Source: an optimization exercise on an open RTL-to-GDS flow (aim: small area). Production flows keep margins and buffers that such runs may drop.
RTL that was checked went through simulation tests only; none was proved equivalent to the original.
Not every run is shown, and edits may drop behaviour that the tests do not exercise.
For runs 5 to 7 and 13, only the layout was checked, not whether the RTL still works.
Power figures rest on the tool's default switching activity, not on a simulated workload.

[flow/design.v]
module fifo_32x32 (
    input  logic        clk_i,
    input  logic        rst_n_i,
    input  logic        flush_i,
    output logic        full_o,
    output logic        empty_o,
    output logic [ 5:0] cnt_o,
    input  logic [31:0] dat_i,
    input  logic        push_i,
    output logic [31:0] dat_o,
    input  logic        pop_i
);
  fifo #(
      .DATA_WIDTH  (32),
      .BUFFER_DEPTH(32)
  ) u_fifo (
      .clk_i  (clk_i),
      .rst_n_i(rst_n_i),
      .flush_i(flush_i),
      .full_o (full_o),
      .empty_o(empty_o),
      .cnt_o  (cnt_o),
      .dat_i  (dat_i),
      .push_i (push_i),
      .dat_o  (dat_o),
      .pop_i  (pop_i)
  );
endmodule

module dff #(
    parameter int DATA_WIDTH = 1
) (
    input  logic                  clk_i,
    input  logic [DATA_WIDTH-1:0] dat_i,
    output logic [DATA_WIDTH-1:0] dat_o
);
  always_ff @(posedge clk_i) begin
    dat_o <= #0.0 dat_i;
  end
endmodule
module dffr #(
    parameter int DATA_WIDTH = 1
) (
    input  logic                  clk_i,
    input  logic                  rst_n_i,
    input  logic [DATA_WIDTH-1:0] dat_i,
    output logic [DATA_WIDTH-1:0] dat_o
);
  always_ff @(posedge clk_i, negedge rst_n_i) begin
    if (~rst_n_i) begin
      dat_o <= '0;
    end else begin
      dat_o <= #0.0 dat_i;
    end
  end
endmodule
module ndffr #(
    parameter int DATA_WIDTH = 1
) (
    input  logic                  clk_i,
    input  logic                  rst_n_i,
    input  logic [DATA_WIDTH-1:0] dat_i,
    output logic [DATA_WIDTH-1:0] dat_o
);
  always_ff @(negedge clk_i, negedge rst_n_i) begin
    if (~rst_n_i) begin
      dat_o <= '0;
    end else begin
      dat_o <= #0.0 dat_i;
    end
  end
endmodule
module dffrh #(
    parameter int DATA_WIDTH = 1
) (
    input  logic                  clk_i,
    input  logic                  rst_n_i,
    input  logic [DATA_WIDTH-1:0] dat_i,
    output logic [DATA_WIDTH-1:0] dat_o
);
  always_ff @(posedge clk_i, negedge rst_n_i) begin
    if (~rst_n_i) begin
      dat_o <= '1;
    end else begin
      dat_o <= #0.0 dat_i;
    end
  end
endmodule
module dffrc #(
    parameter int                    DATA_WIDTH = 1,
    parameter logic [DATA_WIDTH-1:0] RESET_VAL  = '0
) (
    input  logic                  clk_i,
    input  logic                  rst_n_i,
    input  logic [DATA_WIDTH-1:0] dat_i,
    output logic [DATA_WIDTH-1:0] dat_o
);
  always_ff @(posedge clk_i, negedge rst_n_i) begin
    if (~rst_n_i) begin
      dat_o <= RESET_VAL;
    end else begin
      dat_o <= #0.0 dat_i;
    end
  end
endmodule
module dffsr #(
    parameter int DATA_WIDTH = 1
) (
    input  logic                  clk_i,
    input  logic                  rst_n_i,
    input  logic [DATA_WIDTH-1:0] dat_i,
    output logic [DATA_WIDTH-1:0] dat_o
);
  always_ff @(posedge clk_i) begin
    if (~rst_n_i) begin
      dat_o <= '0;
    end else begin
      dat_o <= #0.0 dat_i;
    end
  end
endmodule
module dffl #(
    parameter int DATA_WIDTH = 1
) (
    input  logic                  clk_i,
    input  logic                  en_i,
    input  logic [DATA_WIDTH-1:0] dat_i,
    output logic [DATA_WIDTH-1:0] dat_o
);
  always_ff @(posedge clk_i) begin
    if (en_i) begin
      dat_o <= #0.0 dat_i;
    end
  end
endmodule
module dffer #(
    parameter int DATA_WIDTH = 1
) (
    input  logic                  clk_i,
    input  logic                  rst_n_i,
    input  logic                  en_i,
    input  logic [DATA_WIDTH-1:0] dat_i,
    output logic [DATA_WIDTH-1:0] dat_o
);
  always_ff @(posedge clk_i, negedge rst_n_i) begin
    if (~rst_n_i) begin
      dat_o <= '0;
    end else if (en_i) begin
      dat_o <= #0.0 dat_i;
    end
  end
endmodule
module dfferh #(
    parameter int DATA_WIDTH = 1
) (
    input  logic                  clk_i,
    input  logic                  rst_n_i,
    input  logic                  en_i,
    input  logic [DATA_WIDTH-1:0] dat_i,
    output logic [DATA_WIDTH-1:0] dat_o
);
  always_ff @(posedge clk_i, negedge rst_n_i) begin
    if (~rst_n_i) begin
      dat_o <= '1;
    end else if (en_i) begin
      dat_o <= #0.0 dat_i;
    end
  end
endmodule
module dfferc #(
    parameter int                    DATA_WIDTH = 1,
    parameter logic [DATA_WIDTH-1:0] RESET_VAL  = '0
) (
    input  logic                  clk_i,
    input  logic                  rst_n_i,
    input  logic                  en_i,
    input  logic [DATA_WIDTH-1:0] dat_i,
    output logic [DATA_WIDTH-1:0] dat_o
);
  always_ff @(posedge clk_i, negedge rst_n_i) begin
    if (~rst_n_i) begin
      dat_o <= RESET_VAL;
    end else if (en_i) begin
      dat_o <= #0.0 dat_i;
    end
  end
endmodule
module dffesr #(
    parameter int DATA_WIDTH = 1
) (
    input  logic                  clk_i,
    input  logic                  rst_n_i,
    input  logic                  en_i,
    input  logic [DATA_WIDTH-1:0] dat_i,
    output logic [DATA_WIDTH-1:0] dat_o
);
  always_ff @(posedge clk_i) begin
    if (~rst_n_i) begin
      dat_o <= '0;
    end else if (en_i) begin
      dat_o <= #0.0 dat_i;
    end
  end
endmodule
module fifo #(
    parameter int DATA_WIDTH       = 32,
    parameter int BUFFER_DEPTH     = 8,
    parameter int LOG_BUFFER_DEPTH = (BUFFER_DEPTH > 1) ? $clog2(BUFFER_DEPTH) : 1
) (
    input  logic                      clk_i,
    input  logic                      rst_n_i,
    input  logic                      flush_i,
    output logic                      full_o,
    output logic                      empty_o,
    output logic [LOG_BUFFER_DEPTH:0] cnt_o,
    input  logic [    DATA_WIDTH-1:0] dat_i,
    input  logic                      push_i,
    output logic [    DATA_WIDTH-1:0] dat_o,
    input  logic                      pop_i
);
  localparam int NG3 = BUFFER_DEPTH / 3;   
  localparam int NREM = BUFFER_DEPTH % 3;   
  localparam int NGRP = NG3 + NREM;   
  logic [LOG_BUFFER_DEPTH:0] s_cnt_d, s_cnt_q;
  logic [BUFFER_DEPTH-1:0][DATA_WIDTH-1:0] s_mem_q;
  logic [BUFFER_DEPTH-1:0] s_sel;
  logic push_hdshk, pop_hdshk;
  assign push_hdshk = push_i & ~full_o;
  assign pop_hdshk  = pop_i & ~empty_o;
  assign cnt_o      = s_cnt_q;
  assign empty_o    = s_cnt_q == 0;
  assign full_o     = s_cnt_q == BUFFER_DEPTH;
  always_comb begin
    s_cnt_d = s_cnt_q;
    if (flush_i) begin
      s_cnt_d = '0;
    end else if (push_hdshk && ~pop_hdshk) begin
      s_cnt_d = s_cnt_q + 1'b1;
    end else if (~push_hdshk && pop_hdshk) begin
      s_cnt_d = s_cnt_q - 1'b1;
    end
  end
  dffr #(LOG_BUFFER_DEPTH + 1) u_cnt_dffr (
      clk_i,
      rst_n_i,
      s_cnt_d,
      s_cnt_q
  );
  always_ff @(posedge clk_i) begin
    if (push_hdshk) begin
      s_mem_q[0] <= dat_i;
      for (int i = 1; i < BUFFER_DEPTH; i++) s_mem_q[i] <= s_mem_q[i-1];
    end
  end
  for (genvar i = 0; i < BUFFER_DEPTH; i++) begin : g_sel
    assign s_sel[i] = s_cnt_q[LOG_BUFFER_DEPTH-1:0] == LOG_BUFFER_DEPTH'(i + 1);
  end
  for (genvar b = 0; b < DATA_WIDTH; b++) begin : g_bit
    logic [NGRP-1:0] s_grp_n;
    for (genvar g = 0; g < NG3; g++) begin : g_grp
      fifo_aoi222 u_aoi (
          .a1(s_sel[3*g]),
          .a2(s_mem_q[3*g][b]),
          .b1(s_sel[3*g+1]),
          .b2(s_mem_q[3*g+1][b]),
          .c1(s_sel[3*g+2]),
          .c2(s_mem_q[3*g+2][b]),
          .y (s_grp_n[g])
      );
    end
    for (genvar r = 0; r < NREM; r++) begin : g_rem
      fifo_nand_n #(2) u_nand (
          .a({s_sel[3*NG3+r], s_mem_q[3*NG3+r][b]}),
          .y(s_grp_n[NG3+r])
      );
    end
    fifo_or_n #(NGRP) u_or (
        .a_n(s_grp_n),
        .y  (dat_o[b])
    );
  end
endmodule
module fifo_aoi222 (
    input  logic a1,
    input  logic a2,
    input  logic b1,
    input  logic b2,
    input  logic c1,
    input  logic c2,
    output logic y
);
  assign y = ~((a1 & a2) | (b1 & b2) | (c1 & c2));
endmodule
module fifo_aoi22 (
    input  logic a1,
    input  logic a2,
    input  logic b1,
    input  logic b2,
    output logic y
);
  assign y = ~((a1 & a2) | (b1 & b2));
endmodule
module fifo_or_n #(
    parameter int N = 11
) (
    input  logic [N-1:0] a_n,
    output logic         y
);
  localparam int NQ = (N + 3) / 4;
  logic [NQ-1:0] s_part;
  for (genvar q = 0; q < NQ; q++) begin : g_q
    localparam int LO = 4 * q;
    localparam int HI = (4 * q + 3 < N) ? 4 * q + 3 : N - 1;
    fifo_nand_n #(HI - LO + 1) u_nand (
        .a(a_n[HI:LO]),
        .y(s_part[q])
    );
  end
  assign y = |s_part;
endmodule
module fifo_nand_n #(
    parameter int N = 4
) (
    input  logic [N-1:0] a,
    output logic         y
);
  assign y = ~&a;
endmodule
[flow/flow/run.sh]
#!/bin/bash
# Standard ORFS layout with a lighter clock tree (no dummy loads, one
# mid-size clock buffer) and the smallest buffer on the ports.
set -euo pipefail
bash standard.sh \
  "CTS_ARGS=-sink_clustering_enable -repair_clock_nets -dont_use_dummy_load -buf_list sky130_fd_sc_hd__clkbuf_8 -sink_clustering_size 16 -sink_clustering_max_diameter 50" \
  "BUFFER_PORTS_ARGS=-buffer_cell sky130_fd_sc_hd__buf_1" \
  finish > standard.log 2>&1
[flow/standard.sh]
#!/bin/bash
# synth_recipe.tcl (not shown) runs the flow's synth.tcl, then flattens the netlist and writes it again
# the make line also repeats each setting of config.mk as NAME=value (left out here)
make -C /OpenROAD-flow-scripts/flow DESIGN_CONFIG=/design/flow/config.mk WORK_HOME=/design/flow/orfs CLKGATE_MAP_FILE= SYNTH_SCRIPT=/design/flow/synth_recipe.tcl "${@:-finish}"
[flow/config.mk]
export PLATFORM = sky130hd
export DESIGN_NAME = fifo_32x32
export DESIGN_NICKNAME = fifo_32x32
export VERILOG_FILES = /design/flow/design.v
export SDC_FILE = /design/flow/constraint.sdc
export NUM_CORES = 8
export LEC_CHECK = 0
export CAP_MARGIN = 20
export CORE_MARGIN = 2
export CORE_UTILIZATION = 70
export PLACE_DENSITY = 0.8
export SLEW_MARGIN = 20
export SYNTH_HIERARCHICAL = 1
[flow/constraint.sdc]
create_clock -name core_clock -period 5.0 [get_ports {clk_i}]
set_input_delay 1.0000 -clock core_clock [delete_from_list [all_inputs] [get_ports {clk_i}]]
set_output_delay 1.0000 -clock core_clock [all_outputs]
set_load 0.01 [all_outputs]
==> out/qor.txt, run 1 <==
=================================================================================
Outcome ............................................................  no timing/DRC/antenna violations
Fill count .........................................................         2660
Yosys top cell area share ..........................................       85.89%
Via count of the first global-routing pass .........................        18620
Met2 wire len ......................................................     34.15 mm
Adder and majority gate portion of the synthesized area ............      0.2097%
WL/cell ............................................................     29.34 um
Comb power frac ....................................................        17.3%
Post-synthesis compound-gate area fraction .........................       9.275%
Multi-input logic area .............................................     4920 um2
Highest routing layer actually used ................................         met5
First-pass GRT wire length .........................................     111.2 mm
Number of antenna violations at the first check in global routing ..            6
Most used flip-flop cell after synthesis ........................... sky130_fd_sc_hd__edfxtp_1
Maximum number of pins on one net before global-route repair .......          131
Endpoints failing setup ............................................            0
CP endpoint ........................................................     dat_o[5]
Cell with the most instances after synthesis ....................... sky130_fd_sc_hd__edfxtp_1
Power in sequential cells ..........................................      11.4 mW
Source of the critical timing path ................................. u_fifo.u_cnt_dffr.dat_o[1]
Number of tap cells added at floorplan .............................          672
Post-Synthesis Cell Area ...........................................    35800 um2
Setup slack after placement ........................................     1.137 ns
Post-layout min period .............................................     4.657 ns
Area growth syn-to-layout ..........................................       7.731%
Final worst-path setup slack .......................................    0.3427 ns
Most common library cell in the layout ignoring fill and taps ...... sky130_fd_sc_hd__edfxtp_1
Worst slew margin ..................................................       42.60%
CTS buffer count ...................................................           80
Sequential cell count of the final layout ..........................         1030
Achievable Freq ....................................................   0.2147 GHz
Post-Syn Instances .................................................         1659
Synth Area per Inst ................................................    21.58 um2
Startpoint of the most critical register-to-register path .......... u_fifo.u_cnt_dffr.dat_o[1]
Distinct cell type count after synthesis ...........................           36
Switching power summed over all nets ...............................     5.270 mW
Count of flip-flops with a built-in enable after synthesis .........         1024
Worst supply voltage drop on vdd ...................................  0.0003245 V
Number of ordinary and repair buffers in the finished layout .......          122
Synthesis warning total ............................................            8
Setup tns final ....................................................         0 ns
Library cell occupying the most area in the post-synthesis netlist . sky130_fd_sc_hd__edfxtp_1
Number of nets in the finished design ..............................         1897
Power per Cell Area ................................................ 478.7 nW/um2
Power, Total .......................................................     18.46 mW
Cell area after placement ..........................................    37470 um2
RSZ-0062 raised after global routing ...............................        false
Slowest cell on the critical path .................................. sky130_fd_sc_hd__a222oi_1
Largest family of logic cells by synthesized area .................. compound AO/OA/AOI/OAI gates
CTS tree ...........................................................          yes
Effective utilization at floorplan .................................       71.21%
Leading cell types in the layout, fill and taps excluded ........... 1024 x sky130_fd_sc_hd__edfxtp_1, 320 x sky130_fd_sc_hd__a222oi_1, 96 x sky130_fd_sc_hd__nand4_1, 80 x sky130_fd_sc_hd__clkbuf_8, 77 x sky130_fd_sc_hd__nand2_1
=================================================================================
run_1/closeup.png
The bar under the picture is 20 um long. Region (33, 148) to (83, 198) um. Cells in grey, sequential cells in the stronger grey; small squares are vias.
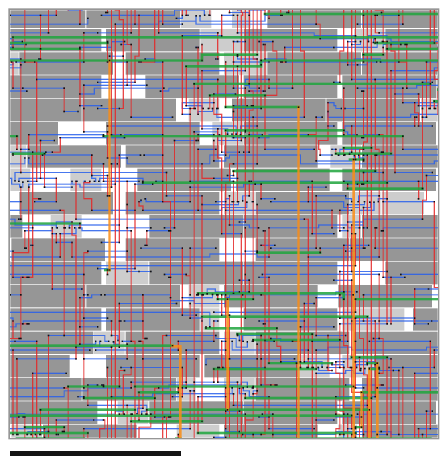
legend:
  M3:
    colour: green
  M2:
    colour: red
  M4:
    colour: orange
  M1:
    colour: blue
most frequent: edfxtp_1 (71), a222oi_1 (19), nand4_1 (6)
cells with their middle in the window: 102
sequential cells in the window: 71
netlist names of flops here include: `u_fifo.s_mem_q` (71)

run_1/clock_wires.png
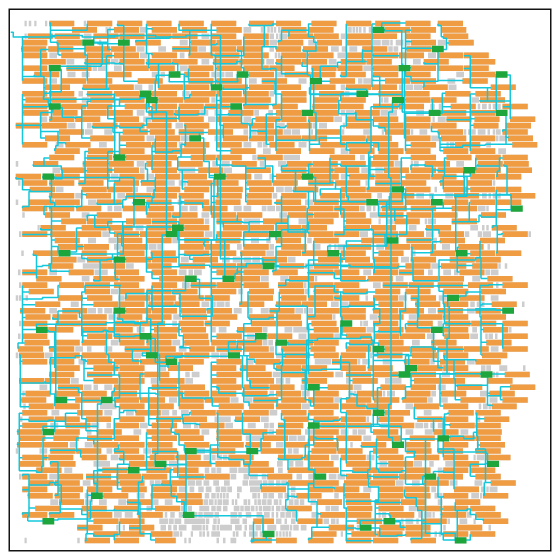
legend:
  clock-net drivers:
    colour: green
    count: 80
  clock wires:
    colour: cyan
    length: 9690 um
  flip-flops:
    colour: orange
    count: 1030
flops lie: all over the die
latest clock arrival within the worst-skew pair: 0.67 ns
worst-case clock skew: 0.05849 ns
Clk network pwr share: 20.9%

run_1/chip.png
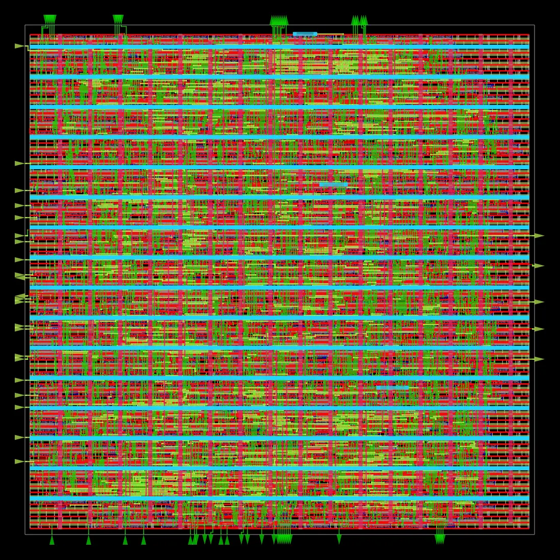
routed wire length: 74.04 mm
non-filler instance count after layout: 2524
die area: 52970 um2
number of ports placed on the die boundary: 77
design area: 38570 um2

run_1/ff_map.png
Other cells in grey.
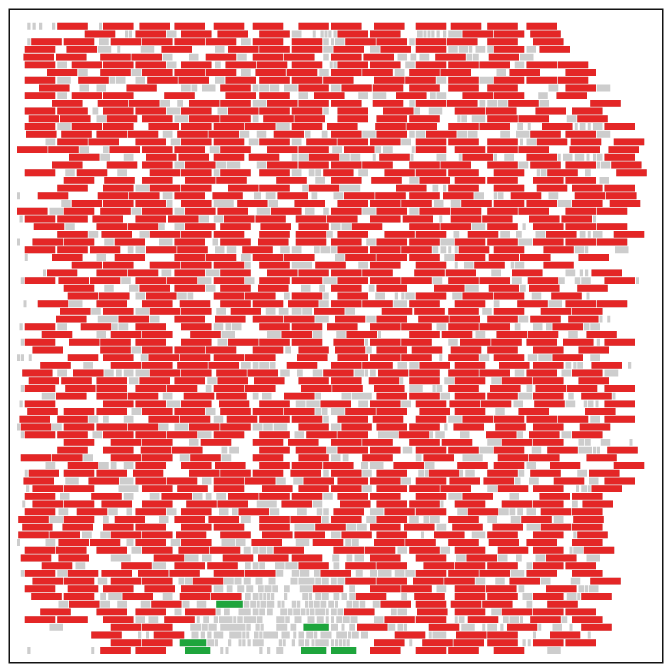

==> run 2: changes to the inputs <==
--- a/flow/config.mk
+++ b/flow/config.mk
@@ -7,7 +7,7 @@
 export LEC_CHECK = 0
 export CAP_MARGIN = 20
 export CORE_MARGIN = 2
-export CORE_UTILIZATION = 70
-export PLACE_DENSITY = 0.8
+export CORE_UTILIZATION = 80
+export PLACE_DENSITY = 0.9
 export SLEW_MARGIN = 20
 export SYNTH_HIERARCHICAL = 1
run_2/ff_map.png
Other cells in grey.
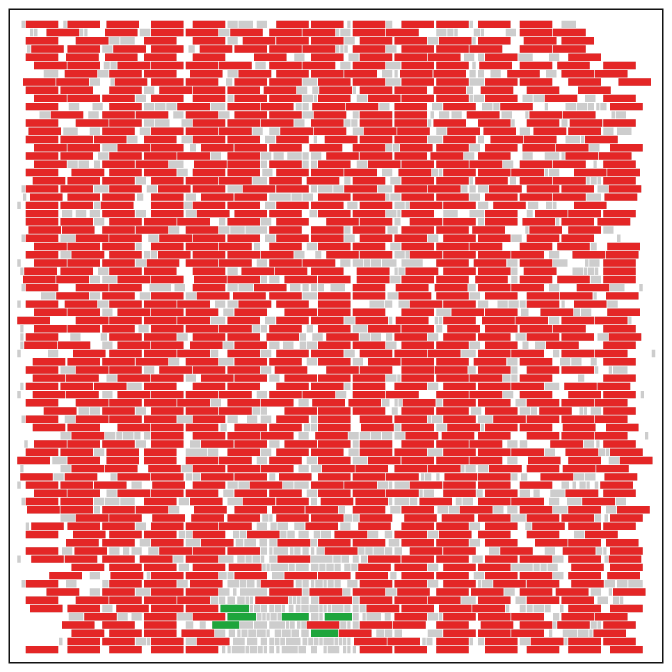
legend:
  `u_fifo.s_mem_q`:
    colour: red
    flops: 1024
    where: all over the die
  `u_fifo.u_cnt_dffr.dat_o`:
    colour: green
    flops: 6
    where: bottom centre
power in sequential cells: 11.5 mW
register area: 30900 um2
register fraction of the total cell area: 80.47%
utilization of the core after routing: 86.84%

==> out/qor.txt, run 2 <==
============================================================================
Via count of the first global-routing pass ....................        20090   +7.9%
Cell with the most instances after synthesis .................. sky130_fd_sc_hd__edfxtp_1
CTS tree ......................................................          yes
Source of the critical timing path ............................ u_fifo.u_cnt_dffr.dat_o[2]
Post-Synthesis Cell Area ......................................    35800 um2   unchanged
Outcome ....................................................... complete, but fails checks
Post-synthesis compound-gate area fraction ....................       9.275%   unchanged
Count of flip-flops with a built-in enable after synthesis ....         1024   unchanged
SO Viols ...................................................... setup timing
Highest routing layer actually used ...........................         met5
Number of ordinary and repair buffers in the finished layout ..          126   +3.3%
Synthesis warning total .......................................            8   unchanged
Synth Area per Inst ...........................................    21.58 um2   unchanged
Yosys top cell area share .....................................       85.89%   unchanged
Die area ......................................................    46460 um2   -12%
Setup slack after placement ...................................     1.155 ns   +0.01867 ns
Switching power summed over all nets ..........................     5.596 mW   +6.2%
Most common library cell in the layout ignoring fill and taps . sky130_fd_sc_hd__edfxtp_1
Worst supply voltage drop on vdd ..............................  0.0004212 V   +30%
Distinct cell type count after synthesis ......................           36   unchanged
Power, Total ..................................................     18.71 mW   +1.4%
Final worst-path setup slack ..................................  -0.08257 ns   -0.4253 ns
Area growth syn-to-layout .....................................       7.259%
Startpoint of the most critical register-to-register path ..... u_fifo.u_cnt_dffr.dat_o[1]
Non-filler instance count after layout ........................         2448   -3.0%
Power per Cell Area ........................................... 487.3 nW/um2   +1.8%
Worst-case clock skew .........................................   0.06841 ns   +0.009924 ns
Comb power frac ...............................................        18.0%   +0.7 points
Routed wire length ............................................     86.00 mm   +16%
Design area ...................................................    38400 um2   -0.44%
Endpoints failing setup .......................................            1   +1
============================================================================
run_2/clock_wires.png
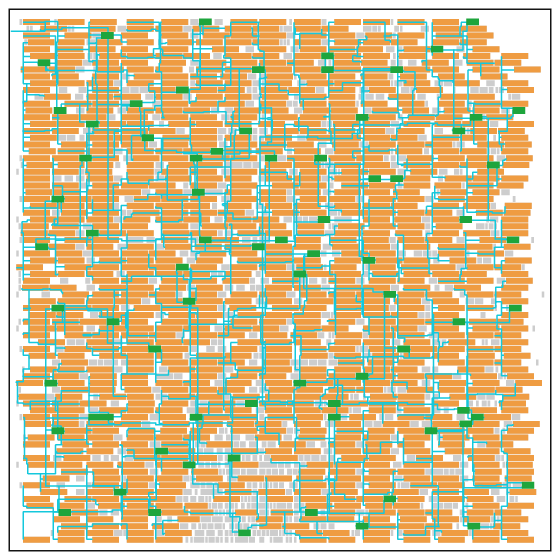
legend:
  clock-net drivers:
    colour: green
    count: 75
  clock wires:
    colour: cyan
    length: 9640 um
  flip-flops:
    colour: orange
    count: 1030
flops lie: all over the die
routed clock nets: 76
Clk network pwr share: 20.5%
power in the clock group: 3.83 mW
latest clock arrival within the worst-skew pair: 0.71 ns

run_2/critical_path.png
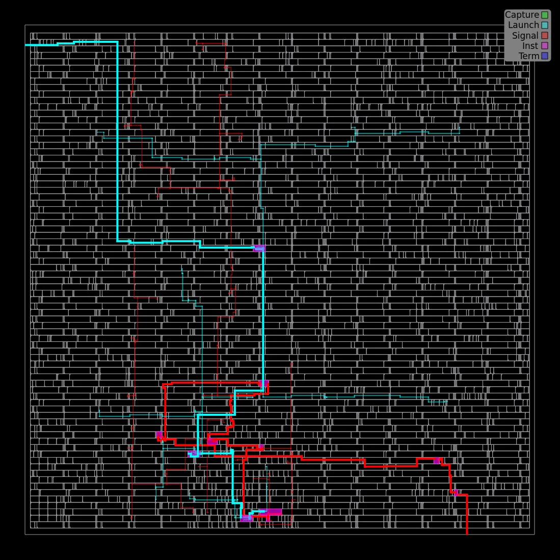

==> run 3: changes to the inputs <==
==> flow/run.sh (new file) <==
#!/bin/bash
# synth_recipe.tcl (not shown) runs the flow's synth.tcl, then flattens the netlist and writes it again
# the make line also repeats each setting of config.mk as NAME=value (left out here)
make -C /OpenROAD-flow-scripts/flow DESIGN_CONFIG=/design/flow/config.mk WORK_HOME=/design/flow/orfs CLKGATE_MAP_FILE= SYNTH_SCRIPT=/design/flow/synth_recipe.tcl finish
--- a/flow/config.mk
+++ b/flow/config.mk
@@ -7,7 +7,8 @@
 export LEC_CHECK = 0
 export CAP_MARGIN = 20
 export CORE_MARGIN = 2
-export CORE_UTILIZATION = 80
-export PLACE_DENSITY = 0.9
+export CORE_UTILIZATION = 50
+export CTS_BUF_LIST = sky130_fd_sc_hd__clkbuf_4
+export PLACE_DENSITY = 0.6
 export SLEW_MARGIN = 20
 export SYNTH_HIERARCHICAL = 1
removed: flow/flow/run.sh
removed: flow/standard.sh
run_3/critical_path.png
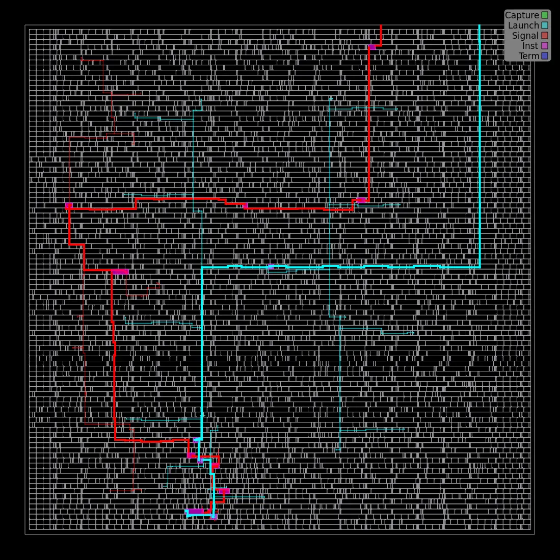
final worst-path setup slack: 0.09004 ns
setup tns final: 0 ns
non-filler instance count after layout: 3163
utilization of the core after routing: 58.75%
post-layout min period: 4.910 ns

==> out/qor.txt, run 3 <==
==============================================================================
Outcome .........................................................  no timing/DRC/antenna violations
Power in the clock group ........................................      6.77 mW   +77%
Multi-input logic area ..........................................     5101 um2
Vias per Instance ...............................................        6.449
Worst slew margin ...............................................       47.80%
Routed wire length ..............................................     82.99 mm   -3.5%
Register area ...................................................    30910 um2   about the same
Post-route fraction of the period consumed by the critical path .       98.20%
Switching fraction of total power ...............................       27.88%
Number of ports placed on the die boundary ......................           77
Hold Fails Final Rpt ............................................            0
Multi-Input Combinational .......................................          612
Detailed placement HPWL .........................................     44.68 mm
Count of flip-flops with a built-in enable after synthesis ......         1024   unchanged
X dimension of the die ..........................................     271.6 um
Yosys top cell area share .......................................       85.89%   unchanged
Distinct cell type count after synthesis ........................           36   unchanged
Met2 wire len ...................................................     37.81 mm
Area growth syn-to-layout .......................................       16.90%
Post-Synthesis Cell Area ........................................    35800 um2   unchanged
Die area ........................................................    73760 um2   +59%
Power per Cell Area ............................................. 531.0 nW/um2   +9.0%
Most common library cell in the layout ignoring fill and taps ... sky130_fd_sc_hd__edfxtp_1
Worst-path clk slew .............................................      0.07 ns
Largest family of logic cells by synthesized area ............... compound AO/OA/AOI/OAI gates
Diodes inserted .................................................            1
Worst-case clock skew ...........................................   0.05833 ns   -0.01008 ns
Highest routing layer actually used .............................         met4
Via count .......................................................        20400
Post-synthesis compound-gate area fraction ......................       9.275%   unchanged
Synth Area per Inst .............................................    21.58 um2   unchanged
Synthesis warning total .........................................            8   unchanged
Via count of the first global-routing pass ......................        20100   +0.025%
Switching power summed over all nets ............................     6.196 mW   +11%
Cell with the most instances after synthesis .................... sky130_fd_sc_hd__edfxtp_1
Startpoint of the most critical register-to-register path ....... u_fifo.u_cnt_dffr.dat_o[0]
Number of ordinary and repair buffers in the finished layout ....          135   +7.1%
Worst supply voltage drop on vdd ................................  0.0003345 V   -21%
Detailed-routing wirelength on met1 .............................     34.72 mm
Crit. End Element ...............................................   output pin
Proportion of synthesized chip area in sequential cells .........       86.31%
Source of the critical timing path .............................. u_fifo.u_cnt_dffr.dat_o[1]
Latest clock arrival within the worst-skew pair .................      1.07 ns   +0.36 ns
Setup slack after placement .....................................    0.5400 ns   -0.6153 ns
Endpoints failing setup .........................................            0   -1
CTS tree ........................................................          yes
Comb power frac .................................................        18.3%   +0.3 points
Power, Total ....................................................     22.23 mW   +19%
Number of tap cells added at floorplan ..........................          950
Power in sequential cells .......................................      11.4 mW   about the same
Clk network pwr share ...........................................        30.5%   +10 points
==============================================================================
run_3/class_map.png
The bar under the picture is 100 um long. Fill, decap, tap and diode cells in grey.
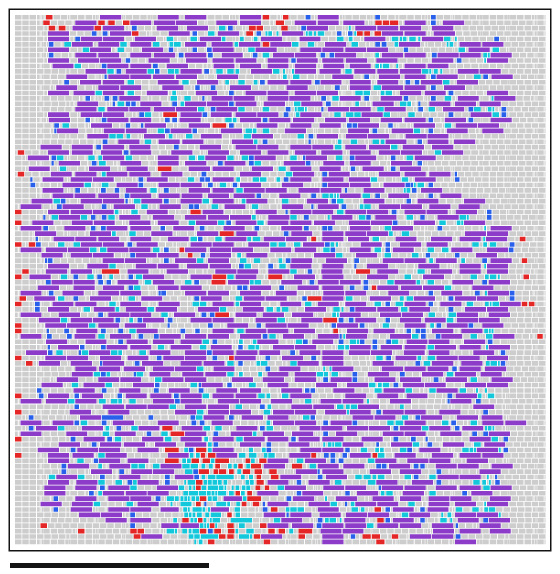
legend:
  remaining buffers and delay cells:
    colour: red
    cells: 135
    share_of_their_area: 3.7%
  sequential cells:
    colour: purple
    cells: 1030
    share_of_their_area: 76%
  clock drivers and dummy loads:
    colour: blue
    cells: 427
    share_of_their_area: 7.6%
  remaining logic cells:
    colour: cyan
    cells: 620
    share_of_their_area: 13%
design area: 41850 um2
Cell Rows: 98
core outline area: 71240 um2
register fraction of the total cell area: 73.85%

run_3/ff_map.png
Other cells in grey.
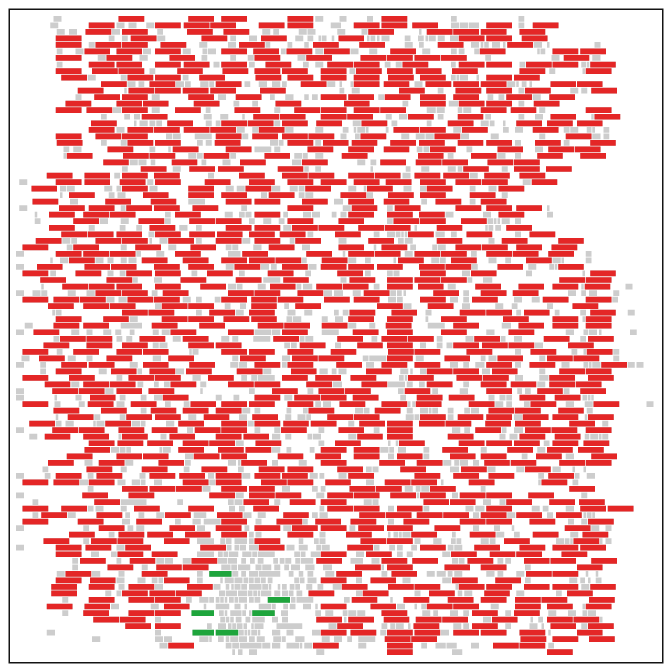

==> run 4: changes to the inputs <==
--- a/flow/config.mk
+++ b/flow/config.mk
@@ -8,7 +8,9 @@
 export CAP_MARGIN = 20
 export CORE_MARGIN = 2
 export CORE_UTILIZATION = 50
-export CTS_BUF_LIST = sky130_fd_sc_hd__clkbuf_4
+export CTS_BUF_LIST = sky130_fd_sc_hd__clkbuf_2 sky130_fd_sc_hd__clkbuf_4 sky130_fd_sc_hd__clkbuf_8
+export CTS_CLUSTER_DIAMETER = 40
+export CTS_CLUSTER_SIZE = 16
 export PLACE_DENSITY = 0.6
 export SLEW_MARGIN = 20
 export SYNTH_HIERARCHICAL = 1
run_4/ff_map.png
Other cells in grey.
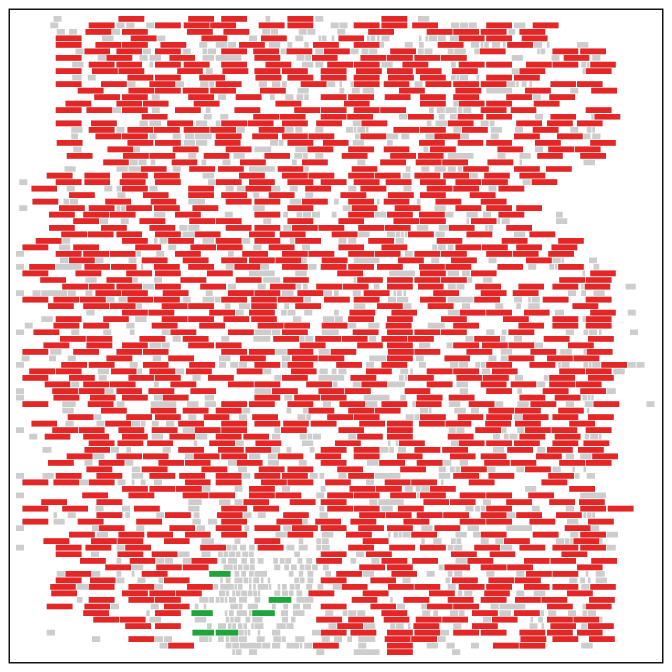
legend:
  `u_fifo.u_cnt_dffr.dat_o`:
    colour: green
    flops: 6
  `u_fifo.s_mem_q`:
    colour: red
    flops: 1024
    where: all over the die
register area: 30900 um2
register fraction of the total cell area: 74.73%
utilization of the core after routing: 58.05%
power in sequential cells: 11.4 mW

run_4/closeup.png
The bar under the picture is 20 um long. Region (43, 179) to (93, 229) um. Cells in grey, sequential cells in the stronger grey; small squares are vias.
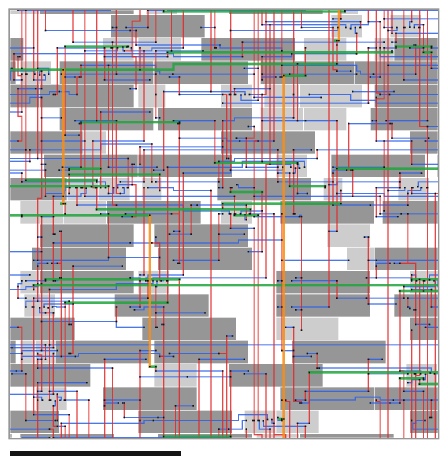
legend:
  M1:
    colour: blue
  M4:
    colour: orange
  M2:
    colour: red
  M3:
    colour: green
cells with their middle in the window: 79
netlist names of flops here include: `u_fifo.s_mem_q` (42)
sequential cells in the window: 42
most frequent: edfxtp_1 (42), a222oi_1 (16), clkbuf_8 (9)

==> out/qor.txt, run 4 <==
============================================================================
Post-Synthesis Cell Area ......................................    35800 um2   unchanged
Most common library cell in the layout ignoring fill and taps . sky130_fd_sc_hd__edfxtp_1
Startpoint of the most critical register-to-register path ..... u_fifo.u_cnt_dffr.dat_o[1]
Worst-case clock skew .........................................   0.03665 ns   -0.02167 ns
Endpoints failing setup .......................................            0   unchanged
Switching fraction of total power .............................       28.44%   +0.56 points
Worst-path clk slew ...........................................      0.08 ns   about the same
Die area ......................................................    73760 um2   unchanged
X dimension of the die ........................................     271.6 um   unchanged
Cell with the most instances after synthesis .................. sky130_fd_sc_hd__edfxtp_1
Power, Total ..................................................     22.04 mW   -0.85%
Via count of the first global-routing pass ....................        18760   -6.7%
Met2 wire len .................................................     37.08 mm   -1.9%
Via count .....................................................        19380   -5.0%
Latest clock arrival within the worst-skew pair ...............      0.75 ns   -0.32 ns
Outcome .......................................................  no timing/DRC/antenna violations
Multi-Input Combinational .....................................          612   unchanged
Number of tap cells added at floorplan ........................          950   unchanged
Core outline area .............................................    71240 um2   unchanged
Clk network pwr share .........................................        31.1%   +0.6 points
Detailed placement HPWL .......................................     44.68 mm   unchanged
Power per Cell Area ........................................... 532.9 nW/um2   +0.35%
Post-layout min period ........................................     4.951 ns   +0.04101 ns
Setup tns final ...............................................         0 ns   unchanged
Crit. End Element .............................................   output pin
Synthesis warning total .......................................            8   unchanged
Switching power summed over all nets ..........................     6.268 mW   +1.2%
Setup slack after placement ...................................    0.5400 ns   unchanged
Area growth syn-to-layout .....................................       15.50%
============================================================================
run_4/class_map.png
The bar under the picture is 100 um long. Fill, decap, tap and diode cells in grey.
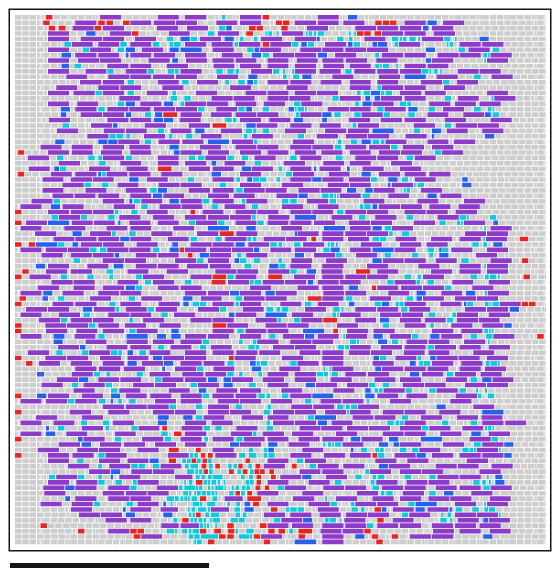

==> run 5: changes to the inputs <==
--- a/flow/design.v
+++ b/flow/design.v
@@ -218,12 +218,11 @@
     output logic [    DATA_WIDTH-1:0] dat_o,
     input  logic                      pop_i
 );
-  localparam int NG3 = BUFFER_DEPTH / 3;   
-  localparam int NREM = BUFFER_DEPTH % 3;   
-  localparam int NGRP = NG3 + NREM;   
+  localparam int NGRP = (BUFFER_DEPTH + 2) / 3;   
+  localparam int NSEL = 3 * NGRP;
   logic [LOG_BUFFER_DEPTH:0] s_cnt_d, s_cnt_q;
   logic [BUFFER_DEPTH-1:0][DATA_WIDTH-1:0] s_mem_q;
-  logic [BUFFER_DEPTH-1:0] s_sel;
+  logic [NSEL-1:0] s_sel;
   logic push_hdshk, pop_hdshk;
   assign push_hdshk = push_i & ~full_o;
   assign pop_hdshk  = pop_i & ~empty_o;
@@ -252,32 +251,35 @@
       for (int i = 1; i < BUFFER_DEPTH; i++) s_mem_q[i] <= s_mem_q[i-1];
     end
   end
-  for (genvar i = 0; i < BUFFER_DEPTH; i++) begin : g_sel
-    assign s_sel[i] = s_cnt_q[LOG_BUFFER_DEPTH-1:0] == LOG_BUFFER_DEPTH'(i + 1);
+  for (genvar i = 0; i < NSEL; i++) begin : g_sel
+    if (i < BUFFER_DEPTH) begin : g_used
+      assign s_sel[i] = s_cnt_q[LOG_BUFFER_DEPTH-1:0] == LOG_BUFFER_DEPTH'(i + 1);
+    end else begin : g_pad
+      assign s_sel[i] = 1'b0;
+    end
   end
   for (genvar b = 0; b < DATA_WIDTH; b++) begin : g_bit
+    logic [NSEL-1:0] s_col;
     logic [NGRP-1:0] s_grp_n;
-    for (genvar g = 0; g < NG3; g++) begin : g_grp
+    for (genvar i = 0; i < NSEL; i++) begin : g_col
+      if (i < BUFFER_DEPTH) begin : g_used
+        assign s_col[i] = s_mem_q[i][b];
+      end else begin : g_pad
+        assign s_col[i] = 1'b0;
+      end
+    end
+    for (genvar g = 0; g < NGRP; g++) begin : g_grp
       fifo_aoi222 u_aoi (
           .a1(s_sel[3*g]),
-          .a2(s_mem_q[3*g][b]),
+          .a2(s_col[3*g]),
           .b1(s_sel[3*g+1]),
-          .b2(s_mem_q[3*g+1][b]),
+          .b2(s_col[3*g+1]),
           .c1(s_sel[3*g+2]),
-          .c2(s_mem_q[3*g+2][b]),
+          .c2(s_col[3*g+2]),
           .y (s_grp_n[g])
       );
     end
-    for (genvar r = 0; r < NREM; r++) begin : g_rem
-      fifo_nand_n #(2) u_nand (
-          .a({s_sel[3*NG3+r], s_mem_q[3*NG3+r][b]}),
-          .y(s_grp_n[NG3+r])
-      );
-    end
-    fifo_or_n #(NGRP) u_or (
-        .a_n(s_grp_n),
-        .y  (dat_o[b])
-    );
+    assign dat_o[b] = ~&s_grp_n;
   end
 endmodule
 module fifo_aoi222 (
@@ -291,38 +293,3 @@
 );
   assign y = ~((a1 & a2) | (b1 & b2) | (c1 & c2));
 endmodule
-module fifo_aoi22 (
-    input  logic a1,
-    input  logic a2,
-    input  logic b1,
-    input  logic b2,
-    output logic y
-);
-  assign y = ~((a1 & a2) | (b1 & b2));
-endmodule
-module fifo_or_n #(
-    parameter int N = 11
-) (
-    input  logic [N-1:0] a_n,
-    output logic         y
-);
-  localparam int NQ = (N + 3) / 4;
-  logic [NQ-1:0] s_part;
-  for (genvar q = 0; q < NQ; q++) begin : g_q
-    localparam int LO = 4 * q;
-    localparam int HI = (4 * q + 3 < N) ? 4 * q + 3 : N - 1;
-    fifo_nand_n #(HI - LO + 1) u_nand (
-        .a(a_n[HI:LO]),
-        .y(s_part[q])
-    );
-  end
-  assign y = |s_part;
-endmodule
-module fifo_nand_n #(
-    parameter int N = 4
-) (
-    input  logic [N-1:0] a,
-    output logic         y
-);
-  assign y = ~&a;
-endmodule
==> flow/config.mk (replaced) <==
export PLATFORM = sky130hd
export DESIGN_NAME = fifo_32x32
export DESIGN_NICKNAME = fifo_32x32
export VERILOG_FILES = /design/flow/design.v
export SDC_FILE = /design/flow/constraint.sdc
export NUM_CORES = 8
export LEC_CHECK = 0
export CAP_MARGIN = 20
export CORE_MARGIN = 2
export CORE_UTILIZATION = 50
export PLACE_DENSITY = 0.6
export SLEW_MARGIN = 20
export SYNTH_HIERARCHICAL = 1
run_5/class_map.png
The bar under the picture is 100 um long. Fill, decap, tap and diode cells in grey.
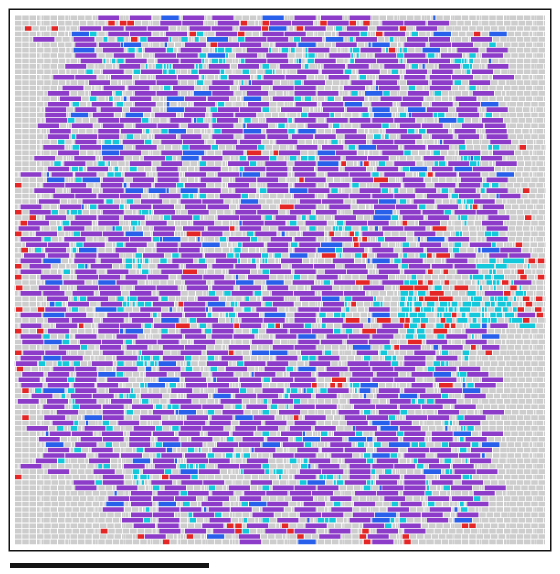
legend:
  remaining buffers and delay cells:
    colour: red
    cells: 141
    share_of_their_area: 3.7%
  remaining logic cells:
    colour: cyan
    cells: 645
    share_of_their_area: 13%
  sequential cells:
    colour: purple
    cells: 1030
    share_of_their_area: 75%
  clock drivers and dummy loads:
    colour: blue
    cells: 183
    share_of_their_area: 8.1%
register fraction of the total cell area: 73.02%
design area: 42320 um2

==> out/qor.txt, run 5 <==
=================================================================================
Latest clock arrival within the worst-skew pair ....................      0.66 ns   -0.09 ns
Total number of H-tree levels ......................................            3
Number of ports placed on the die boundary .........................           77
Clock Network Area Fraction ........................................       7.847%
Area growth syn-to-layout ..........................................       18.01%
Biggest register ................................................... u_fifo.s_mem_q
RSZ-0062 raised after global routing ...............................        false
Worst supply voltage drop on vdd ...................................  0.0005221 V
Worst-case clock skew ..............................................   0.02453 ns   -0.01212 ns
Multi-Input Combinational ..........................................          637   +4.1%
Switching power summed over all nets ...............................     6.163 mW   -1.7%
Cell with the most instances after synthesis ....................... sky130_fd_sc_hd__edfxtp_1
Hold crit path type ................................................ flop to flop
Crit. End Element ..................................................   output pin
Power, Total .......................................................     23.34 mW   +5.9%
Post-route fraction of the period consumed by the critical path ....       96.61%
Post-synthesis register bit count ..................................         1030
Post-Syn Instances .................................................         1621
Library cell occupying the most area in the post-synthesis netlist . sky130_fd_sc_hd__edfxtp_1
Clk network pwr share ..............................................        32.9%   +1.8 points
Detailed-routing wirelength on met1 ................................     37.50 mm
Synth Area per Inst ................................................    22.12 um2
DRC marker count from the first detailed-route iteration ...........         4852
Die area ...........................................................    73880 um2   +0.17%
Post-Synthesis Cell Area ...........................................    35860 um2   +0.17%
Via count of the first global-routing pass .........................        19190   +2.3%
Most common library cell in the layout ignoring fill and taps ...... sky130_fd_sc_hd__edfxtp_1
X dimension of the die .............................................     271.8 um   about the same
Synthesis warning total ............................................            8   unchanged
Post-layout min period .............................................     4.831 ns   -0.1202 ns
Fin. max-slew vios .................................................            0
Met2 wire len ......................................................     38.83 mm   +4.7%
Fraction of registers with async set/reset .........................      0.5825%
Power per Cell Area ................................................ 551.4 nW/um2   +3.5%
Number of tap cells added at floorplan .............................          950   unchanged
Post-cts resize count ..............................................            1
Outcome ............................................................  no timing/DRC/antenna violations
Switching fraction of total power ..................................       26.41%   -2.0 points
Largest registers in the final layout .............................. u_fifo.s_mem_q: 1024 flops, u_fifo.u_cnt_dffr.dat_o: 6 flops
Setup tns final ....................................................         0 ns   unchanged
M2 GR Usage ........................................................       33.52%
Via count ..........................................................        20200   +4.2%
Detailed placement HPWL ............................................     47.58 mm   +6.5%
Setup slack after placement ........................................    0.6822 ns   +0.1422 ns
Grt met1 use .......................................................       38.21%
Core outline area ..................................................    71240 um2   unchanged
Worst-path clk slew ................................................      0.07 ns   about the same
Power in sequential cells ..........................................      12.0 mW   +5%
=================================================================================
run_5/ff_map.png
Other cells in grey.
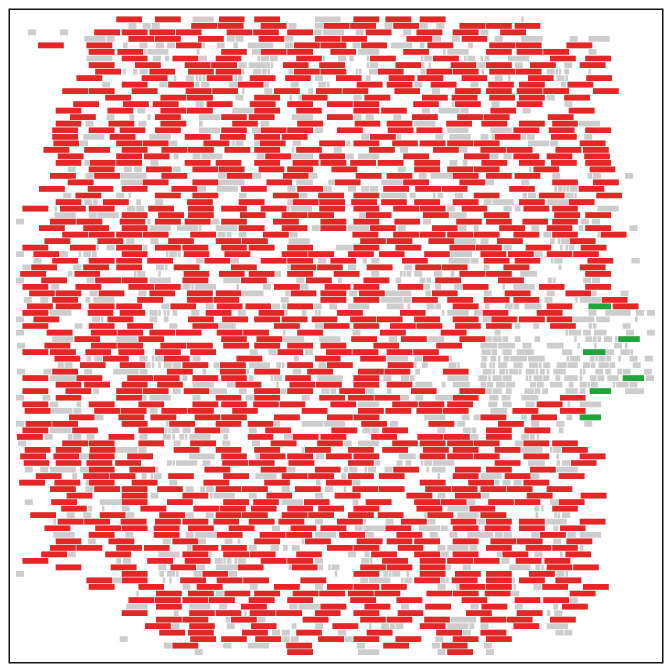
legend:
  `u_fifo.u_cnt_dffr.dat_o`:
    colour: green
    flops: 6
    where: middle right
  `u_fifo.s_mem_q`:
    colour: red
    flops: 1024
    where: all over the die
utilization of the core after routing: 59.40%
register area: 30900 um2

run_5/chip.png
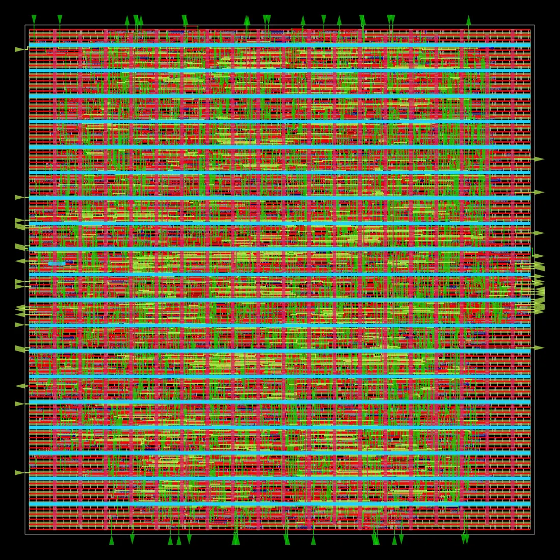

==> run 6: changes to the inputs <==
--- a/flow/design.v
+++ b/flow/design.v
@@ -218,17 +218,44 @@
     output logic [    DATA_WIDTH-1:0] dat_o,
     input  logic                      pop_i
 );
-  localparam int NGRP = (BUFFER_DEPTH + 2) / 3;   
-  localparam int NSEL = 3 * NGRP;
+  logic [LOG_BUFFER_DEPTH - 1:0] s_rd_ptr_d, s_rd_ptr_q, s_wr_ptr_d, s_wr_ptr_q;
   logic [LOG_BUFFER_DEPTH:0] s_cnt_d, s_cnt_q;
-  logic [BUFFER_DEPTH-1:0][DATA_WIDTH-1:0] s_mem_q;
-  logic [NSEL-1:0] s_sel;
+  logic [BUFFER_DEPTH - 1:0][DATA_WIDTH-1:0] s_mem_d, s_mem_q;
   logic push_hdshk, pop_hdshk;
   assign push_hdshk = push_i & ~full_o;
   assign pop_hdshk  = pop_i & ~empty_o;
   assign cnt_o      = s_cnt_q;
   assign empty_o    = s_cnt_q == 0;
   assign full_o     = s_cnt_q == BUFFER_DEPTH;
+  assign dat_o      = s_mem_q[s_rd_ptr_q];
+  always_comb begin
+    s_rd_ptr_d = s_rd_ptr_q;
+    if (flush_i) begin
+      s_rd_ptr_d = '0;
+    end else if (pop_hdshk) begin
+      s_rd_ptr_d = s_rd_ptr_q + 1'b1;
+    end
+  end
+  dffr #(LOG_BUFFER_DEPTH) u_rd_ptr_dffr (
+      clk_i,
+      rst_n_i,
+      s_rd_ptr_d,
+      s_rd_ptr_q
+  );
+  always_comb begin
+    s_wr_ptr_d = s_wr_ptr_q;
+    if (flush_i) begin
+      s_wr_ptr_d = '0;
+    end else if (push_hdshk) begin
+      s_wr_ptr_d = s_wr_ptr_q + 1'b1;
+    end
+  end
+  dffr #(LOG_BUFFER_DEPTH) u_wr_ptr_dffr (
+      clk_i,
+      rst_n_i,
+      s_wr_ptr_d,
+      s_wr_ptr_q
+  );
   always_comb begin
     s_cnt_d = s_cnt_q;
     if (flush_i) begin
@@ -245,51 +272,16 @@
       s_cnt_d,
       s_cnt_q
   );
-  always_ff @(posedge clk_i) begin
+  always_comb begin
+    s_mem_d = s_mem_q;
     if (push_hdshk) begin
-      s_mem_q[0] <= dat_i;
-      for (int i = 1; i < BUFFER_DEPTH; i++) s_mem_q[i] <= s_mem_q[i-1];
-    end
-  end
-  for (genvar i = 0; i < NSEL; i++) begin : g_sel
-    if (i < BUFFER_DEPTH) begin : g_used
-      assign s_sel[i] = s_cnt_q[LOG_BUFFER_DEPTH-1:0] == LOG_BUFFER_DEPTH'(i + 1);
-    end else begin : g_pad
-      assign s_sel[i] = 1'b0;
-    end
-  end
-  for (genvar b = 0; b < DATA_WIDTH; b++) begin : g_bit
-    logic [NSEL-1:0] s_col;
-    logic [NGRP-1:0] s_grp_n;
-    for (genvar i = 0; i < NSEL; i++) begin : g_col
-      if (i < BUFFER_DEPTH) begin : g_used
-        assign s_col[i] = s_mem_q[i][b];
-      end else begin : g_pad
-        assign s_col[i] = 1'b0;
-      end
-    end
-    for (genvar g = 0; g < NGRP; g++) begin : g_grp
-      fifo_aoi222 u_aoi (
-          .a1(s_sel[3*g]),
-          .a2(s_col[3*g]),
-          .b1(s_sel[3*g+1]),
-          .b2(s_col[3*g+1]),
-          .c1(s_sel[3*g+2]),
-          .c2(s_col[3*g+2]),
-          .y (s_grp_n[g])
-      );
-    end
-    assign dat_o[b] = ~&s_grp_n;
-  end
-endmodule
-module fifo_aoi222 (
-    input  logic a1,
-    input  logic a2,
-    input  logic b1,
-    input  logic b2,
-    input  logic c1,
-    input  logic c2,
-    output logic y
-);
-  assign y = ~((a1 & a2) | (b1 & b2) | (c1 & c2));
-endmodule
+      s_mem_d[s_wr_ptr_q] = dat_i;
+    end
+  end
+  dffr #(BUFFER_DEPTH * DATA_WIDTH) u_mem_dffr (
+      clk_i,
+      rst_n_i,
+      s_mem_d,
+      s_mem_q
+  );
+endmodule
--- a/flow/config.mk
+++ b/flow/config.mk
@@ -10,4 +10,3 @@
 export CORE_UTILIZATION = 50
 export PLACE_DENSITY = 0.6
 export SLEW_MARGIN = 20
-export SYNTH_HIERARCHICAL = 1
run_6/chip.png
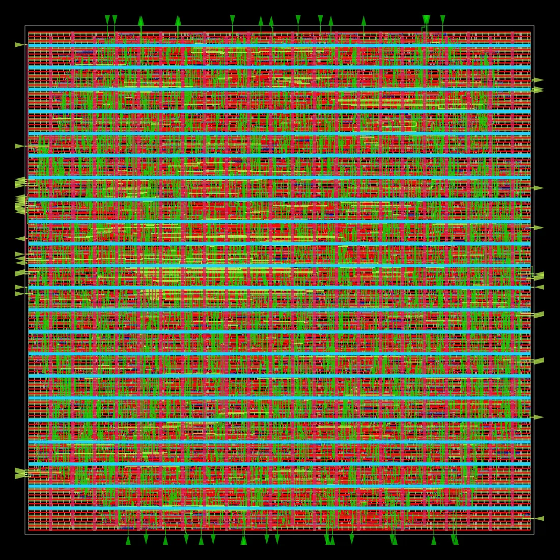
design area: 53840 um2
Cell Rows: 113

run_6/clock_wires.png
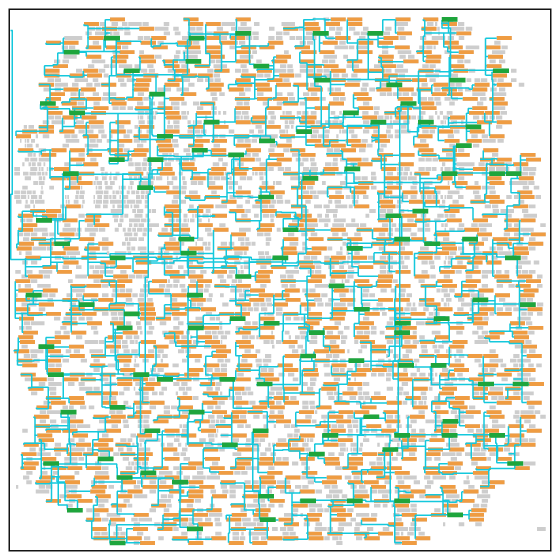
legend:
  flip-flops:
    colour: orange
    count: 1040
  clock wires:
    colour: cyan
    length: 13000 um
  clock-net drivers:
    colour: green
    count: 111
routed clock nets: 112
flops lie: all over the die
power in the clock group: 8.33 mW
worst-case clock skew: 0.03453 ns
Clk network pwr share: 36.5%

==> out/qor.txt, run 6 <==
=================================================================================
Number of ordinary and repair buffers in the finished layout .......          181
Maximum number of pins on one net before global-route repair .......          120
Via count ..........................................................        27940   +38%
X dimension of the die .............................................     314.2 um   +16%
Biggest register ................................................... u_fifo.u_mem_dffr.dat_o
Setup tns final ....................................................         0 ns   unchanged
Startpoint of the most critical register-to-register path .......... u_fifo.u_wr_ptr_dffr.dat_o[0]
Post-synthesis xor/xnor area fraction ..............................      0.2549%
Top cells by area in the synthesized netlist ....................... sky130_fd_sc_hd__dfrtp_1 54%, sky130_fd_sc_hd__mux2_2 19%, sky130_fd_sc_hd__mux2i_1 6.7%
Register area ......................................................    26040 um2   -16%
Post-Syn Instances .................................................         3238   +100%
Area growth syn-to-layout ..........................................       11.93%
Multi-input logic area .............................................    20670 um2
Hold crit path type ................................................ input port to asynchronous set/reset pin
Fraction of the mapped netlist area in simple logic gates ..........       1.849%
Detailed-routing wirelength on met1 ................................     57.53 mm   +53%
Most common library cell in the layout ignoring fill and taps ...... sky130_fd_sc_hd__dfrtp_1
Worst supply voltage drop on vdd ...................................  0.0003120 V   -40%
Latest clock arrival within the worst-skew pair ....................      0.70 ns   +0.04 ns
Via count of the first global-routing pass .........................        30180   +57%
Switching fraction of total power ..................................       28.23%   +1.8 points
Post-cts resize count ..............................................            0   -1
DRC marker count from the first detailed-route iteration ...........         1762   -64%
M2 GR Usage ........................................................       40.42%   +6.9 points
Grt met1 use .......................................................       36.89%   -1.3 points
Multi-Input Combinational ..........................................         1875   +190%
Outcome ............................................................  no timing/DRC/antenna violations
Setup slack after placement ........................................     1.110 ns   +0.4282 ns
Synth Area per Inst ................................................    14.85 um2   -33%
Worst-path clk slew ................................................      0.06 ns   about the same
Crit. End Element ..................................................   output pin
Register-to-Register Path Depth ....................................            8
Utilization of the core after routing ..............................       56.58%   -2.8 points
Power, Total .......................................................     22.84 mW   -2.1%
Largest registers in the final layout .............................. u_fifo.u_mem_dffr.dat_o: 1024 flops, u_fifo.u_cnt_dffr.dat_o: 6 flops
Fraction of registers with async set/reset .........................       100.0%   +99 points
Power in sequential cells ..........................................      9.51 mW   -21%
Number of tap cells added at floorplan .............................         1265   +33%
Clock Network Area Fraction ........................................       6.925%   -0.92 points
Detailed placement HPWL ............................................     71.27 mm   +50%
Switching power summed over all nets ...............................     6.450 mW   +4.6%
Library cell occupying the most area in the post-synthesis netlist . sky130_fd_sc_hd__dfrtp_1
Final weighted congestion in routability-driven placement ..........       0.7915
Number of ports placed on the die boundary .........................           77   unchanged
Post-Synthesis Cell Area ...........................................    48100 um2   +34%
Fin. max-slew vios .................................................            0   unchanged
Cell with the most instances after synthesis ....................... sky130_fd_sc_hd__dfrtp_1
RSZ-0062 raised after global routing ...............................        false
Reg-to-reg critical path endpoint .................................. u_fifo.u_mem_dffr.dat_o[789]
Post-layout min period .............................................     4.658 ns   -0.1731 ns
Met2 wire len ......................................................     58.29 mm   +50%
Leading cell kind .................................................. sequential cells
Die area ...........................................................    98700 um2   +34%
Power per Cell Area ................................................ 424.3 nW/um2   -23%
Post-synthesis register bit count ..................................         1040   +0.97%
=================================================================================
run_6/closeup.png
The bar under the picture is 20 um long. Region (54, 211) to (104, 261) um. Cells in grey, sequential cells in the stronger grey; small squares are vias.
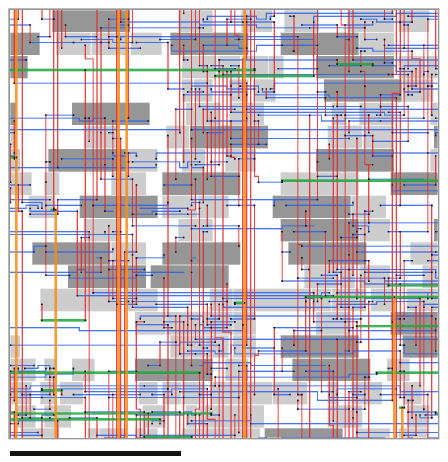

## Run 7: files that changed since run 6, shown whole
removed: flow/run.sh
==> flow/design.v <==
module fifo_32x32 (
    input  logic        clk_i,
    input  logic        rst_n_i,
    input  logic        flush_i,
    output logic        full_o,
    output logic        empty_o,
    output logic [ 5:0] cnt_o,
    input  logic [31:0] dat_i,
    input  logic        push_i,
    output logic [31:0] dat_o,
    input  logic        pop_i
);
  fifo #(
      .DATA_WIDTH  (32),
      .BUFFER_DEPTH(32)
  ) u_fifo (
      .clk_i  (clk_i),
      .rst_n_i(rst_n_i),
      .flush_i(flush_i),
      .full_o (full_o),
      .empty_o(empty_o),
      .cnt_o  (cnt_o),
      .dat_i  (dat_i),
      .push_i (push_i),
      .dat_o  (dat_o),
      .pop_i  (pop_i)
  );
endmodule

module dff #(
    parameter int DATA_WIDTH = 1
) (
    input  logic                  clk_i,
    input  logic [DATA_WIDTH-1:0] dat_i,
    output logic [DATA_WIDTH-1:0] dat_o
);
  always_ff @(posedge clk_i) begin
    dat_o <= #0.0 dat_i;
  end
endmodule
module dffr #(
    parameter int DATA_WIDTH = 1
) (
    input  logic                  clk_i,
    input  logic                  rst_n_i,
    input  logic [DATA_WIDTH-1:0] dat_i,
    output logic [DATA_WIDTH-1:0] dat_o
);
  always_ff @(posedge clk_i, negedge rst_n_i) begin
    if (~rst_n_i) begin
      dat_o <= '0;
    end else begin
      dat_o <= #0.0 dat_i;
    end
  end
endmodule
module ndffr #(
    parameter int DATA_WIDTH = 1
) (
    input  logic                  clk_i,
    input  logic                  rst_n_i,
    input  logic [DATA_WIDTH-1:0] dat_i,
    output logic [DATA_WIDTH-1:0] dat_o
);
  always_ff @(negedge clk_i, negedge rst_n_i) begin
    if (~rst_n_i) begin
      dat_o <= '0;
    end else begin
      dat_o <= #0.0 dat_i;
    end
  end
endmodule
module dffrh #(
    parameter int DATA_WIDTH = 1
) (
    input  logic                  clk_i,
    input  logic                  rst_n_i,
    input  logic [DATA_WIDTH-1:0] dat_i,
    output logic [DATA_WIDTH-1:0] dat_o
);
  always_ff @(posedge clk_i, negedge rst_n_i) begin
    if (~rst_n_i) begin
      dat_o <= '1;
    end else begin
      dat_o <= #0.0 dat_i;
    end
  end
endmodule
module dffrc #(
    parameter int                    DATA_WIDTH = 1,
    parameter logic [DATA_WIDTH-1:0] RESET_VAL  = '0
) (
    input  logic                  clk_i,
    input  logic                  rst_n_i,
    input  logic [DATA_WIDTH-1:0] dat_i,
    output logic [DATA_WIDTH-1:0] dat_o
);
  always_ff @(posedge clk_i, negedge rst_n_i) begin
    if (~rst_n_i) begin
      dat_o <= RESET_VAL;
    end else begin
      dat_o <= #0.0 dat_i;
    end
  end
endmodule
module dffsr #(
    parameter int DATA_WIDTH = 1
) (
    input  logic                  clk_i,
    input  logic                  rst_n_i,
    input  logic [DATA_WIDTH-1:0] dat_i,
    output logic [DATA_WIDTH-1:0] dat_o
);
  always_ff @(posedge clk_i) begin
    if (~rst_n_i) begin
      dat_o <= '0;
    end else begin
      dat_o <= #0.0 dat_i;
    end
  end
endmodule
module dffl #(
    parameter int DATA_WIDTH = 1
) (
    input  logic                  clk_i,
    input  logic                  en_i,
    input  logic [DATA_WIDTH-1:0] dat_i,
    output logic [DATA_WIDTH-1:0] dat_o
);
  always_ff @(posedge clk_i) begin
    if (en_i) begin
      dat_o <= #0.0 dat_i;
    end
  end
endmodule
module dffer #(
    parameter int DATA_WIDTH = 1
) (
    input  logic                  clk_i,
    input  logic                  rst_n_i,
    input  logic                  en_i,
    input  logic [DATA_WIDTH-1:0] dat_i,
    output logic [DATA_WIDTH-1:0] dat_o
);
  always_ff @(posedge clk_i, negedge rst_n_i) begin
    if (~rst_n_i) begin
      dat_o <= '0;
    end else if (en_i) begin
      dat_o <= #0.0 dat_i;
    end
  end
endmodule
module dfferh #(
    parameter int DATA_WIDTH = 1
) (
    input  logic                  clk_i,
    input  logic                  rst_n_i,
    input  logic                  en_i,
    input  logic [DATA_WIDTH-1:0] dat_i,
    output logic [DATA_WIDTH-1:0] dat_o
);
  always_ff @(posedge clk_i, negedge rst_n_i) begin
    if (~rst_n_i) begin
      dat_o <= '1;
    end else if (en_i) begin
      dat_o <= #0.0 dat_i;
    end
  end
endmodule
module dfferc #(
    parameter int                    DATA_WIDTH = 1,
    parameter logic [DATA_WIDTH-1:0] RESET_VAL  = '0
) (
    input  logic                  clk_i,
    input  logic                  rst_n_i,
    input  logic                  en_i,
    input  logic [DATA_WIDTH-1:0] dat_i,
    output logic [DATA_WIDTH-1:0] dat_o
);
  always_ff @(posedge clk_i, negedge rst_n_i) begin
    if (~rst_n_i) begin
      dat_o <= RESET_VAL;
    end else if (en_i) begin
      dat_o <= #0.0 dat_i;
    end
  end
endmodule
module dffesr #(
    parameter int DATA_WIDTH = 1
) (
    input  logic                  clk_i,
    input  logic                  rst_n_i,
    input  logic                  en_i,
    input  logic [DATA_WIDTH-1:0] dat_i,
    output logic [DATA_WIDTH-1:0] dat_o
);
  always_ff @(posedge clk_i) begin
    if (~rst_n_i) begin
      dat_o <= '0;
    end else if (en_i) begin
      dat_o <= #0.0 dat_i;
    end
  end
endmodule
module fifo #(
    parameter int DATA_WIDTH       = 32,
    parameter int BUFFER_DEPTH     = 8,
    parameter int LOG_BUFFER_DEPTH = (BUFFER_DEPTH > 1) ? $clog2(BUFFER_DEPTH) : 1
) (
    input  logic                      clk_i,
    input  logic                      rst_n_i,
    input  logic                      flush_i,
    output logic                      full_o,
    output logic                      empty_o,
    output logic [LOG_BUFFER_DEPTH:0] cnt_o,
    input  logic [    DATA_WIDTH-1:0] dat_i,
    input  logic                      push_i,
    output logic [    DATA_WIDTH-1:0] dat_o,
    input  logic                      pop_i
);
  localparam int NG3 = BUFFER_DEPTH / 3;   
  localparam int NREM = BUFFER_DEPTH % 3;   
  localparam int NGRP = NG3 + NREM;   
  logic [LOG_BUFFER_DEPTH:0] s_cnt_d, s_cnt_q;
  logic [BUFFER_DEPTH-1:0][DATA_WIDTH-1:0] s_mem_q;
  logic [BUFFER_DEPTH-1:0] s_sel;
  logic push_hdshk, pop_hdshk, s_mem_en;
  assign push_hdshk = push_i & ~full_o;
  assign pop_hdshk  = pop_i & ~empty_o;
  assign cnt_o      = s_cnt_q;
  assign empty_o    = s_cnt_q == 0;
  assign full_o     = s_cnt_q == BUFFER_DEPTH;
  logic s_inc, s_dec;
  logic [LOG_BUFFER_DEPTH:0] s_all1, s_all0;
  assign s_inc = push_hdshk & ~pop_hdshk;
  assign s_dec = pop_hdshk & ~push_hdshk;
  assign s_all1[0] = s_inc;
  assign s_all0[0] = s_dec;
  for (genvar i = 1; i <= LOG_BUFFER_DEPTH; i++) begin : g_cnt
    assign s_all1[i] = s_all1[i-1] & s_cnt_q[i-1];
    assign s_all0[i] = s_all0[i-1] & ~s_cnt_q[i-1];
  end
  assign s_cnt_d = flush_i ? '0 : s_cnt_q ^ (s_all1 | s_all0);
  dffr #(LOG_BUFFER_DEPTH + 1) u_cnt_dffr (
      clk_i,
      rst_n_i,
      s_cnt_d,
      s_cnt_q
  );
  logic s_push_n;
  fifo_inv u_push_n (
      .a(push_i),
      .y(s_push_n)
  );
  fifo_nor2 u_mem_en (
      .a(s_push_n),
      .b(full_o),
      .y(s_mem_en)
  );
  always_ff @(posedge clk_i) begin
    if (s_mem_en) begin
      s_mem_q[0] <= dat_i;
      for (int i = 1; i < BUFFER_DEPTH; i++) s_mem_q[i] <= s_mem_q[i-1];
    end
  end
  localparam int LLO = LOG_BUFFER_DEPTH / 2;
  localparam int LHI = LOG_BUFFER_DEPTH - LLO;
  logic [(1<<LLO)-1:0] s_nlo;
  logic [(1<<LHI)-1:0] s_nhi;
  for (genvar j = 0; j < (1 << LLO); j++) begin : g_lo
    assign s_nlo[j] = ~(s_cnt_q[LLO-1:0] == LLO'(j));
  end
  for (genvar j = 0; j < (1 << LHI); j++) begin : g_hi
    assign s_nhi[j] = ~(s_cnt_q[LOG_BUFFER_DEPTH-1:LLO] == LHI'(j));
  end
  for (genvar i = 0; i < BUFFER_DEPTH; i++) begin : g_sel
    localparam int K = (i + 1) % (1 << LOG_BUFFER_DEPTH);
    fifo_nor2 u_sel (
        .a(s_nlo[K%(1<<LLO)]),
        .b(s_nhi[K>>LLO]),
        .y(s_sel[i])
    );
  end
  for (genvar b = 0; b < DATA_WIDTH; b++) begin : g_bit
    logic [NGRP-1:0] s_grp_n;
    for (genvar g = 0; g < NG3; g++) begin : g_grp
      fifo_aoi222 u_aoi (
          .a1(s_sel[3*g]),
          .a2(s_mem_q[3*g][b]),
          .b1(s_sel[3*g+1]),
          .b2(s_mem_q[3*g+1][b]),
          .c1(s_sel[3*g+2]),
          .c2(s_mem_q[3*g+2][b]),
          .y (s_grp_n[g])
      );
    end
    for (genvar r = 0; r < NREM; r++) begin : g_rem
      fifo_nand_n #(2) u_nand (
          .a({s_sel[3*NG3+r], s_mem_q[3*NG3+r][b]}),
          .y(s_grp_n[NG3+r])
      );
    end
    fifo_or_n #(NGRP) u_or (
        .a_n(s_grp_n),
        .y  (dat_o[b])
    );
  end
endmodule
module fifo_aoi222 (
    input  logic a1,
    input  logic a2,
    input  logic b1,
    input  logic b2,
    input  logic c1,
    input  logic c2,
    output logic y
);
  assign y = ~((a1 & a2) | (b1 & b2) | (c1 & c2));
endmodule
module fifo_aoi22 (
    input  logic a1,
    input  logic a2,
    input  logic b1,
    input  logic b2,
    output logic y
);
  assign y = ~((a1 & a2) | (b1 & b2));
endmodule
module fifo_or_n #(
    parameter int N = 11
) (
    input  logic [N-1:0] a_n,
    output logic         y
);
  localparam int NQ = (N + 3) / 4;
  logic [NQ-1:0] s_part;
  for (genvar q = 0; q < NQ; q++) begin : g_q
    localparam int LO = 4 * q;
    localparam int HI = (4 * q + 3 < N) ? 4 * q + 3 : N - 1;
    fifo_nand_n #(HI - LO + 1) u_nand (
        .a(a_n[HI:LO]),
        .y(s_part[q])
    );
  end
  assign y = |s_part;
endmodule
module fifo_nand_n #(
    parameter int N = 4
) (
    input  logic [N-1:0] a,
    output logic         y
);
  assign y = ~&a;
endmodule
module fifo_inv (
    input  logic a,
    output logic y
);
  assign y = ~a;
endmodule
module fifo_nor2 (
    input  logic a,
    input  logic b,
    output logic y
);
  assign y = ~(a | b);
endmodule
==> flow/flow/run.sh <==
#!/bin/bash
# Standard ORFS layout. Synthesis runs unchanged; the later steps use a
# lighter clock tree (no dummy loads, clkbuf_8 only), the smallest buffer on
# the ports, and no buffers above buf_4 for repairs.
set -euo pipefail
bash standard.sh synth > standard_synth.log 2>&1
DU="sky130_fd_sc_hd__probe_p_8 sky130_fd_sc_hd__probec_p_8 sky130_fd_sc_hd__lpflow_bleeder_1 sky130_fd_sc_hd__lpflow_clkbufkapwr_1 sky130_fd_sc_hd__lpflow_clkbufkapwr_16 sky130_fd_sc_hd__lpflow_clkbufkapwr_2 sky130_fd_sc_hd__lpflow_clkbufkapwr_4 sky130_fd_sc_hd__lpflow_clkbufkapwr_8 sky130_fd_sc_hd__lpflow_clkinvkapwr_1 sky130_fd_sc_hd__lpflow_clkinvkapwr_16 sky130_fd_sc_hd__lpflow_clkinvkapwr_2 sky130_fd_sc_hd__lpflow_clkinvkapwr_4 sky130_fd_sc_hd__lpflow_clkinvkapwr_8 sky130_fd_sc_hd__lpflow_decapkapwr_12 sky130_fd_sc_hd__lpflow_decapkapwr_3 sky130_fd_sc_hd__lpflow_decapkapwr_4 sky130_fd_sc_hd__lpflow_decapkapwr_6 sky130_fd_sc_hd__lpflow_decapkapwr_8 sky130_fd_sc_hd__lpflow_inputiso0n_1 sky130_fd_sc_hd__lpflow_inputiso0p_1 sky130_fd_sc_hd__lpflow_inputiso1n_1 sky130_fd_sc_hd__lpflow_inputiso1p_1 sky130_fd_sc_hd__lpflow_inputisolatch_1 sky130_fd_sc_hd__lpflow_isobufsrc_1 sky130_fd_sc_hd__lpflow_isobufsrc_16 sky130_fd_sc_hd__lpflow_isobufsrc_2 sky130_fd_sc_hd__lpflow_isobufsrc_4 sky130_fd_sc_hd__lpflow_isobufsrc_8 sky130_fd_sc_hd__lpflow_isobufsrckapwr_16 sky130_fd_sc_hd__lpflow_lsbuf_lh_hl_isowell_tap_1 sky130_fd_sc_hd__lpflow_lsbuf_lh_hl_isowell_tap_2 sky130_fd_sc_hd__lpflow_lsbuf_lh_hl_isowell_tap_4 sky130_fd_sc_hd__lpflow_lsbuf_lh_isowell_4 sky130_fd_sc_hd__lpflow_lsbuf_lh_isowell_tap_1 sky130_fd_sc_hd__lpflow_lsbuf_lh_isowell_tap_2 sky130_fd_sc_hd__lpflow_lsbuf_lh_isowell_tap_4 sky130_fd_sc_hd__fill_1 sky130_fd_sc_hd__fill_2 sky130_fd_sc_hd__fill_4 sky130_fd_sc_hd__fill_8  sky130_fd_sc_hd__buf_6 sky130_fd_sc_hd__buf_8 sky130_fd_sc_hd__buf_12 sky130_fd_sc_hd__buf_16 sky130_fd_sc_hd__bufbuf_8 sky130_fd_sc_hd__bufbuf_16"
bash standard.sh \
  "DONT_USE_CELLS=$DU" \
  "CTS_ARGS=-sink_clustering_enable -repair_clock_nets -dont_use_dummy_load -buf_list sky130_fd_sc_hd__clkbuf_8 -sink_clustering_size 18 -sink_clustering_max_diameter 60" \
  "BUFFER_PORTS_ARGS=-buffer_cell sky130_fd_sc_hd__buf_1" \
  finish > standard.log 2>&1
==> flow/standard.sh <==
#!/bin/bash
# synth_recipe.tcl (not shown) runs the flow's synth.tcl, then flattens the netlist and writes it again
# the make line also repeats each setting of config.mk as NAME=value (left out here)
make -C /OpenROAD-flow-scripts/flow DESIGN_CONFIG=/design/flow/config.mk WORK_HOME=/design/flow/orfs CLKGATE_MAP_FILE= SYNTH_SCRIPT=/design/flow/synth_recipe.tcl "${@:-finish}"
==> flow/config.mk <==
export PLATFORM = sky130hd
export DESIGN_NAME = fifo_32x32
export DESIGN_NICKNAME = fifo_32x32
export VERILOG_FILES = /design/flow/design.v
export SDC_FILE = /design/flow/constraint.sdc
export NUM_CORES = 8
export LEC_CHECK = 0
export CAP_MARGIN = 20
export CORE_MARGIN = 2
export CORE_UTILIZATION = 70
export PLACE_DENSITY = 0.8
export SLEW_MARGIN = 20
export SYNTH_HIERARCHICAL = 1
run_7/closeup.png
The bar under the picture is 20 um long. Region (32, 147) to (82, 197) um. Cells in grey, sequential cells in the stronger grey; small squares are vias.
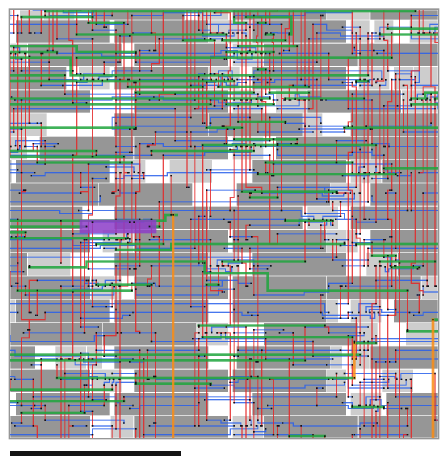
legend:
  M4:
    colour: orange
  M2:
    colour: red
  M1:
    colour: blue
  M5:
    colour: purple
  M3:
    colour: green
cells with their middle in the window: 108
netlist names of flops here include: `u_fifo.s_mem_q` (61)
most frequent: edfxtp_1 (61), a222oi_1 (28), nand4_1 (8)
sequential cells in the window: 61

==> out/qor.txt, run 7 <==
=================================================================================
Outcome ............................................................  no timing/DRC/antenna violations
Most common library cell in the layout ignoring fill and taps ...... sky130_fd_sc_hd__edfxtp_1
Post-Synthesis Cell Area ...........................................    35640 um2   -26%
Power in sequential cells ..........................................      12.3 mW   +29%
Top cells by area in the synthesized netlist ....................... sky130_fd_sc_hd__edfxtp_1 86%, sky130_fd_sc_hd__a222oi_1 9.0%, sky130_fd_sc_hd__nand4_1 1.7%
Utilization of the core after routing ..............................       76.46%   +20 points
Fraction of registers with async set/reset .........................      0.5825%   -99 points
Multi-Input Combinational ..........................................          591   -68%
Worst-path clk slew ................................................      0.08 ns   +0.02 ns
Library cell occupying the most area in the post-synthesis netlist . sky130_fd_sc_hd__edfxtp_1
Area growth syn-to-layout ..........................................       7.617%
Worst-case clock skew ..............................................   0.05400 ns   +0.01947 ns
Switching power summed over all nets ...............................     5.343 mW   -17%
Number of tap cells added at floorplan .............................          672   -47%
Clk network pwr share ..............................................        18.9%   -18 points
Power, Total .......................................................     18.88 mW   -17%
Fin. max-slew vios .................................................            0   unchanged
Startpoint of the most critical register-to-register path .......... u_fifo.u_cnt_dffr.dat_o[2]
Register area ......................................................    30900 um2   +19%
Post-layout min period .............................................     4.866 ns   +0.2088 ns
RSZ-0062 raised after global routing ...............................        false
Leading cell kind .................................................. sequential cells
Switching fraction of total power ..................................       28.31%   +0.072 points
Final weighted congestion in routability-driven placement ..........       0.8717   +10%
Detailed-routing wirelength on met1 ................................     28.55 mm   -50%
Number of ordinary and repair buffers in the finished layout .......          176   -2.8%
Number of ports placed on the die boundary .........................           77   unchanged
Multi-input logic area .............................................     4796 um2   -77%
Power per Cell Area ................................................ 492.1 nW/um2   +16%
Maximum number of pins on one net before global-route repair .......           61   -49%
Die area ...........................................................    52740 um2   -47%
Post-cts resize count ..............................................            0   unchanged
Synth Area per Inst ................................................    21.85 um2   +47%
Post-synthesis xor/xnor area fraction ..............................     0.04915%   -0.21 points
Setup slack after placement ........................................    0.8362 ns   -0.2742 ns
Grt met1 use .......................................................       41.41%   +4.5 points
Fraction of the mapped netlist area in simple logic gates ..........       3.791%   +1.9 points
Latest clock arrival within the worst-skew pair ....................      0.69 ns   about the same
=================================================================================
run_7/class_map.png
The bar under the picture is 50 um long. Fill, decap, tap and diode cells in grey.
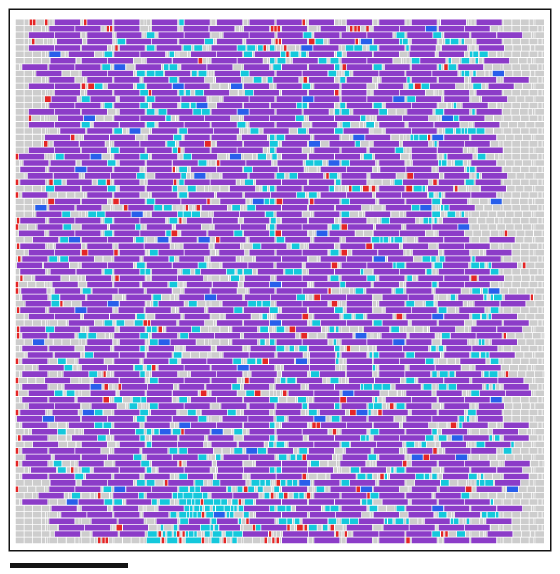
legend:
  remaining logic cells:
    colour: cyan
    cells: 595
    share_of_their_area: 13%
  remaining buffers and delay cells:
    colour: red
    cells: 176
    share_of_their_area: 2.3%
  sequential cells:
    colour: purple
    cells: 1030
    share_of_their_area: 82%
  clock-net drivers:
    colour: blue
    cells: 68
    share_of_their_area: 2.5%
Cell Rows: 82
register fraction of the total cell area: 80.56%
core outline area: 50170 um2

run_7/ff_map.png
Other cells in grey.
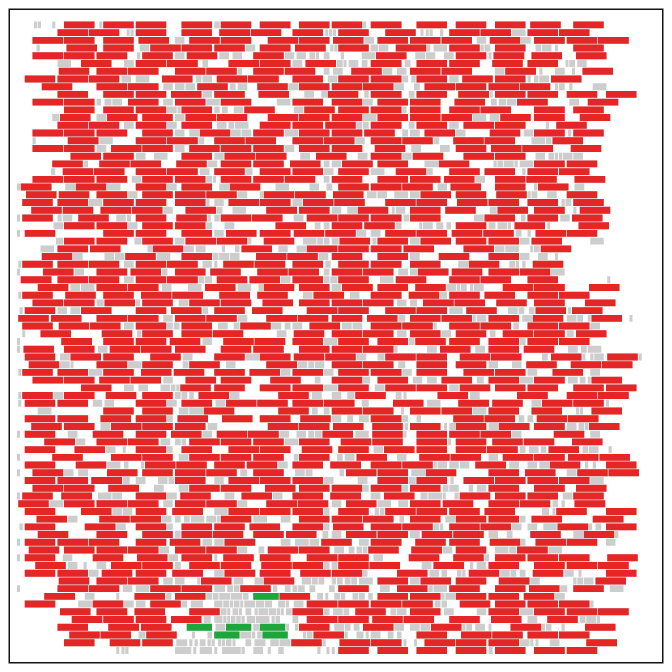

==> run 8: changes to the inputs <==
--- a/flow/design.v
+++ b/flow/design.v
@@ -224,7 +224,7 @@
   logic [LOG_BUFFER_DEPTH:0] s_cnt_d, s_cnt_q;
   logic [BUFFER_DEPTH-1:0][DATA_WIDTH-1:0] s_mem_q;
   logic [BUFFER_DEPTH-1:0] s_sel;
-  logic push_hdshk, pop_hdshk, s_mem_en;
+  logic push_hdshk, pop_hdshk;
   assign push_hdshk = push_i & ~full_o;
   assign pop_hdshk  = pop_i & ~empty_o;
   assign cnt_o      = s_cnt_q;
@@ -247,18 +247,8 @@
       s_cnt_d,
       s_cnt_q
   );
-  logic s_push_n;
-  fifo_inv u_push_n (
-      .a(push_i),
-      .y(s_push_n)
-  );
-  fifo_nor2 u_mem_en (
-      .a(s_push_n),
-      .b(full_o),
-      .y(s_mem_en)
-  );
   always_ff @(posedge clk_i) begin
-    if (s_mem_en) begin
+    if (push_hdshk) begin
       s_mem_q[0] <= dat_i;
       for (int i = 1; i < BUFFER_DEPTH; i++) s_mem_q[i] <= s_mem_q[i-1];
     end
@@ -275,11 +265,7 @@
   end
   for (genvar i = 0; i < BUFFER_DEPTH; i++) begin : g_sel
     localparam int K = (i + 1) % (1 << LOG_BUFFER_DEPTH);
-    fifo_nor2 u_sel (
-        .a(s_nlo[K%(1<<LLO)]),
-        .b(s_nhi[K>>LLO]),
-        .y(s_sel[i])
-    );
+    assign s_sel[i] = ~(s_nlo[K%(1<<LLO)] | s_nhi[K>>LLO]);
   end
   for (genvar b = 0; b < DATA_WIDTH; b++) begin : g_bit
     logic [NGRP-1:0] s_grp_n;
@@ -352,16 +338,3 @@
 );
   assign y = ~&a;
 endmodule
-module fifo_inv (
-    input  logic a,
-    output logic y
-);
-  assign y = ~a;
-endmodule
-module fifo_nor2 (
-    input  logic a,
-    input  logic b,
-    output logic y
-);
-  assign y = ~(a | b);
-endmodule
run_8/ff_map.png
Other cells in grey.
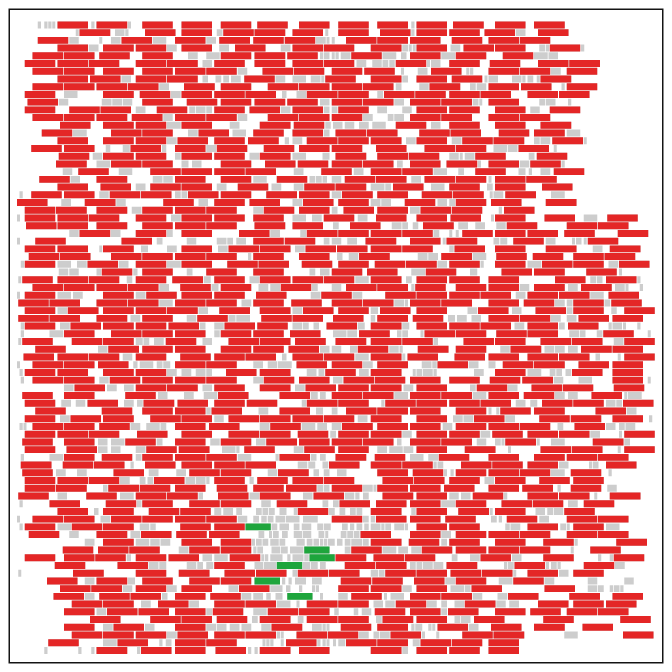
legend:
  `u_fifo.u_cnt_dffr.dat_o`:
    colour: green
    flops: 6
    where: bottom centre
  `u_fifo.s_mem_q`:
    colour: red
    flops: 1024
    where: all over the die
power in sequential cells: 12.3 mW
register fraction of the total cell area: 80.89%
register area: 30900 um2
utilization of the core after routing: 76.14%

==> out/qor.txt, run 8 <==
=================================================================================
Outcome ............................................................  no timing/DRC/antenna violations
Startpoint kind of the worst setup timing path .....................         flop
Clk network pwr share ..............................................        19.0%   about the same
Maximum number of pins on one net before global-route repair .......           73   +20%
Multi-input logic area .............................................     4788 um2   -0.16%
Source of the critical timing path ................................. u_fifo.u_cnt_dffr.dat_o[0]
Latest clock arrival within the worst-skew pair ....................      0.67 ns   -0.02 ns
Final weighted congestion in routability-driven placement ..........       0.8257   -5.3%
Detailed-routing wirelength on met1 ................................     28.80 mm   +0.86%
Grt met1 use .......................................................       43.62%   +2.2 points
Cell total after placement .........................................         2445
Actual transition at the worst max-transition pin ..................     1.125 ns
Post-layout min period .............................................     4.816 ns   -0.05026 ns
Number of clock sinks seen by CTS ..................................         1030
Switching power summed over all nets ...............................     5.478 mW   +2.5%
Most utilized layer in the global route result .....................         met1
Switching fraction of total power ..................................       28.81%   +0.50 points
Power per Cell Area ................................................ 497.8 nW/um2   +1.1%
M2 GR Usage ........................................................       42.89%
Number of ordinary and repair buffers in the finished layout .......          152   -14%
Proportion of synthesized chip area in sequential cells ............       86.69%
Fin. max-slew vios .................................................            0   unchanged
Count of cell instances traversed by the critical path .............            7
Effective utilization at floorplan .................................       71.05%
Achievable Freq ....................................................   0.2076 GHz
Post-synthesis xor/xnor area fraction ..............................     0.04914%   about the same
Worst-path clk slew ................................................      0.10 ns   +0.02 ns
Post-cts resize count ..............................................            0   unchanged
Multi-Input Combinational ..........................................          589   -0.34%
Number of ports placed on the die boundary .........................           77   unchanged
Layout clock buffer count ..........................................           68
Core outline area ..................................................    50170 um2   unchanged
Setup slack after placement ........................................    0.8149 ns   -0.02130 ns
DRC marker count from the first detailed-route iteration ...........         4420
Worst-case clock skew ..............................................   0.09272 ns   +0.03871 ns
Area growth syn-to-layout ..........................................       7.175%
RSZ-0062 raised after global routing ...............................        false
Fraction of registers with async set/reset .........................      0.5825%   unchanged
X dimension of the die .............................................     229.7 um
Residual DRC count .................................................            0
Fraction of the mapped netlist area in simple logic gates ..........       3.791%   about the same
Startpoint-to-endpoint class of the critical path .................. flop to output pin
Post-Synthesis Cell Area ...........................................    35640 um2   about the same
Most common library cell in the layout ignoring fill and taps ...... sky130_fd_sc_hd__edfxtp_1
Power, Total .......................................................     19.02 mW   +0.74%
Leading cell kind .................................................. sequential cells
Synth Area per Inst ................................................    21.88 um2   +0.13%
Library cell occupying the most area in the post-synthesis netlist . sky130_fd_sc_hd__edfxtp_1
Register-to-Register Path Depth ....................................            5
Top cells by area in the synthesized netlist ....................... sky130_fd_sc_hd__edfxtp_1 86%, sky130_fd_sc_hd__a222oi_1 9.0%, sky130_fd_sc_hd__nand4_1 1.7%
Vertical die dimension .............................................     229.7 um
Number of tap cells added at floorplan .............................          672   unchanged
Startpoint of the most critical register-to-register path .......... u_fifo.u_cnt_dffr.dat_o[0]
Cell Rows ..........................................................           82   unchanged
Comb pwr ...........................................................      3.16 mW
=================================================================================
run_8/closeup.png
The bar under the picture is 20 um long. Region (32, 147) to (82, 197) um. Cells in grey, sequential cells in the stronger grey; small squares are vias.
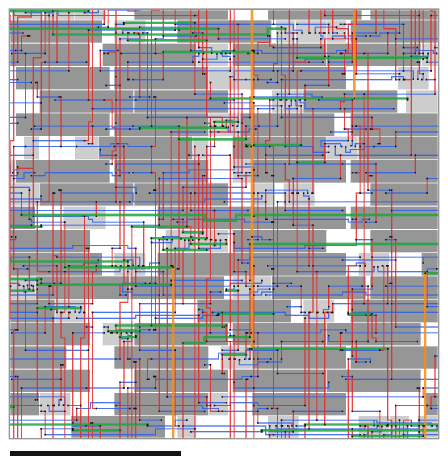
legend:
  M4:
    colour: orange
  M1:
    colour: blue
  M2:
    colour: red
  M3:
    colour: green
cells with their middle in the window: 95
sequential cells in the window: 57
netlist names of flops here include: `u_fifo.s_mem_q` (57)
most frequent: edfxtp_1 (57), a222oi_1 (22), nand4_1 (8)

run_8/chip.png
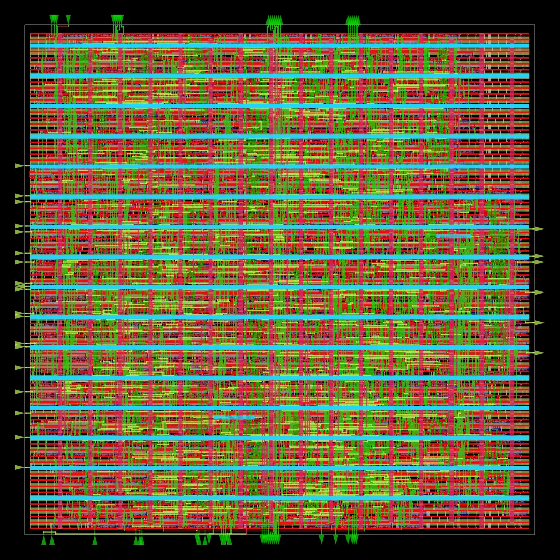

==> run 9: changes to the inputs <==
--- a/flow/design.v
+++ b/flow/design.v
@@ -223,8 +223,9 @@
   localparam int NGRP = NG3 + NREM;   
   logic [LOG_BUFFER_DEPTH:0] s_cnt_d, s_cnt_q;
   logic [BUFFER_DEPTH-1:0][DATA_WIDTH-1:0] s_mem_q;
-  logic [BUFFER_DEPTH-1:0] s_sel;
-  logic push_hdshk, pop_hdshk;
+  localparam int NHALF = 2;   
+  logic [NHALF-1:0][BUFFER_DEPTH-1:0] s_sel;
+  logic push_hdshk, pop_hdshk, s_mem_en;
   assign push_hdshk = push_i & ~full_o;
   assign pop_hdshk  = pop_i & ~empty_o;
   assign cnt_o      = s_cnt_q;
@@ -247,8 +248,18 @@
       s_cnt_d,
       s_cnt_q
   );
+  logic s_push_n;
+  fifo_inv u_push_n (
+      .a(push_i),
+      .y(s_push_n)
+  );
+  fifo_nor2 u_mem_en (
+      .a(s_push_n),
+      .b(full_o),
+      .y(s_mem_en)
+  );
   always_ff @(posedge clk_i) begin
-    if (push_hdshk) begin
+    if (s_mem_en) begin
       s_mem_q[0] <= dat_i;
       for (int i = 1; i < BUFFER_DEPTH; i++) s_mem_q[i] <= s_mem_q[i-1];
     end
@@ -265,24 +276,31 @@
   end
   for (genvar i = 0; i < BUFFER_DEPTH; i++) begin : g_sel
     localparam int K = (i + 1) % (1 << LOG_BUFFER_DEPTH);
-    assign s_sel[i] = ~(s_nlo[K%(1<<LLO)] | s_nhi[K>>LLO]);
+    for (genvar h = 0; h < NHALF; h++) begin : g_half
+      fifo_nor2 u_sel (
+          .a(s_nlo[K%(1<<LLO)]),
+          .b(s_nhi[K>>LLO]),
+          .y(s_sel[h][i])
+      );
+    end
   end
   for (genvar b = 0; b < DATA_WIDTH; b++) begin : g_bit
+    localparam int H = b * NHALF / DATA_WIDTH;
     logic [NGRP-1:0] s_grp_n;
     for (genvar g = 0; g < NG3; g++) begin : g_grp
       fifo_aoi222 u_aoi (
-          .a1(s_sel[3*g]),
+          .a1(s_sel[H][3*g]),
           .a2(s_mem_q[3*g][b]),
-          .b1(s_sel[3*g+1]),
+          .b1(s_sel[H][3*g+1]),
           .b2(s_mem_q[3*g+1][b]),
-          .c1(s_sel[3*g+2]),
+          .c1(s_sel[H][3*g+2]),
           .c2(s_mem_q[3*g+2][b]),
           .y (s_grp_n[g])
       );
     end
     for (genvar r = 0; r < NREM; r++) begin : g_rem
       fifo_nand_n #(2) u_nand (
-          .a({s_sel[3*NG3+r], s_mem_q[3*NG3+r][b]}),
+          .a({s_sel[H][3*NG3+r], s_mem_q[3*NG3+r][b]}),
           .y(s_grp_n[NG3+r])
       );
     end
@@ -338,3 +356,16 @@
 );
   assign y = ~&a;
 endmodule
+module fifo_inv (
+    input  logic a,
+    output logic y
+);
+  assign y = ~a;
+endmodule
+module fifo_nor2 (
+    input  logic a,
+    input  logic b,
+    output logic y
+);
+  assign y = ~(a | b);
+endmodule
run_9/chip.png
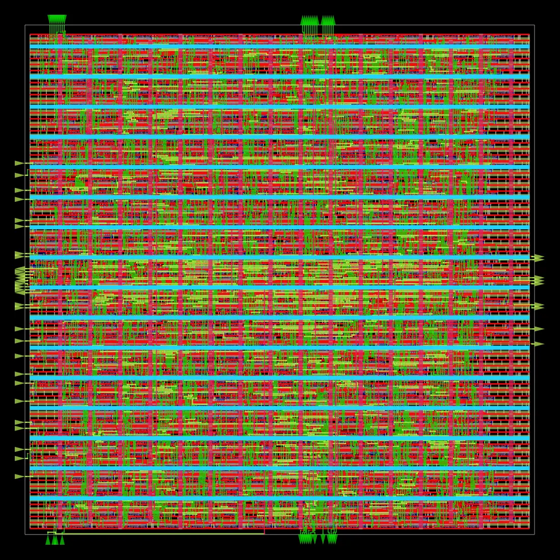
die area: 52910 um2
routed wire length: 68.02 mm
design area: 38210 um2
utilization of the core after routing: 76.01%
vertical die dimension: 230.0 um

run_9/class_map.png
The bar under the picture is 50 um long. Fill, decap, tap and diode cells in grey.
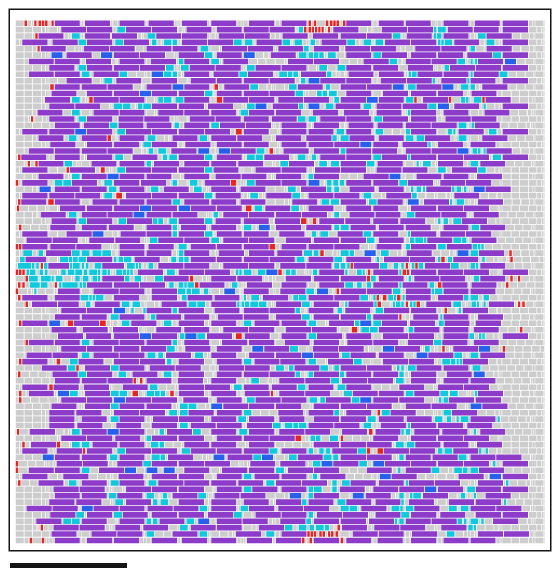
legend:
  remaining logic cells:
    colour: cyan
    cells: 627
    share_of_their_area: 13%
  sequential cells:
    colour: purple
    cells: 1030
    share_of_their_area: 83%
  remaining buffers and delay cells:
    colour: red
    cells: 140
    share_of_their_area: 1.6%
  clock-net drivers:
    colour: blue
    cells: 67
    share_of_their_area: 2.5%
core outline area: 50270 um2
register fraction of the total cell area: 80.87%

==> out/qor.txt, run 9 <==
============================================================================
Switching power summed over all nets ..........................     5.314 mW   -3.0%
Register area .................................................    30900 um2   about the same
Setup slack after placement ...................................    0.7494 ns   -0.06551 ns
Grt met1 use ..................................................       41.51%   -2.1 points
Startpoint-to-endpoint class of the critical path ............. flop to output pin
Post-synthesis xor/xnor area fraction .........................     0.04898%   -0.00016 points
DRC marker count from the first detailed-route iteration ......         4339   -1.8%
Number of ordinary and repair buffers in the finished layout ..          140   -7.9%
Power per Cell Area ........................................... 492.3 nW/um2   -1.1%
Comb pwr ......................................................      3.04 mW   -4%
RSZ-0062 raised after global routing ..........................        false
Post-layout min period ........................................     4.887 ns   +0.07067 ns
Multi-Input Combinational .....................................          623   +5.8%
Source of the critical timing path ............................ u_fifo.u_cnt_dffr.dat_o[0]
Residual DRC count ............................................            0   unchanged
Number of tap cells added at floorplan ........................          672   unchanged
M2 GR Usage ...................................................       35.83%   -7.1 points
Achievable Freq ...............................................   0.2046 GHz   -1.4%
Effective utilization at floorplan ............................       71.14%   +0.091 points
Fraction of the mapped netlist area in simple logic gates .....       4.114%   +0.32 points
Number of ports placed on the die boundary ....................           77   unchanged
Maximum number of pins on one net before global-route repair ..           65   -11%
Worst-path clk slew ...........................................      0.10 ns   about the same
X dimension of the die ........................................     230.0 um   +0.16%
Worst path bufs/invs ..........................................            2
Post-cts resize count .........................................            0   unchanged
Leading cell kind ............................................. sequential cells
Final weighted congestion in routability-driven placement .....       0.8243   -0.17%
Switching fraction of total power .............................       28.25%   -0.56 points
Outcome .......................................................  no timing/DRC/antenna violations
Layout clock buffer count .....................................           67   -1.5%
Actual transition at the worst max-transition pin .............     1.157 ns   +0.03180 ns
Detailed-routing wirelength on met1 ...........................     28.19 mm   -2.1%
Count of cell instances traversed by the critical path ........            7   unchanged
Cell Rows .....................................................           82   unchanged
Fin. max-slew vios ............................................            0   unchanged
Synth Area per Inst ...........................................    21.51 um2   -1.7%
Proportion of synthesized chip area in sequential cells .......       86.40%   -0.29 points
Multi-input logic area ........................................     4896 um2   +2.2%
Register-to-Register Path Depth ...............................            6   +1
Fraction of registers with async set/reset ....................      0.5825%   unchanged
Most common library cell in the layout ignoring fill and taps . sky130_fd_sc_hd__edfxtp_1
Startpoint kind of the worst setup timing path ................         flop
Area growth syn-to-layout .....................................       6.847%
Startpoint of the most critical register-to-register path ..... u_fifo.u_cnt_dffr.dat_o[0]
Cell total after placement ....................................         2466   +0.86%
Power in sequential cells .....................................      12.3 mW   about the same
Number of clock sinks seen by CTS .............................         1030   unchanged
Most utilized layer in the global route result ................         met1
Highest routing layer actually used ...........................         met4
============================================================================
run_9/closeup.png
The bar under the picture is 20 um long. Region (33, 148) to (83, 198) um. Cells in grey, sequential cells in the stronger grey; small squares are vias.
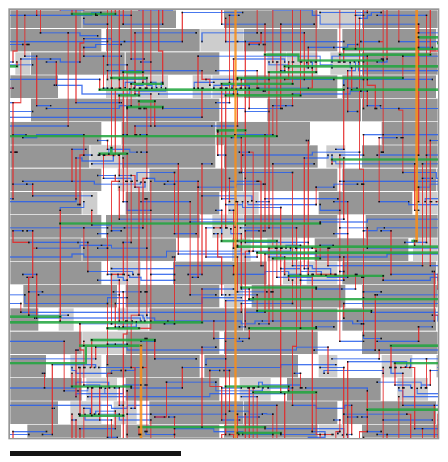

==> run 10: changes to the inputs <==
--- a/flow/flow/run.sh
+++ b/flow/flow/run.sh
@@ -7,6 +7,6 @@
 DU="sky130_fd_sc_hd__probe_p_8 sky130_fd_sc_hd__probec_p_8 sky130_fd_sc_hd__lpflow_bleeder_1 sky130_fd_sc_hd__lpflow_clkbufkapwr_1 sky130_fd_sc_hd__lpflow_clkbufkapwr_16 sky130_fd_sc_hd__lpflow_clkbufkapwr_2 sky130_fd_sc_hd__lpflow_clkbufkapwr_4 sky130_fd_sc_hd__lpflow_clkbufkapwr_8 sky130_fd_sc_hd__lpflow_clkinvkapwr_1 sky130_fd_sc_hd__lpflow_clkinvkapwr_16 sky130_fd_sc_hd__lpflow_clkinvkapwr_2 sky130_fd_sc_hd__lpflow_clkinvkapwr_4 sky130_fd_sc_hd__lpflow_clkinvkapwr_8 sky130_fd_sc_hd__lpflow_decapkapwr_12 sky130_fd_sc_hd__lpflow_decapkapwr_3 sky130_fd_sc_hd__lpflow_decapkapwr_4 sky130_fd_sc_hd__lpflow_decapkapwr_6 sky130_fd_sc_hd__lpflow_decapkapwr_8 sky130_fd_sc_hd__lpflow_inputiso0n_1 sky130_fd_sc_hd__lpflow_inputiso0p_1 sky130_fd_sc_hd__lpflow_inputiso1n_1 sky130_fd_sc_hd__lpflow_inputiso1p_1 sky130_fd_sc_hd__lpflow_inputisolatch_1 sky130_fd_sc_hd__lpflow_isobufsrc_1 sky130_fd_sc_hd__lpflow_isobufsrc_16 sky130_fd_sc_hd__lpflow_isobufsrc_2 sky130_fd_sc_hd__lpflow_isobufsrc_4 sky130_fd_sc_hd__lpflow_isobufsrc_8 sky130_fd_sc_hd__lpflow_isobufsrckapwr_16 sky130_fd_sc_hd__lpflow_lsbuf_lh_hl_isowell_tap_1 sky130_fd_sc_hd__lpflow_lsbuf_lh_hl_isowell_tap_2 sky130_fd_sc_hd__lpflow_lsbuf_lh_hl_isowell_tap_4 sky130_fd_sc_hd__lpflow_lsbuf_lh_isowell_4 sky130_fd_sc_hd__lpflow_lsbuf_lh_isowell_tap_1 sky130_fd_sc_hd__lpflow_lsbuf_lh_isowell_tap_2 sky130_fd_sc_hd__lpflow_lsbuf_lh_isowell_tap_4 sky130_fd_sc_hd__fill_1 sky130_fd_sc_hd__fill_2 sky130_fd_sc_hd__fill_4 sky130_fd_sc_hd__fill_8  sky130_fd_sc_hd__buf_6 sky130_fd_sc_hd__buf_8 sky130_fd_sc_hd__buf_12 sky130_fd_sc_hd__buf_16 sky130_fd_sc_hd__bufbuf_8 sky130_fd_sc_hd__bufbuf_16"
 bash standard.sh \
   "DONT_USE_CELLS=$DU" \
-  "CTS_ARGS=-sink_clustering_enable -repair_clock_nets -dont_use_dummy_load -buf_list sky130_fd_sc_hd__clkbuf_8 -sink_clustering_size 18 -sink_clustering_max_diameter 60" \
+  "CTS_ARGS=-sink_clustering_enable -repair_clock_nets -dont_use_dummy_load -buf_list sky130_fd_sc_hd__clkbuf_8 -sink_clustering_size 20 -sink_clustering_max_diameter 60" \
   "BUFFER_PORTS_ARGS=-buffer_cell sky130_fd_sc_hd__buf_1" \
   finish > standard.log 2>&1
--- a/flow/config.mk
+++ b/flow/config.mk
@@ -8,6 +8,6 @@
 export CAP_MARGIN = 20
 export CORE_MARGIN = 2
 export CORE_UTILIZATION = 70
-export PLACE_DENSITY = 0.8
+export PLACE_DENSITY = 0.75
 export SLEW_MARGIN = 20
 export SYNTH_HIERARCHICAL = 1
run_10/closeup.png
The bar under the picture is 20 um long. Region (33, 148) to (83, 198) um. Cells in grey, sequential cells in the stronger grey; small squares are vias.
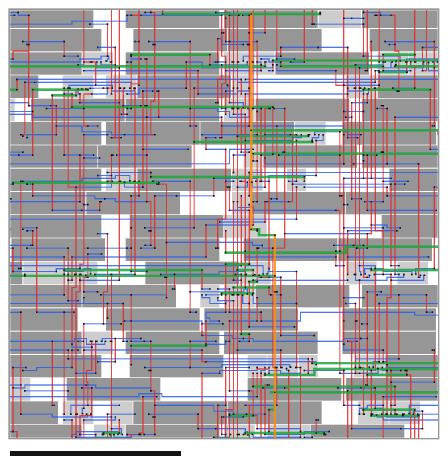
legend:
  M2:
    colour: red
  M1:
    colour: blue
  M3:
    colour: green
  M4:
    colour: orange
sequential cells in the window: 64
most frequent: edfxtp_1 (64), a222oi_1 (24), nand4_1 (8)
cells with their middle in the window: 101
netlist names of flops here include: `u_fifo.s_mem_q` (64)

run_10/clock_wires.png
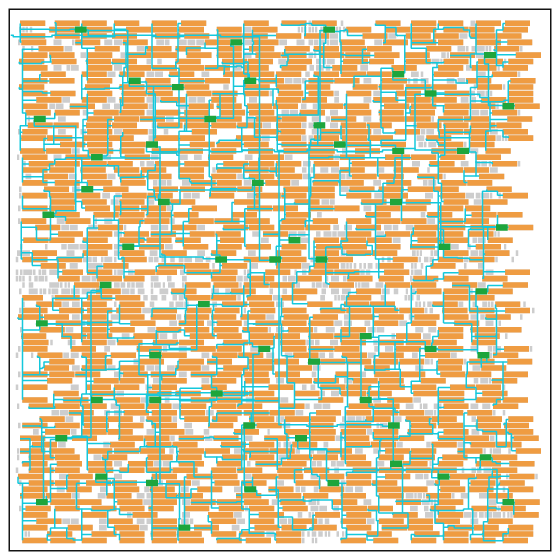
legend:
  clock wires:
    colour: cyan
    length: 9210 um
  clock-net drivers:
    colour: green
    count: 58
  flip-flops:
    colour: orange
    count: 1030
flops lie: all over the die
routed clock nets: 59
Clk network pwr share: 17.8%
latest clock arrival within the worst-skew pair: 0.72 ns
worst-case clock skew: 0.05143 ns
power in the clock group: 3.34 mW

==> out/qor.txt, run 10 <==
===========================================================================
Startpoint-to-endpoint class of the critical path ............ flop to output pin
Routed wire length ...........................................     68.04 mm   about the same
Register fraction of the total cell area .....................       80.73%   -0.14 points
Utilization of the core after routing ........................       76.14%   +0.13 points
Post-cts resize count ........................................            1   +1
Outcome ......................................................  no timing/DRC/antenna violations
Proportion of synthesized chip area in sequential cells ......       86.40%   unchanged
Source of the critical timing path ........................... u_fifo.u_cnt_dffr.dat_o[2]
Actual transition at the worst max-transition pin ............     1.123 ns   -0.03331 ns
Layout clock buffer count ....................................           58   -13%
Highest routing layer actually used ..........................         met5
Fraction of the mapped netlist area in simple logic gates ....       4.114%   unchanged
Core outline area ............................................    50270 um2   unchanged
Residual DRC count ...........................................            0   unchanged
Number of tap cells added at floorplan .......................          672   unchanged
Setup slack after placement ..................................    0.7833 ns   +0.03395 ns
X dimension of the die .......................................     230.0 um   unchanged
Number of ordinary and repair buffers in the finished layout .          157   +12%
Cell Rows ....................................................           82   unchanged
Register area ................................................    30900 um2   about the same
Maximum number of pins on one net before global-route repair .           59   -9.2%
Worst-path clk slew ..........................................      0.11 ns   about the same
Switching fraction of total power ............................       28.70%   +0.45 points
Leading cell kind ............................................ sequential cells
Achievable Freq ..............................................   0.2048 GHz   about the same
Fin. max-slew vios ...........................................            0   unchanged
Count of cell instances traversed by the critical path .......            6   -1
Comb pwr .....................................................      3.16 mW   +4%
Switching power summed over all nets .........................     5.373 mW   +1.1%
Effective utilization at floorplan ...........................       71.14%   unchanged
DRC marker count from the first detailed-route iteration .....         4178   -3.7%
Multi-input logic area .......................................     4976 um2   +1.6%
RSZ-0062 raised after global routing .........................         true
Number of ports placed on the die boundary ...................           77   unchanged
===========================================================================
run_10/critical_path.png
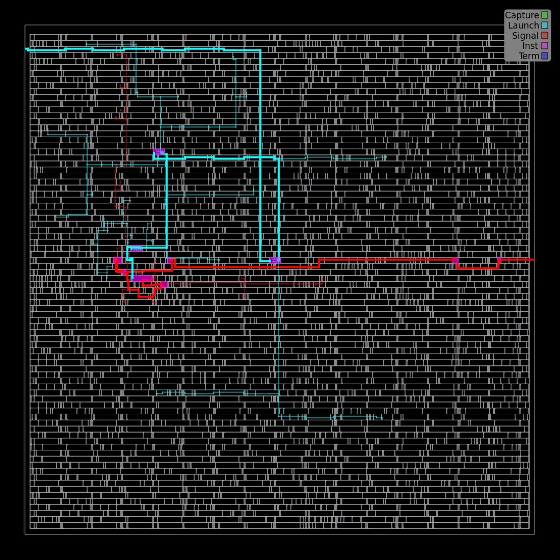

==> run 11: changes to the inputs <==
--- a/flow/config.mk
+++ b/flow/config.mk
@@ -8,6 +8,6 @@
 export CAP_MARGIN = 20
 export CORE_MARGIN = 2
 export CORE_UTILIZATION = 70
-export PLACE_DENSITY = 0.75
+export PLACE_DENSITY = 0.8
 export SLEW_MARGIN = 20
 export SYNTH_HIERARCHICAL = 1
run_11/critical_path.png
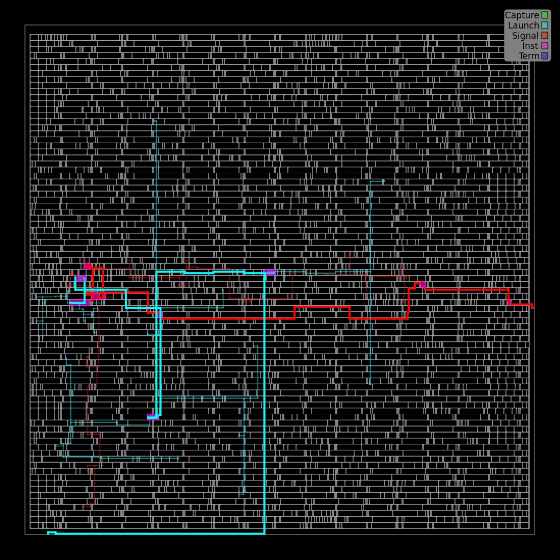
utilization of the core after routing: 75.77%
non-filler instance count after layout: 2528
post-layout min period: 4.860 ns
final worst-path setup slack: 0.1400 ns

==> out/qor.txt, run 11 <==
========================================================================
Highest routing layer actually used .......................         met4
Residual DRC count ........................................            0   unchanged
Fin. max-slew vios ........................................            0   unchanged
Startpoint-to-endpoint class of the critical path ......... flop to output pin
Switching power summed over all nets ......................     5.300 mW   -1.3%
Core outline area .........................................    50270 um2   unchanged
Fraction of the mapped netlist area in simple logic gates .       4.114%   unchanged
Leading cell kind ......................................... sequential cells
Setup slack after placement ...............................    0.7494 ns   -0.03395 ns
Routed wire length ........................................     68.41 mm   +0.55%
Switching fraction of total power .........................       28.46%   -0.24 points
RSZ-0062 raised after global routing ......................         true
Multi-input logic area ....................................     4903 um2   -1.5%
Clk network pwr share .....................................        17.8%   about the same
Proportion of synthesized chip area in sequential cells ...       86.40%   unchanged
Outcome ...................................................  no timing/DRC/antenna violations
Register fraction of the total cell area ..................       81.13%   +0.40 points
Count of cell instances traversed by the critical path ....            6   unchanged
Post-cts resize count .....................................            3   +2
Worst-case clock skew .....................................   0.03390 ns   -0.01754 ns
Latest clock arrival within the worst-skew pair ...........      0.72 ns   about the same
X dimension of the die ....................................     230.0 um   unchanged
Comb pwr ..................................................      3.03 mW   -4%
Actual transition at the worst max-transition pin .........     1.163 ns   +0.03976 ns
Power in the clock group ..................................      3.32 mW   about the same
Achievable Freq ...........................................   0.2058 GHz   +0.47%
Cell Rows .................................................           82   unchanged
Source of the critical timing path ........................ u_fifo.u_cnt_dffr.dat_o[1]
Register area .............................................    30900 um2   about the same
========================================================================
run_11/closeup.png
The bar under the picture is 20 um long. Region (33, 148) to (83, 198) um. Cells in grey, sequential cells in the stronger grey; small squares are vias.
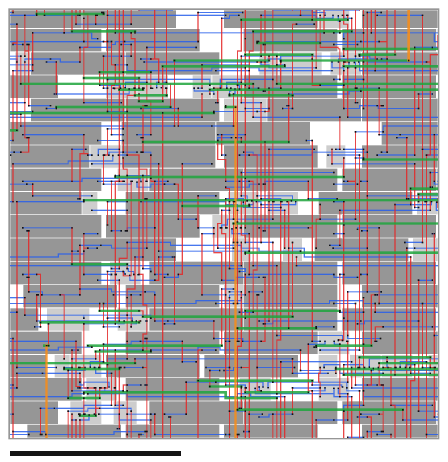
legend:
  M1:
    colour: blue
  M4:
    colour: orange
  M2:
    colour: red
  M3:
    colour: green
netlist names of flops here include: `u_fifo.s_mem_q` (68)
sequential cells in the window: 68
cells with their middle in the window: 104
most frequent: edfxtp_1 (68), a222oi_1 (21), nand4_1 (7)

run_11/clock_wires.png
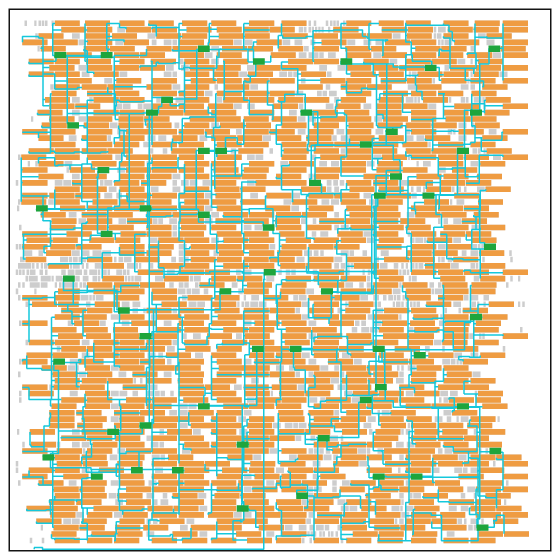

==> run 12: changes to the inputs <==
--- a/flow/config.mk
+++ b/flow/config.mk
@@ -8,6 +8,7 @@
 export CAP_MARGIN = 20
 export CORE_MARGIN = 2
 export CORE_UTILIZATION = 70
+export GPL_ROUTABILITY_DRIVEN = 0
 export PLACE_DENSITY = 0.8
 export SLEW_MARGIN = 20
 export SYNTH_HIERARCHICAL = 1
run_12/clock_wires.png
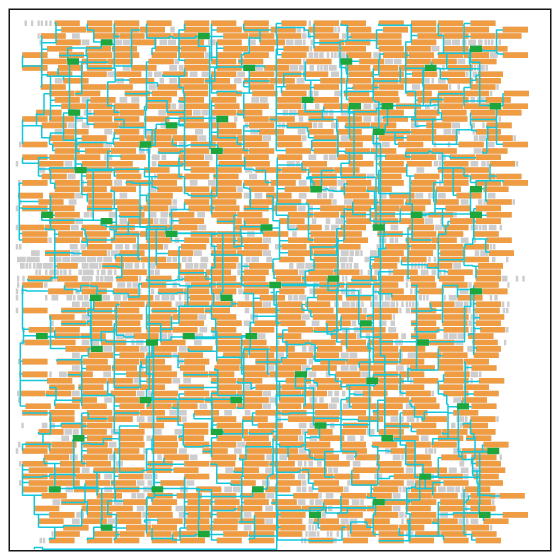
legend:
  flip-flops:
    colour: orange
    count: 1030
  clock-net drivers:
    colour: green
    count: 58
  clock wires:
    colour: cyan
    length: 9010 um
routed clock nets: 59
worst-case clock skew: 0.04451 ns
power in the clock group: 3.33 mW

run_12/critical_path.png
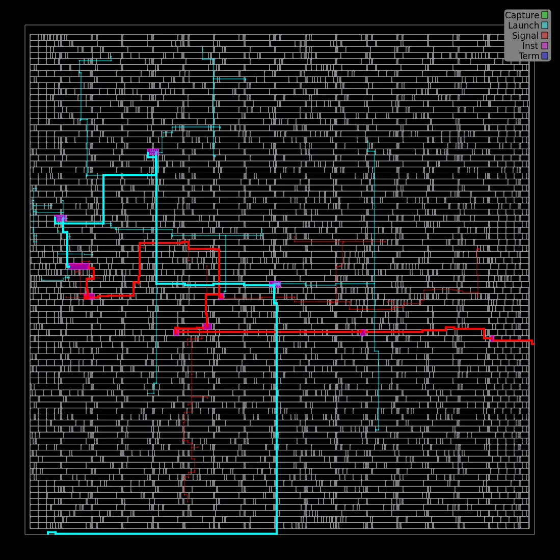
non-filler instance count after layout: 2527
utilization of the core after routing: 75.89%

==> out/qor.txt, run 12 <==
=================================================================================
Highest routing layer actually used ................................         met5
Leading cell kind .................................................. sequential cells
Multi-input logic area .............................................     4969 um2   +1.3%
Vertical die dimension .............................................     230.0 um
Area growth syn-to-layout ..........................................       6.686%
Library cell occupying the most area in the post-synthesis netlist . sky130_fd_sc_hd__edfxtp_1
Power per Cell Area ................................................ 490.4 nW/um2
Largest delay contributor family on the critical path .............. simple AND/OR/NAND/NOR gates
Routed wire length .................................................     67.80 mm   -0.88%
Synth Area per Inst ................................................    21.51 um2
Clk network pwr share ..............................................        17.8%   about the same
Fraction of the mapped netlist area in simple logic gates ..........       4.114%   unchanged
Clock root buffer .................................................. sky130_fd_sc_hd__clkbuf_8
Number of ordinary and repair buffers in the finished layout .......          137
Latest clock arrival within the worst-skew pair ....................      0.72 ns   about the same
Comb pwr ...........................................................      3.12 mW   +3%
Fin. max-slew vios .................................................            0   unchanged
Design area ........................................................    38150 um2
Final worst-path setup slack .......................................    0.1090 ns   -0.03100 ns
DRC marker count from the first detailed-route iteration ...........         4346
Power in sequential cells ..........................................      12.3 mW
Setup tns final ....................................................         0 ns
Core outline area ..................................................    50270 um2   unchanged
Switching power summed over all nets ...............................     5.375 mW   +1.4%
Cell Rows ..........................................................           82   unchanged
Outcome ............................................................  no timing/DRC/antenna violations
Actual transition at the worst max-transition pin ..................     1.135 ns   -0.02804 ns
Die area ...........................................................    52910 um2
Count of cell instances traversed by the critical path .............            7   +1
Register-to-Register Path Depth ....................................            6
Diodes inserted ....................................................            3
X dimension of the die .............................................     230.0 um   unchanged
RSZ-0062 raised after global routing ...............................         true
Top cells by area in the synthesized netlist ....................... sky130_fd_sc_hd__edfxtp_1 86%, sky130_fd_sc_hd__a222oi_1 9.0%, sky130_fd_sc_hd__nand4_1 1.7%
Achievable Freq ....................................................   0.2045 GHz   -0.63%
Switching fraction of total power ..................................       28.73%   +0.27 points
Post-cts resize count ..............................................            4   +1
Startpoint-to-endpoint class of the critical path .................. flop to output pin
Maximum fanout count along the critical path .......................           16
Residual DRC count .................................................            0   unchanged
Fill count .........................................................         2659
Source of the critical timing path ................................. u_fifo.u_cnt_dffr.dat_o[0]
Proportion of synthesized chip area in sequential cells ............       86.40%   unchanged
Register area ......................................................    30900 um2   unchanged
Setup slack after placement ........................................    0.7592 ns   +0.009805 ns
Hold crit path type ................................................ input port to asynchronous set/reset pin
Most common library cell in the layout ignoring fill and taps ...... sky130_fd_sc_hd__edfxtp_1
Register fraction of the total cell area ...........................       81.00%   -0.13 points
Biggest register ................................................... u_fifo.s_mem_q
Multi-Input Combinational ..........................................          623
=================================================================================
run_12/class_map.png
The bar under the picture is 50 um long. Fill, decap, tap and diode cells in grey.
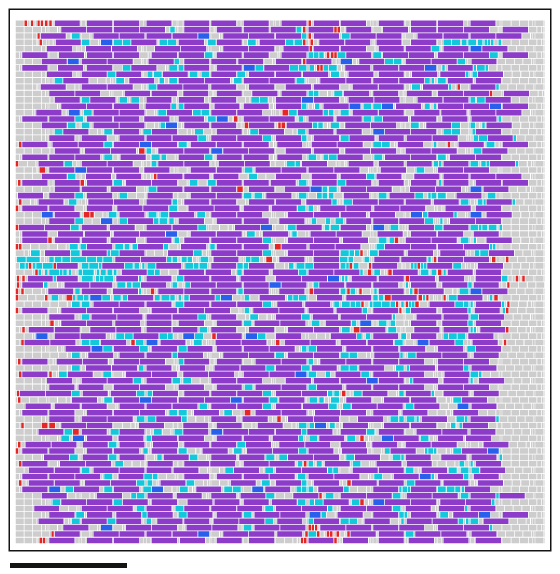

==> run 13: changes to the inputs <==
--- a/flow/design.v
+++ b/flow/design.v
@@ -230,7 +230,7 @@
   assign pop_hdshk  = pop_i & ~empty_o;
   assign cnt_o      = s_cnt_q;
   assign empty_o    = s_cnt_q == 0;
-  assign full_o     = s_cnt_q == BUFFER_DEPTH;
+  assign full_o     = s_cnt_q[LOG_BUFFER_DEPTH];
   logic s_inc, s_dec;
   logic [LOG_BUFFER_DEPTH:0] s_all1, s_all0;
   assign s_inc = push_hdshk & ~pop_hdshk;
--- a/flow/config.mk
+++ b/flow/config.mk
@@ -8,7 +8,6 @@
 export CAP_MARGIN = 20
 export CORE_MARGIN = 2
 export CORE_UTILIZATION = 70
-export GPL_ROUTABILITY_DRIVEN = 0
 export PLACE_DENSITY = 0.8
 export SLEW_MARGIN = 20
 export SYNTH_HIERARCHICAL = 1
run_13/class_map.png
The bar under the picture is 50 um long. Fill, decap, tap and diode cells in grey.
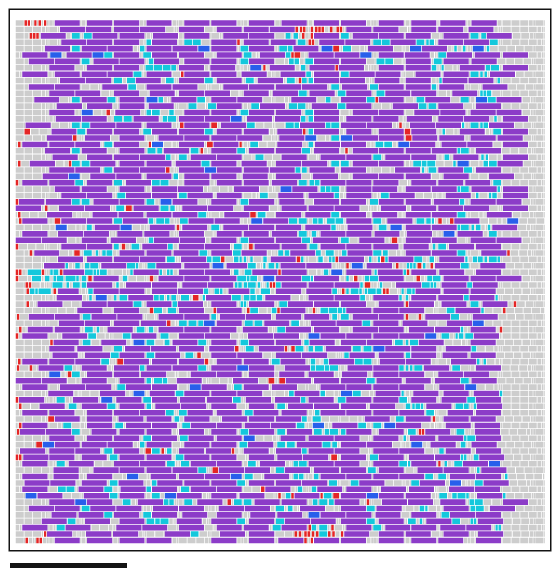
legend:
  sequential cells:
    colour: purple
    cells: 1030
    share_of_their_area: 83%
  remaining logic cells:
    colour: cyan
    cells: 624
    share_of_their_area: 13%
  clock-net drivers:
    colour: blue
    cells: 59
    share_of_their_area: 2.2%
  remaining buffers and delay cells:
    colour: red
    cells: 167
    share_of_their_area: 2.0%
register fraction of the total cell area: 80.91%
design area: 38190 um2
utilization of the core after routing: 75.96%

run_13/clock_wires.png
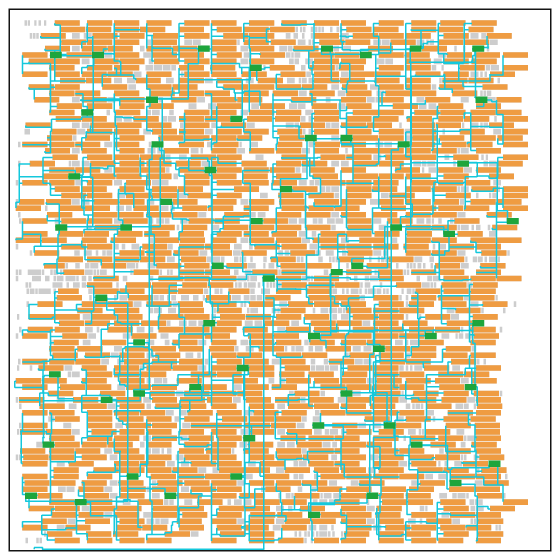
legend:
  clock-net drivers:
    colour: green
    count: 59
  flip-flops:
    colour: orange
    count: 1030
  clock wires:
    colour: cyan
    length: 9000 um
routed clock nets: 60
power in the clock group: 3.35 mW
worst-case clock skew: 0.05173 ns

==> out/qor.txt, run 13 <==
============================================================================
X dimension of the die ........................................     230.0 um   about the same
Register-to-Register Path Depth ...............................            7   +1
Power in sequential cells .....................................      13.0 mW   +6%
Multi-Input Combinational .....................................          620   -0.48%
Cell Rows .....................................................           82   unchanged
Final worst-path setup slack ..................................    0.1219 ns   +0.01292 ns
Power per Cell Area ........................................... 521.8 nW/um2   +6.4%
RSZ-0062 raised after global routing ..........................        false
Maximum fanout count along the critical path ..................           16   unchanged
Switching fraction of total power .............................       29.63%   +0.91 points
Biggest register .............................................. u_fifo.s_mem_q
Non-filler instance count after layout ........................         2555   +1.1%
Fin. max-slew vios ............................................            0   unchanged
Number of hold-repair buffers added at the cts stage ..........            0
Fill count ....................................................         2735   +2.9%
Latest clock arrival within the worst-skew pair ...............      0.70 ns   -0.02 ns
Hold crit path type ........................................... input port to asynchronous set/reset pin
Post-cts resize count .........................................            1   -3
Outcome .......................................................  no timing/DRC/antenna violations
Actual transition at the worst max-transition pin .............     1.131 ns   -0.003817 ns
Area growth syn-to-layout .....................................       6.840%
Highest routing layer actually used ...........................         met4
Residual DRC count ............................................            0   unchanged
Largest delay contributor family on the critical path ......... simple AND/OR/NAND/NOR gates
Number of ordinary and repair buffers in the finished layout ..          167   +22%
Count of cell instances traversed by the critical path ........            6   -1
Vertical die dimension ........................................     230.0 um   about the same
Proportion of synthesized chip area in sequential cells .......       86.45%   about the same
Switching power summed over all nets ..........................     5.904 mW   +9.8%
Achievable Freq ...............................................   0.2050 GHz   +0.27%
Comb pwr ......................................................      3.57 mW   +14%
Diodes inserted ...............................................            3   unchanged
CP endpoint ...................................................    dat_o[18]
Number of clock sinks seen by CTS .............................         1030
Multi-input logic area ........................................     4857 um2   -2.2%
Most common library cell in the layout ignoring fill and taps . sky130_fd_sc_hd__edfxtp_1
Source of the critical timing path ............................ u_fifo.u_cnt_dffr.dat_o[0]
Fraction of the mapped netlist area in simple logic gates .....       4.095%   -0.019 points
Register area .................................................    30900 um2   about the same
Synth Area per Inst ...........................................    21.53 um2   +0.13%
Leading cell kind ............................................. sequential cells
Clk network pwr share .........................................        16.8%   -1.0 points
Clock root buffer ............................................. sky130_fd_sc_hd__clkbuf_8
Setup slack after placement ...................................    0.7654 ns   +0.006161 ns
Setup tns final ...............................................         0 ns   unchanged
Startpoint-to-endpoint class of the critical path ............. flop to output pin
Top cells by area in the synthesized netlist .................. sky130_fd_sc_hd__edfxtp_1 86%, sky130_fd_sc_hd__a222oi_1 9.0%, sky130_fd_sc_hd__nand4_1 1.7%
Core outline area .............................................    50270 um2   unchanged
============================================================================

## Gallery

Full-chip view from the flow's report step.
shot_01.png
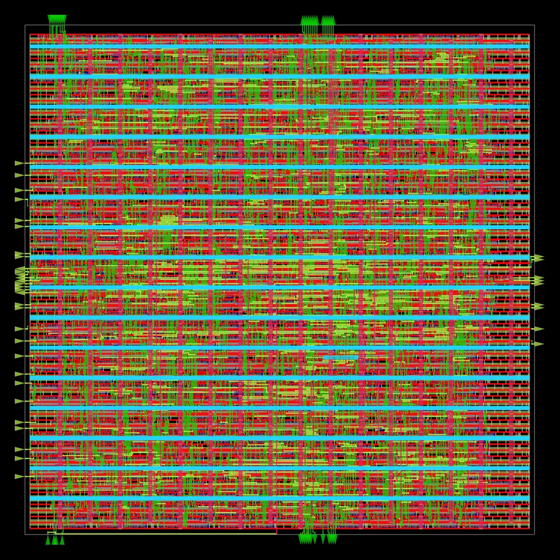
shot_02.png
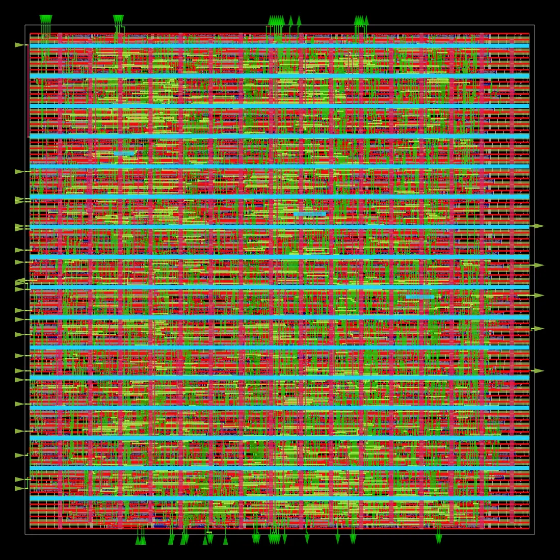
shot_03.png
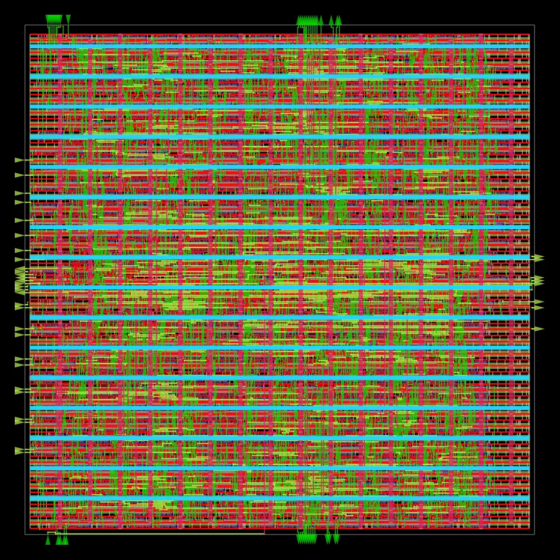
shot_04.png
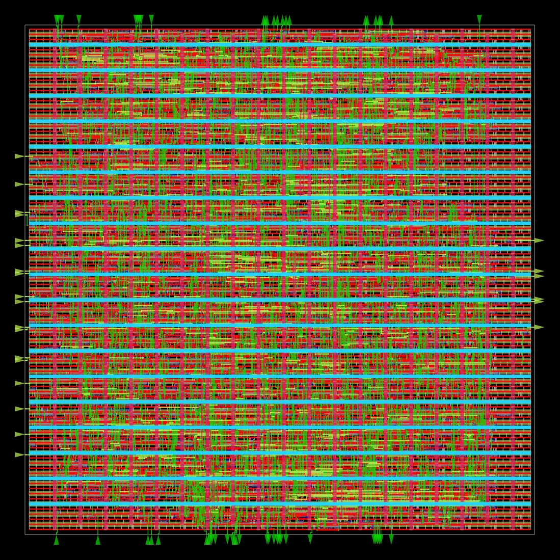
- shot_02.png = run 7
- shot_04.png = run 3
- shot_01.png = run 12
- shot_03.png = run 13
The one with the largest die is shot_04.png.


==> screenshots <==
Full-chip view from the flow's report step.
(a)
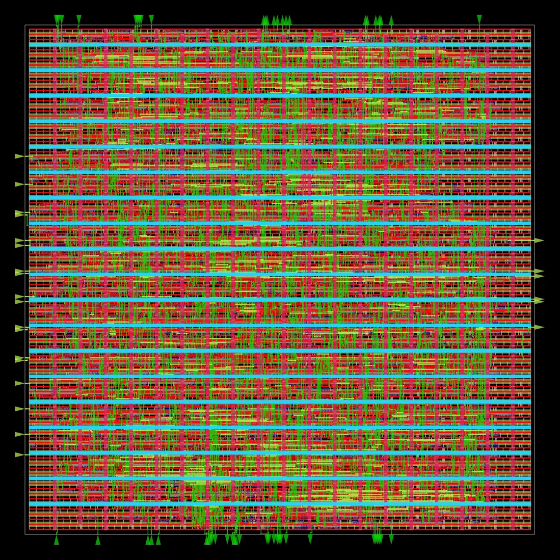
(b)
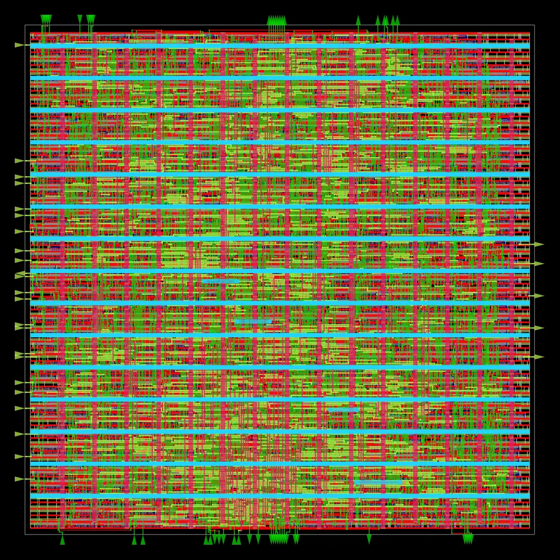
(c)
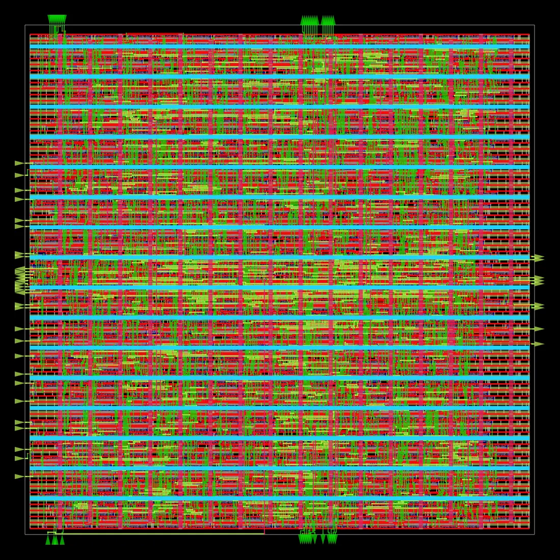
(d)
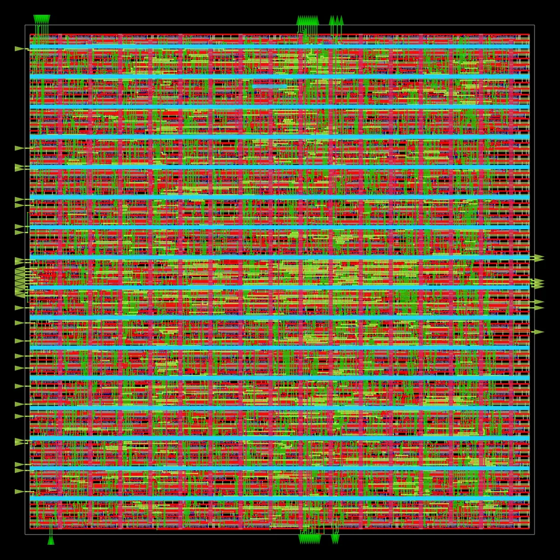
- (a) = run 4
- (d) = run 10
- (c) = run 11
- (b) = run 2

-- re-timing with driven ports --
In the flow no input, the clock included, has a driving cell. The finished layouts below were timed again as built, in two steps.
Step 1 (the two cells are an assumption about what drives the block):
set clk [get_ports {clk_i}]
set_driving_cell -lib_cell sky130_fd_sc_hd__clkbuf_16 $clk
set_driving_cell -lib_cell sky130_fd_sc_hd__buf_2 [delete_from_list [all_inputs] $clk]
Step 2 moves the port delays by t, midway between the first and last clock arrival at a register: inputs arrive t later, outputs are due t later. That takes back most of the time a late clock gives input paths.
a / b / c = ideal / step 1 / step 2; a / b = the first two.
run | t, ns | setup slack, ns | hold WS [ns] | worst setup path at the end | pins driven straight from the clock port
run 1 | 0.701 | 0.343 / 0.286 / 0.987 | 0.209 / 0.177 / 0.419 | register to output | 1
run 2 | 0.735 | -0.083 / -0.135 / 0.600 | 0.170 / 0.144 / 0.416 | register to output | 1
run 3 | 1.101 | 0.090 / 0.031 / 1.132 | 0.219 / 0.185 / 0.397 | register to output | 1
run 4 | 0.790 | 0.049 / -0.010 / 0.780 | 0.421 / 0.421 / 0.421 | register to output | 1
run 5 | 0.712 | 0.169 / 0.102 / 0.814 | 0.441 / 0.441 / 0.441 | register to output | 1
run 6 | 0.750 | 0.342 / 0.277 / 1.027 | 0.260 / 0.245 / 0.481 | register to output | 1
run 7 | 0.721 | 0.134 / 0.073 / 0.794 | 0.199 / 0.160 / 0.410 | register to output | 1
run 8 | 0.685 | 0.184 / 0.128 / 0.813 | 0.244 / 0.216 / 0.374 | register to output | 1
run 9 | 0.696 | 0.113 / 0.064 / 0.760 | 0.213 / 0.188 / 0.447 | register to output | 1
run 10 | 0.747 | 0.117 / 0.064 / 0.811 | 0.149 / 0.118 / 0.444 | register to output | 1
run 11 | 0.747 | 0.140 / 0.092 / 0.839 | 0.170 / 0.146 / 0.443 | register to output | 1
run 12 | 0.750 | 0.109 / 0.057 / 0.808 | 0.148 / 0.120 / 0.427 | register to output | 1
run 13 | 0.732 | 0.122 / 0.073 / 0.805 | 0.218 / 0.195 / 0.392 | register to output | 1
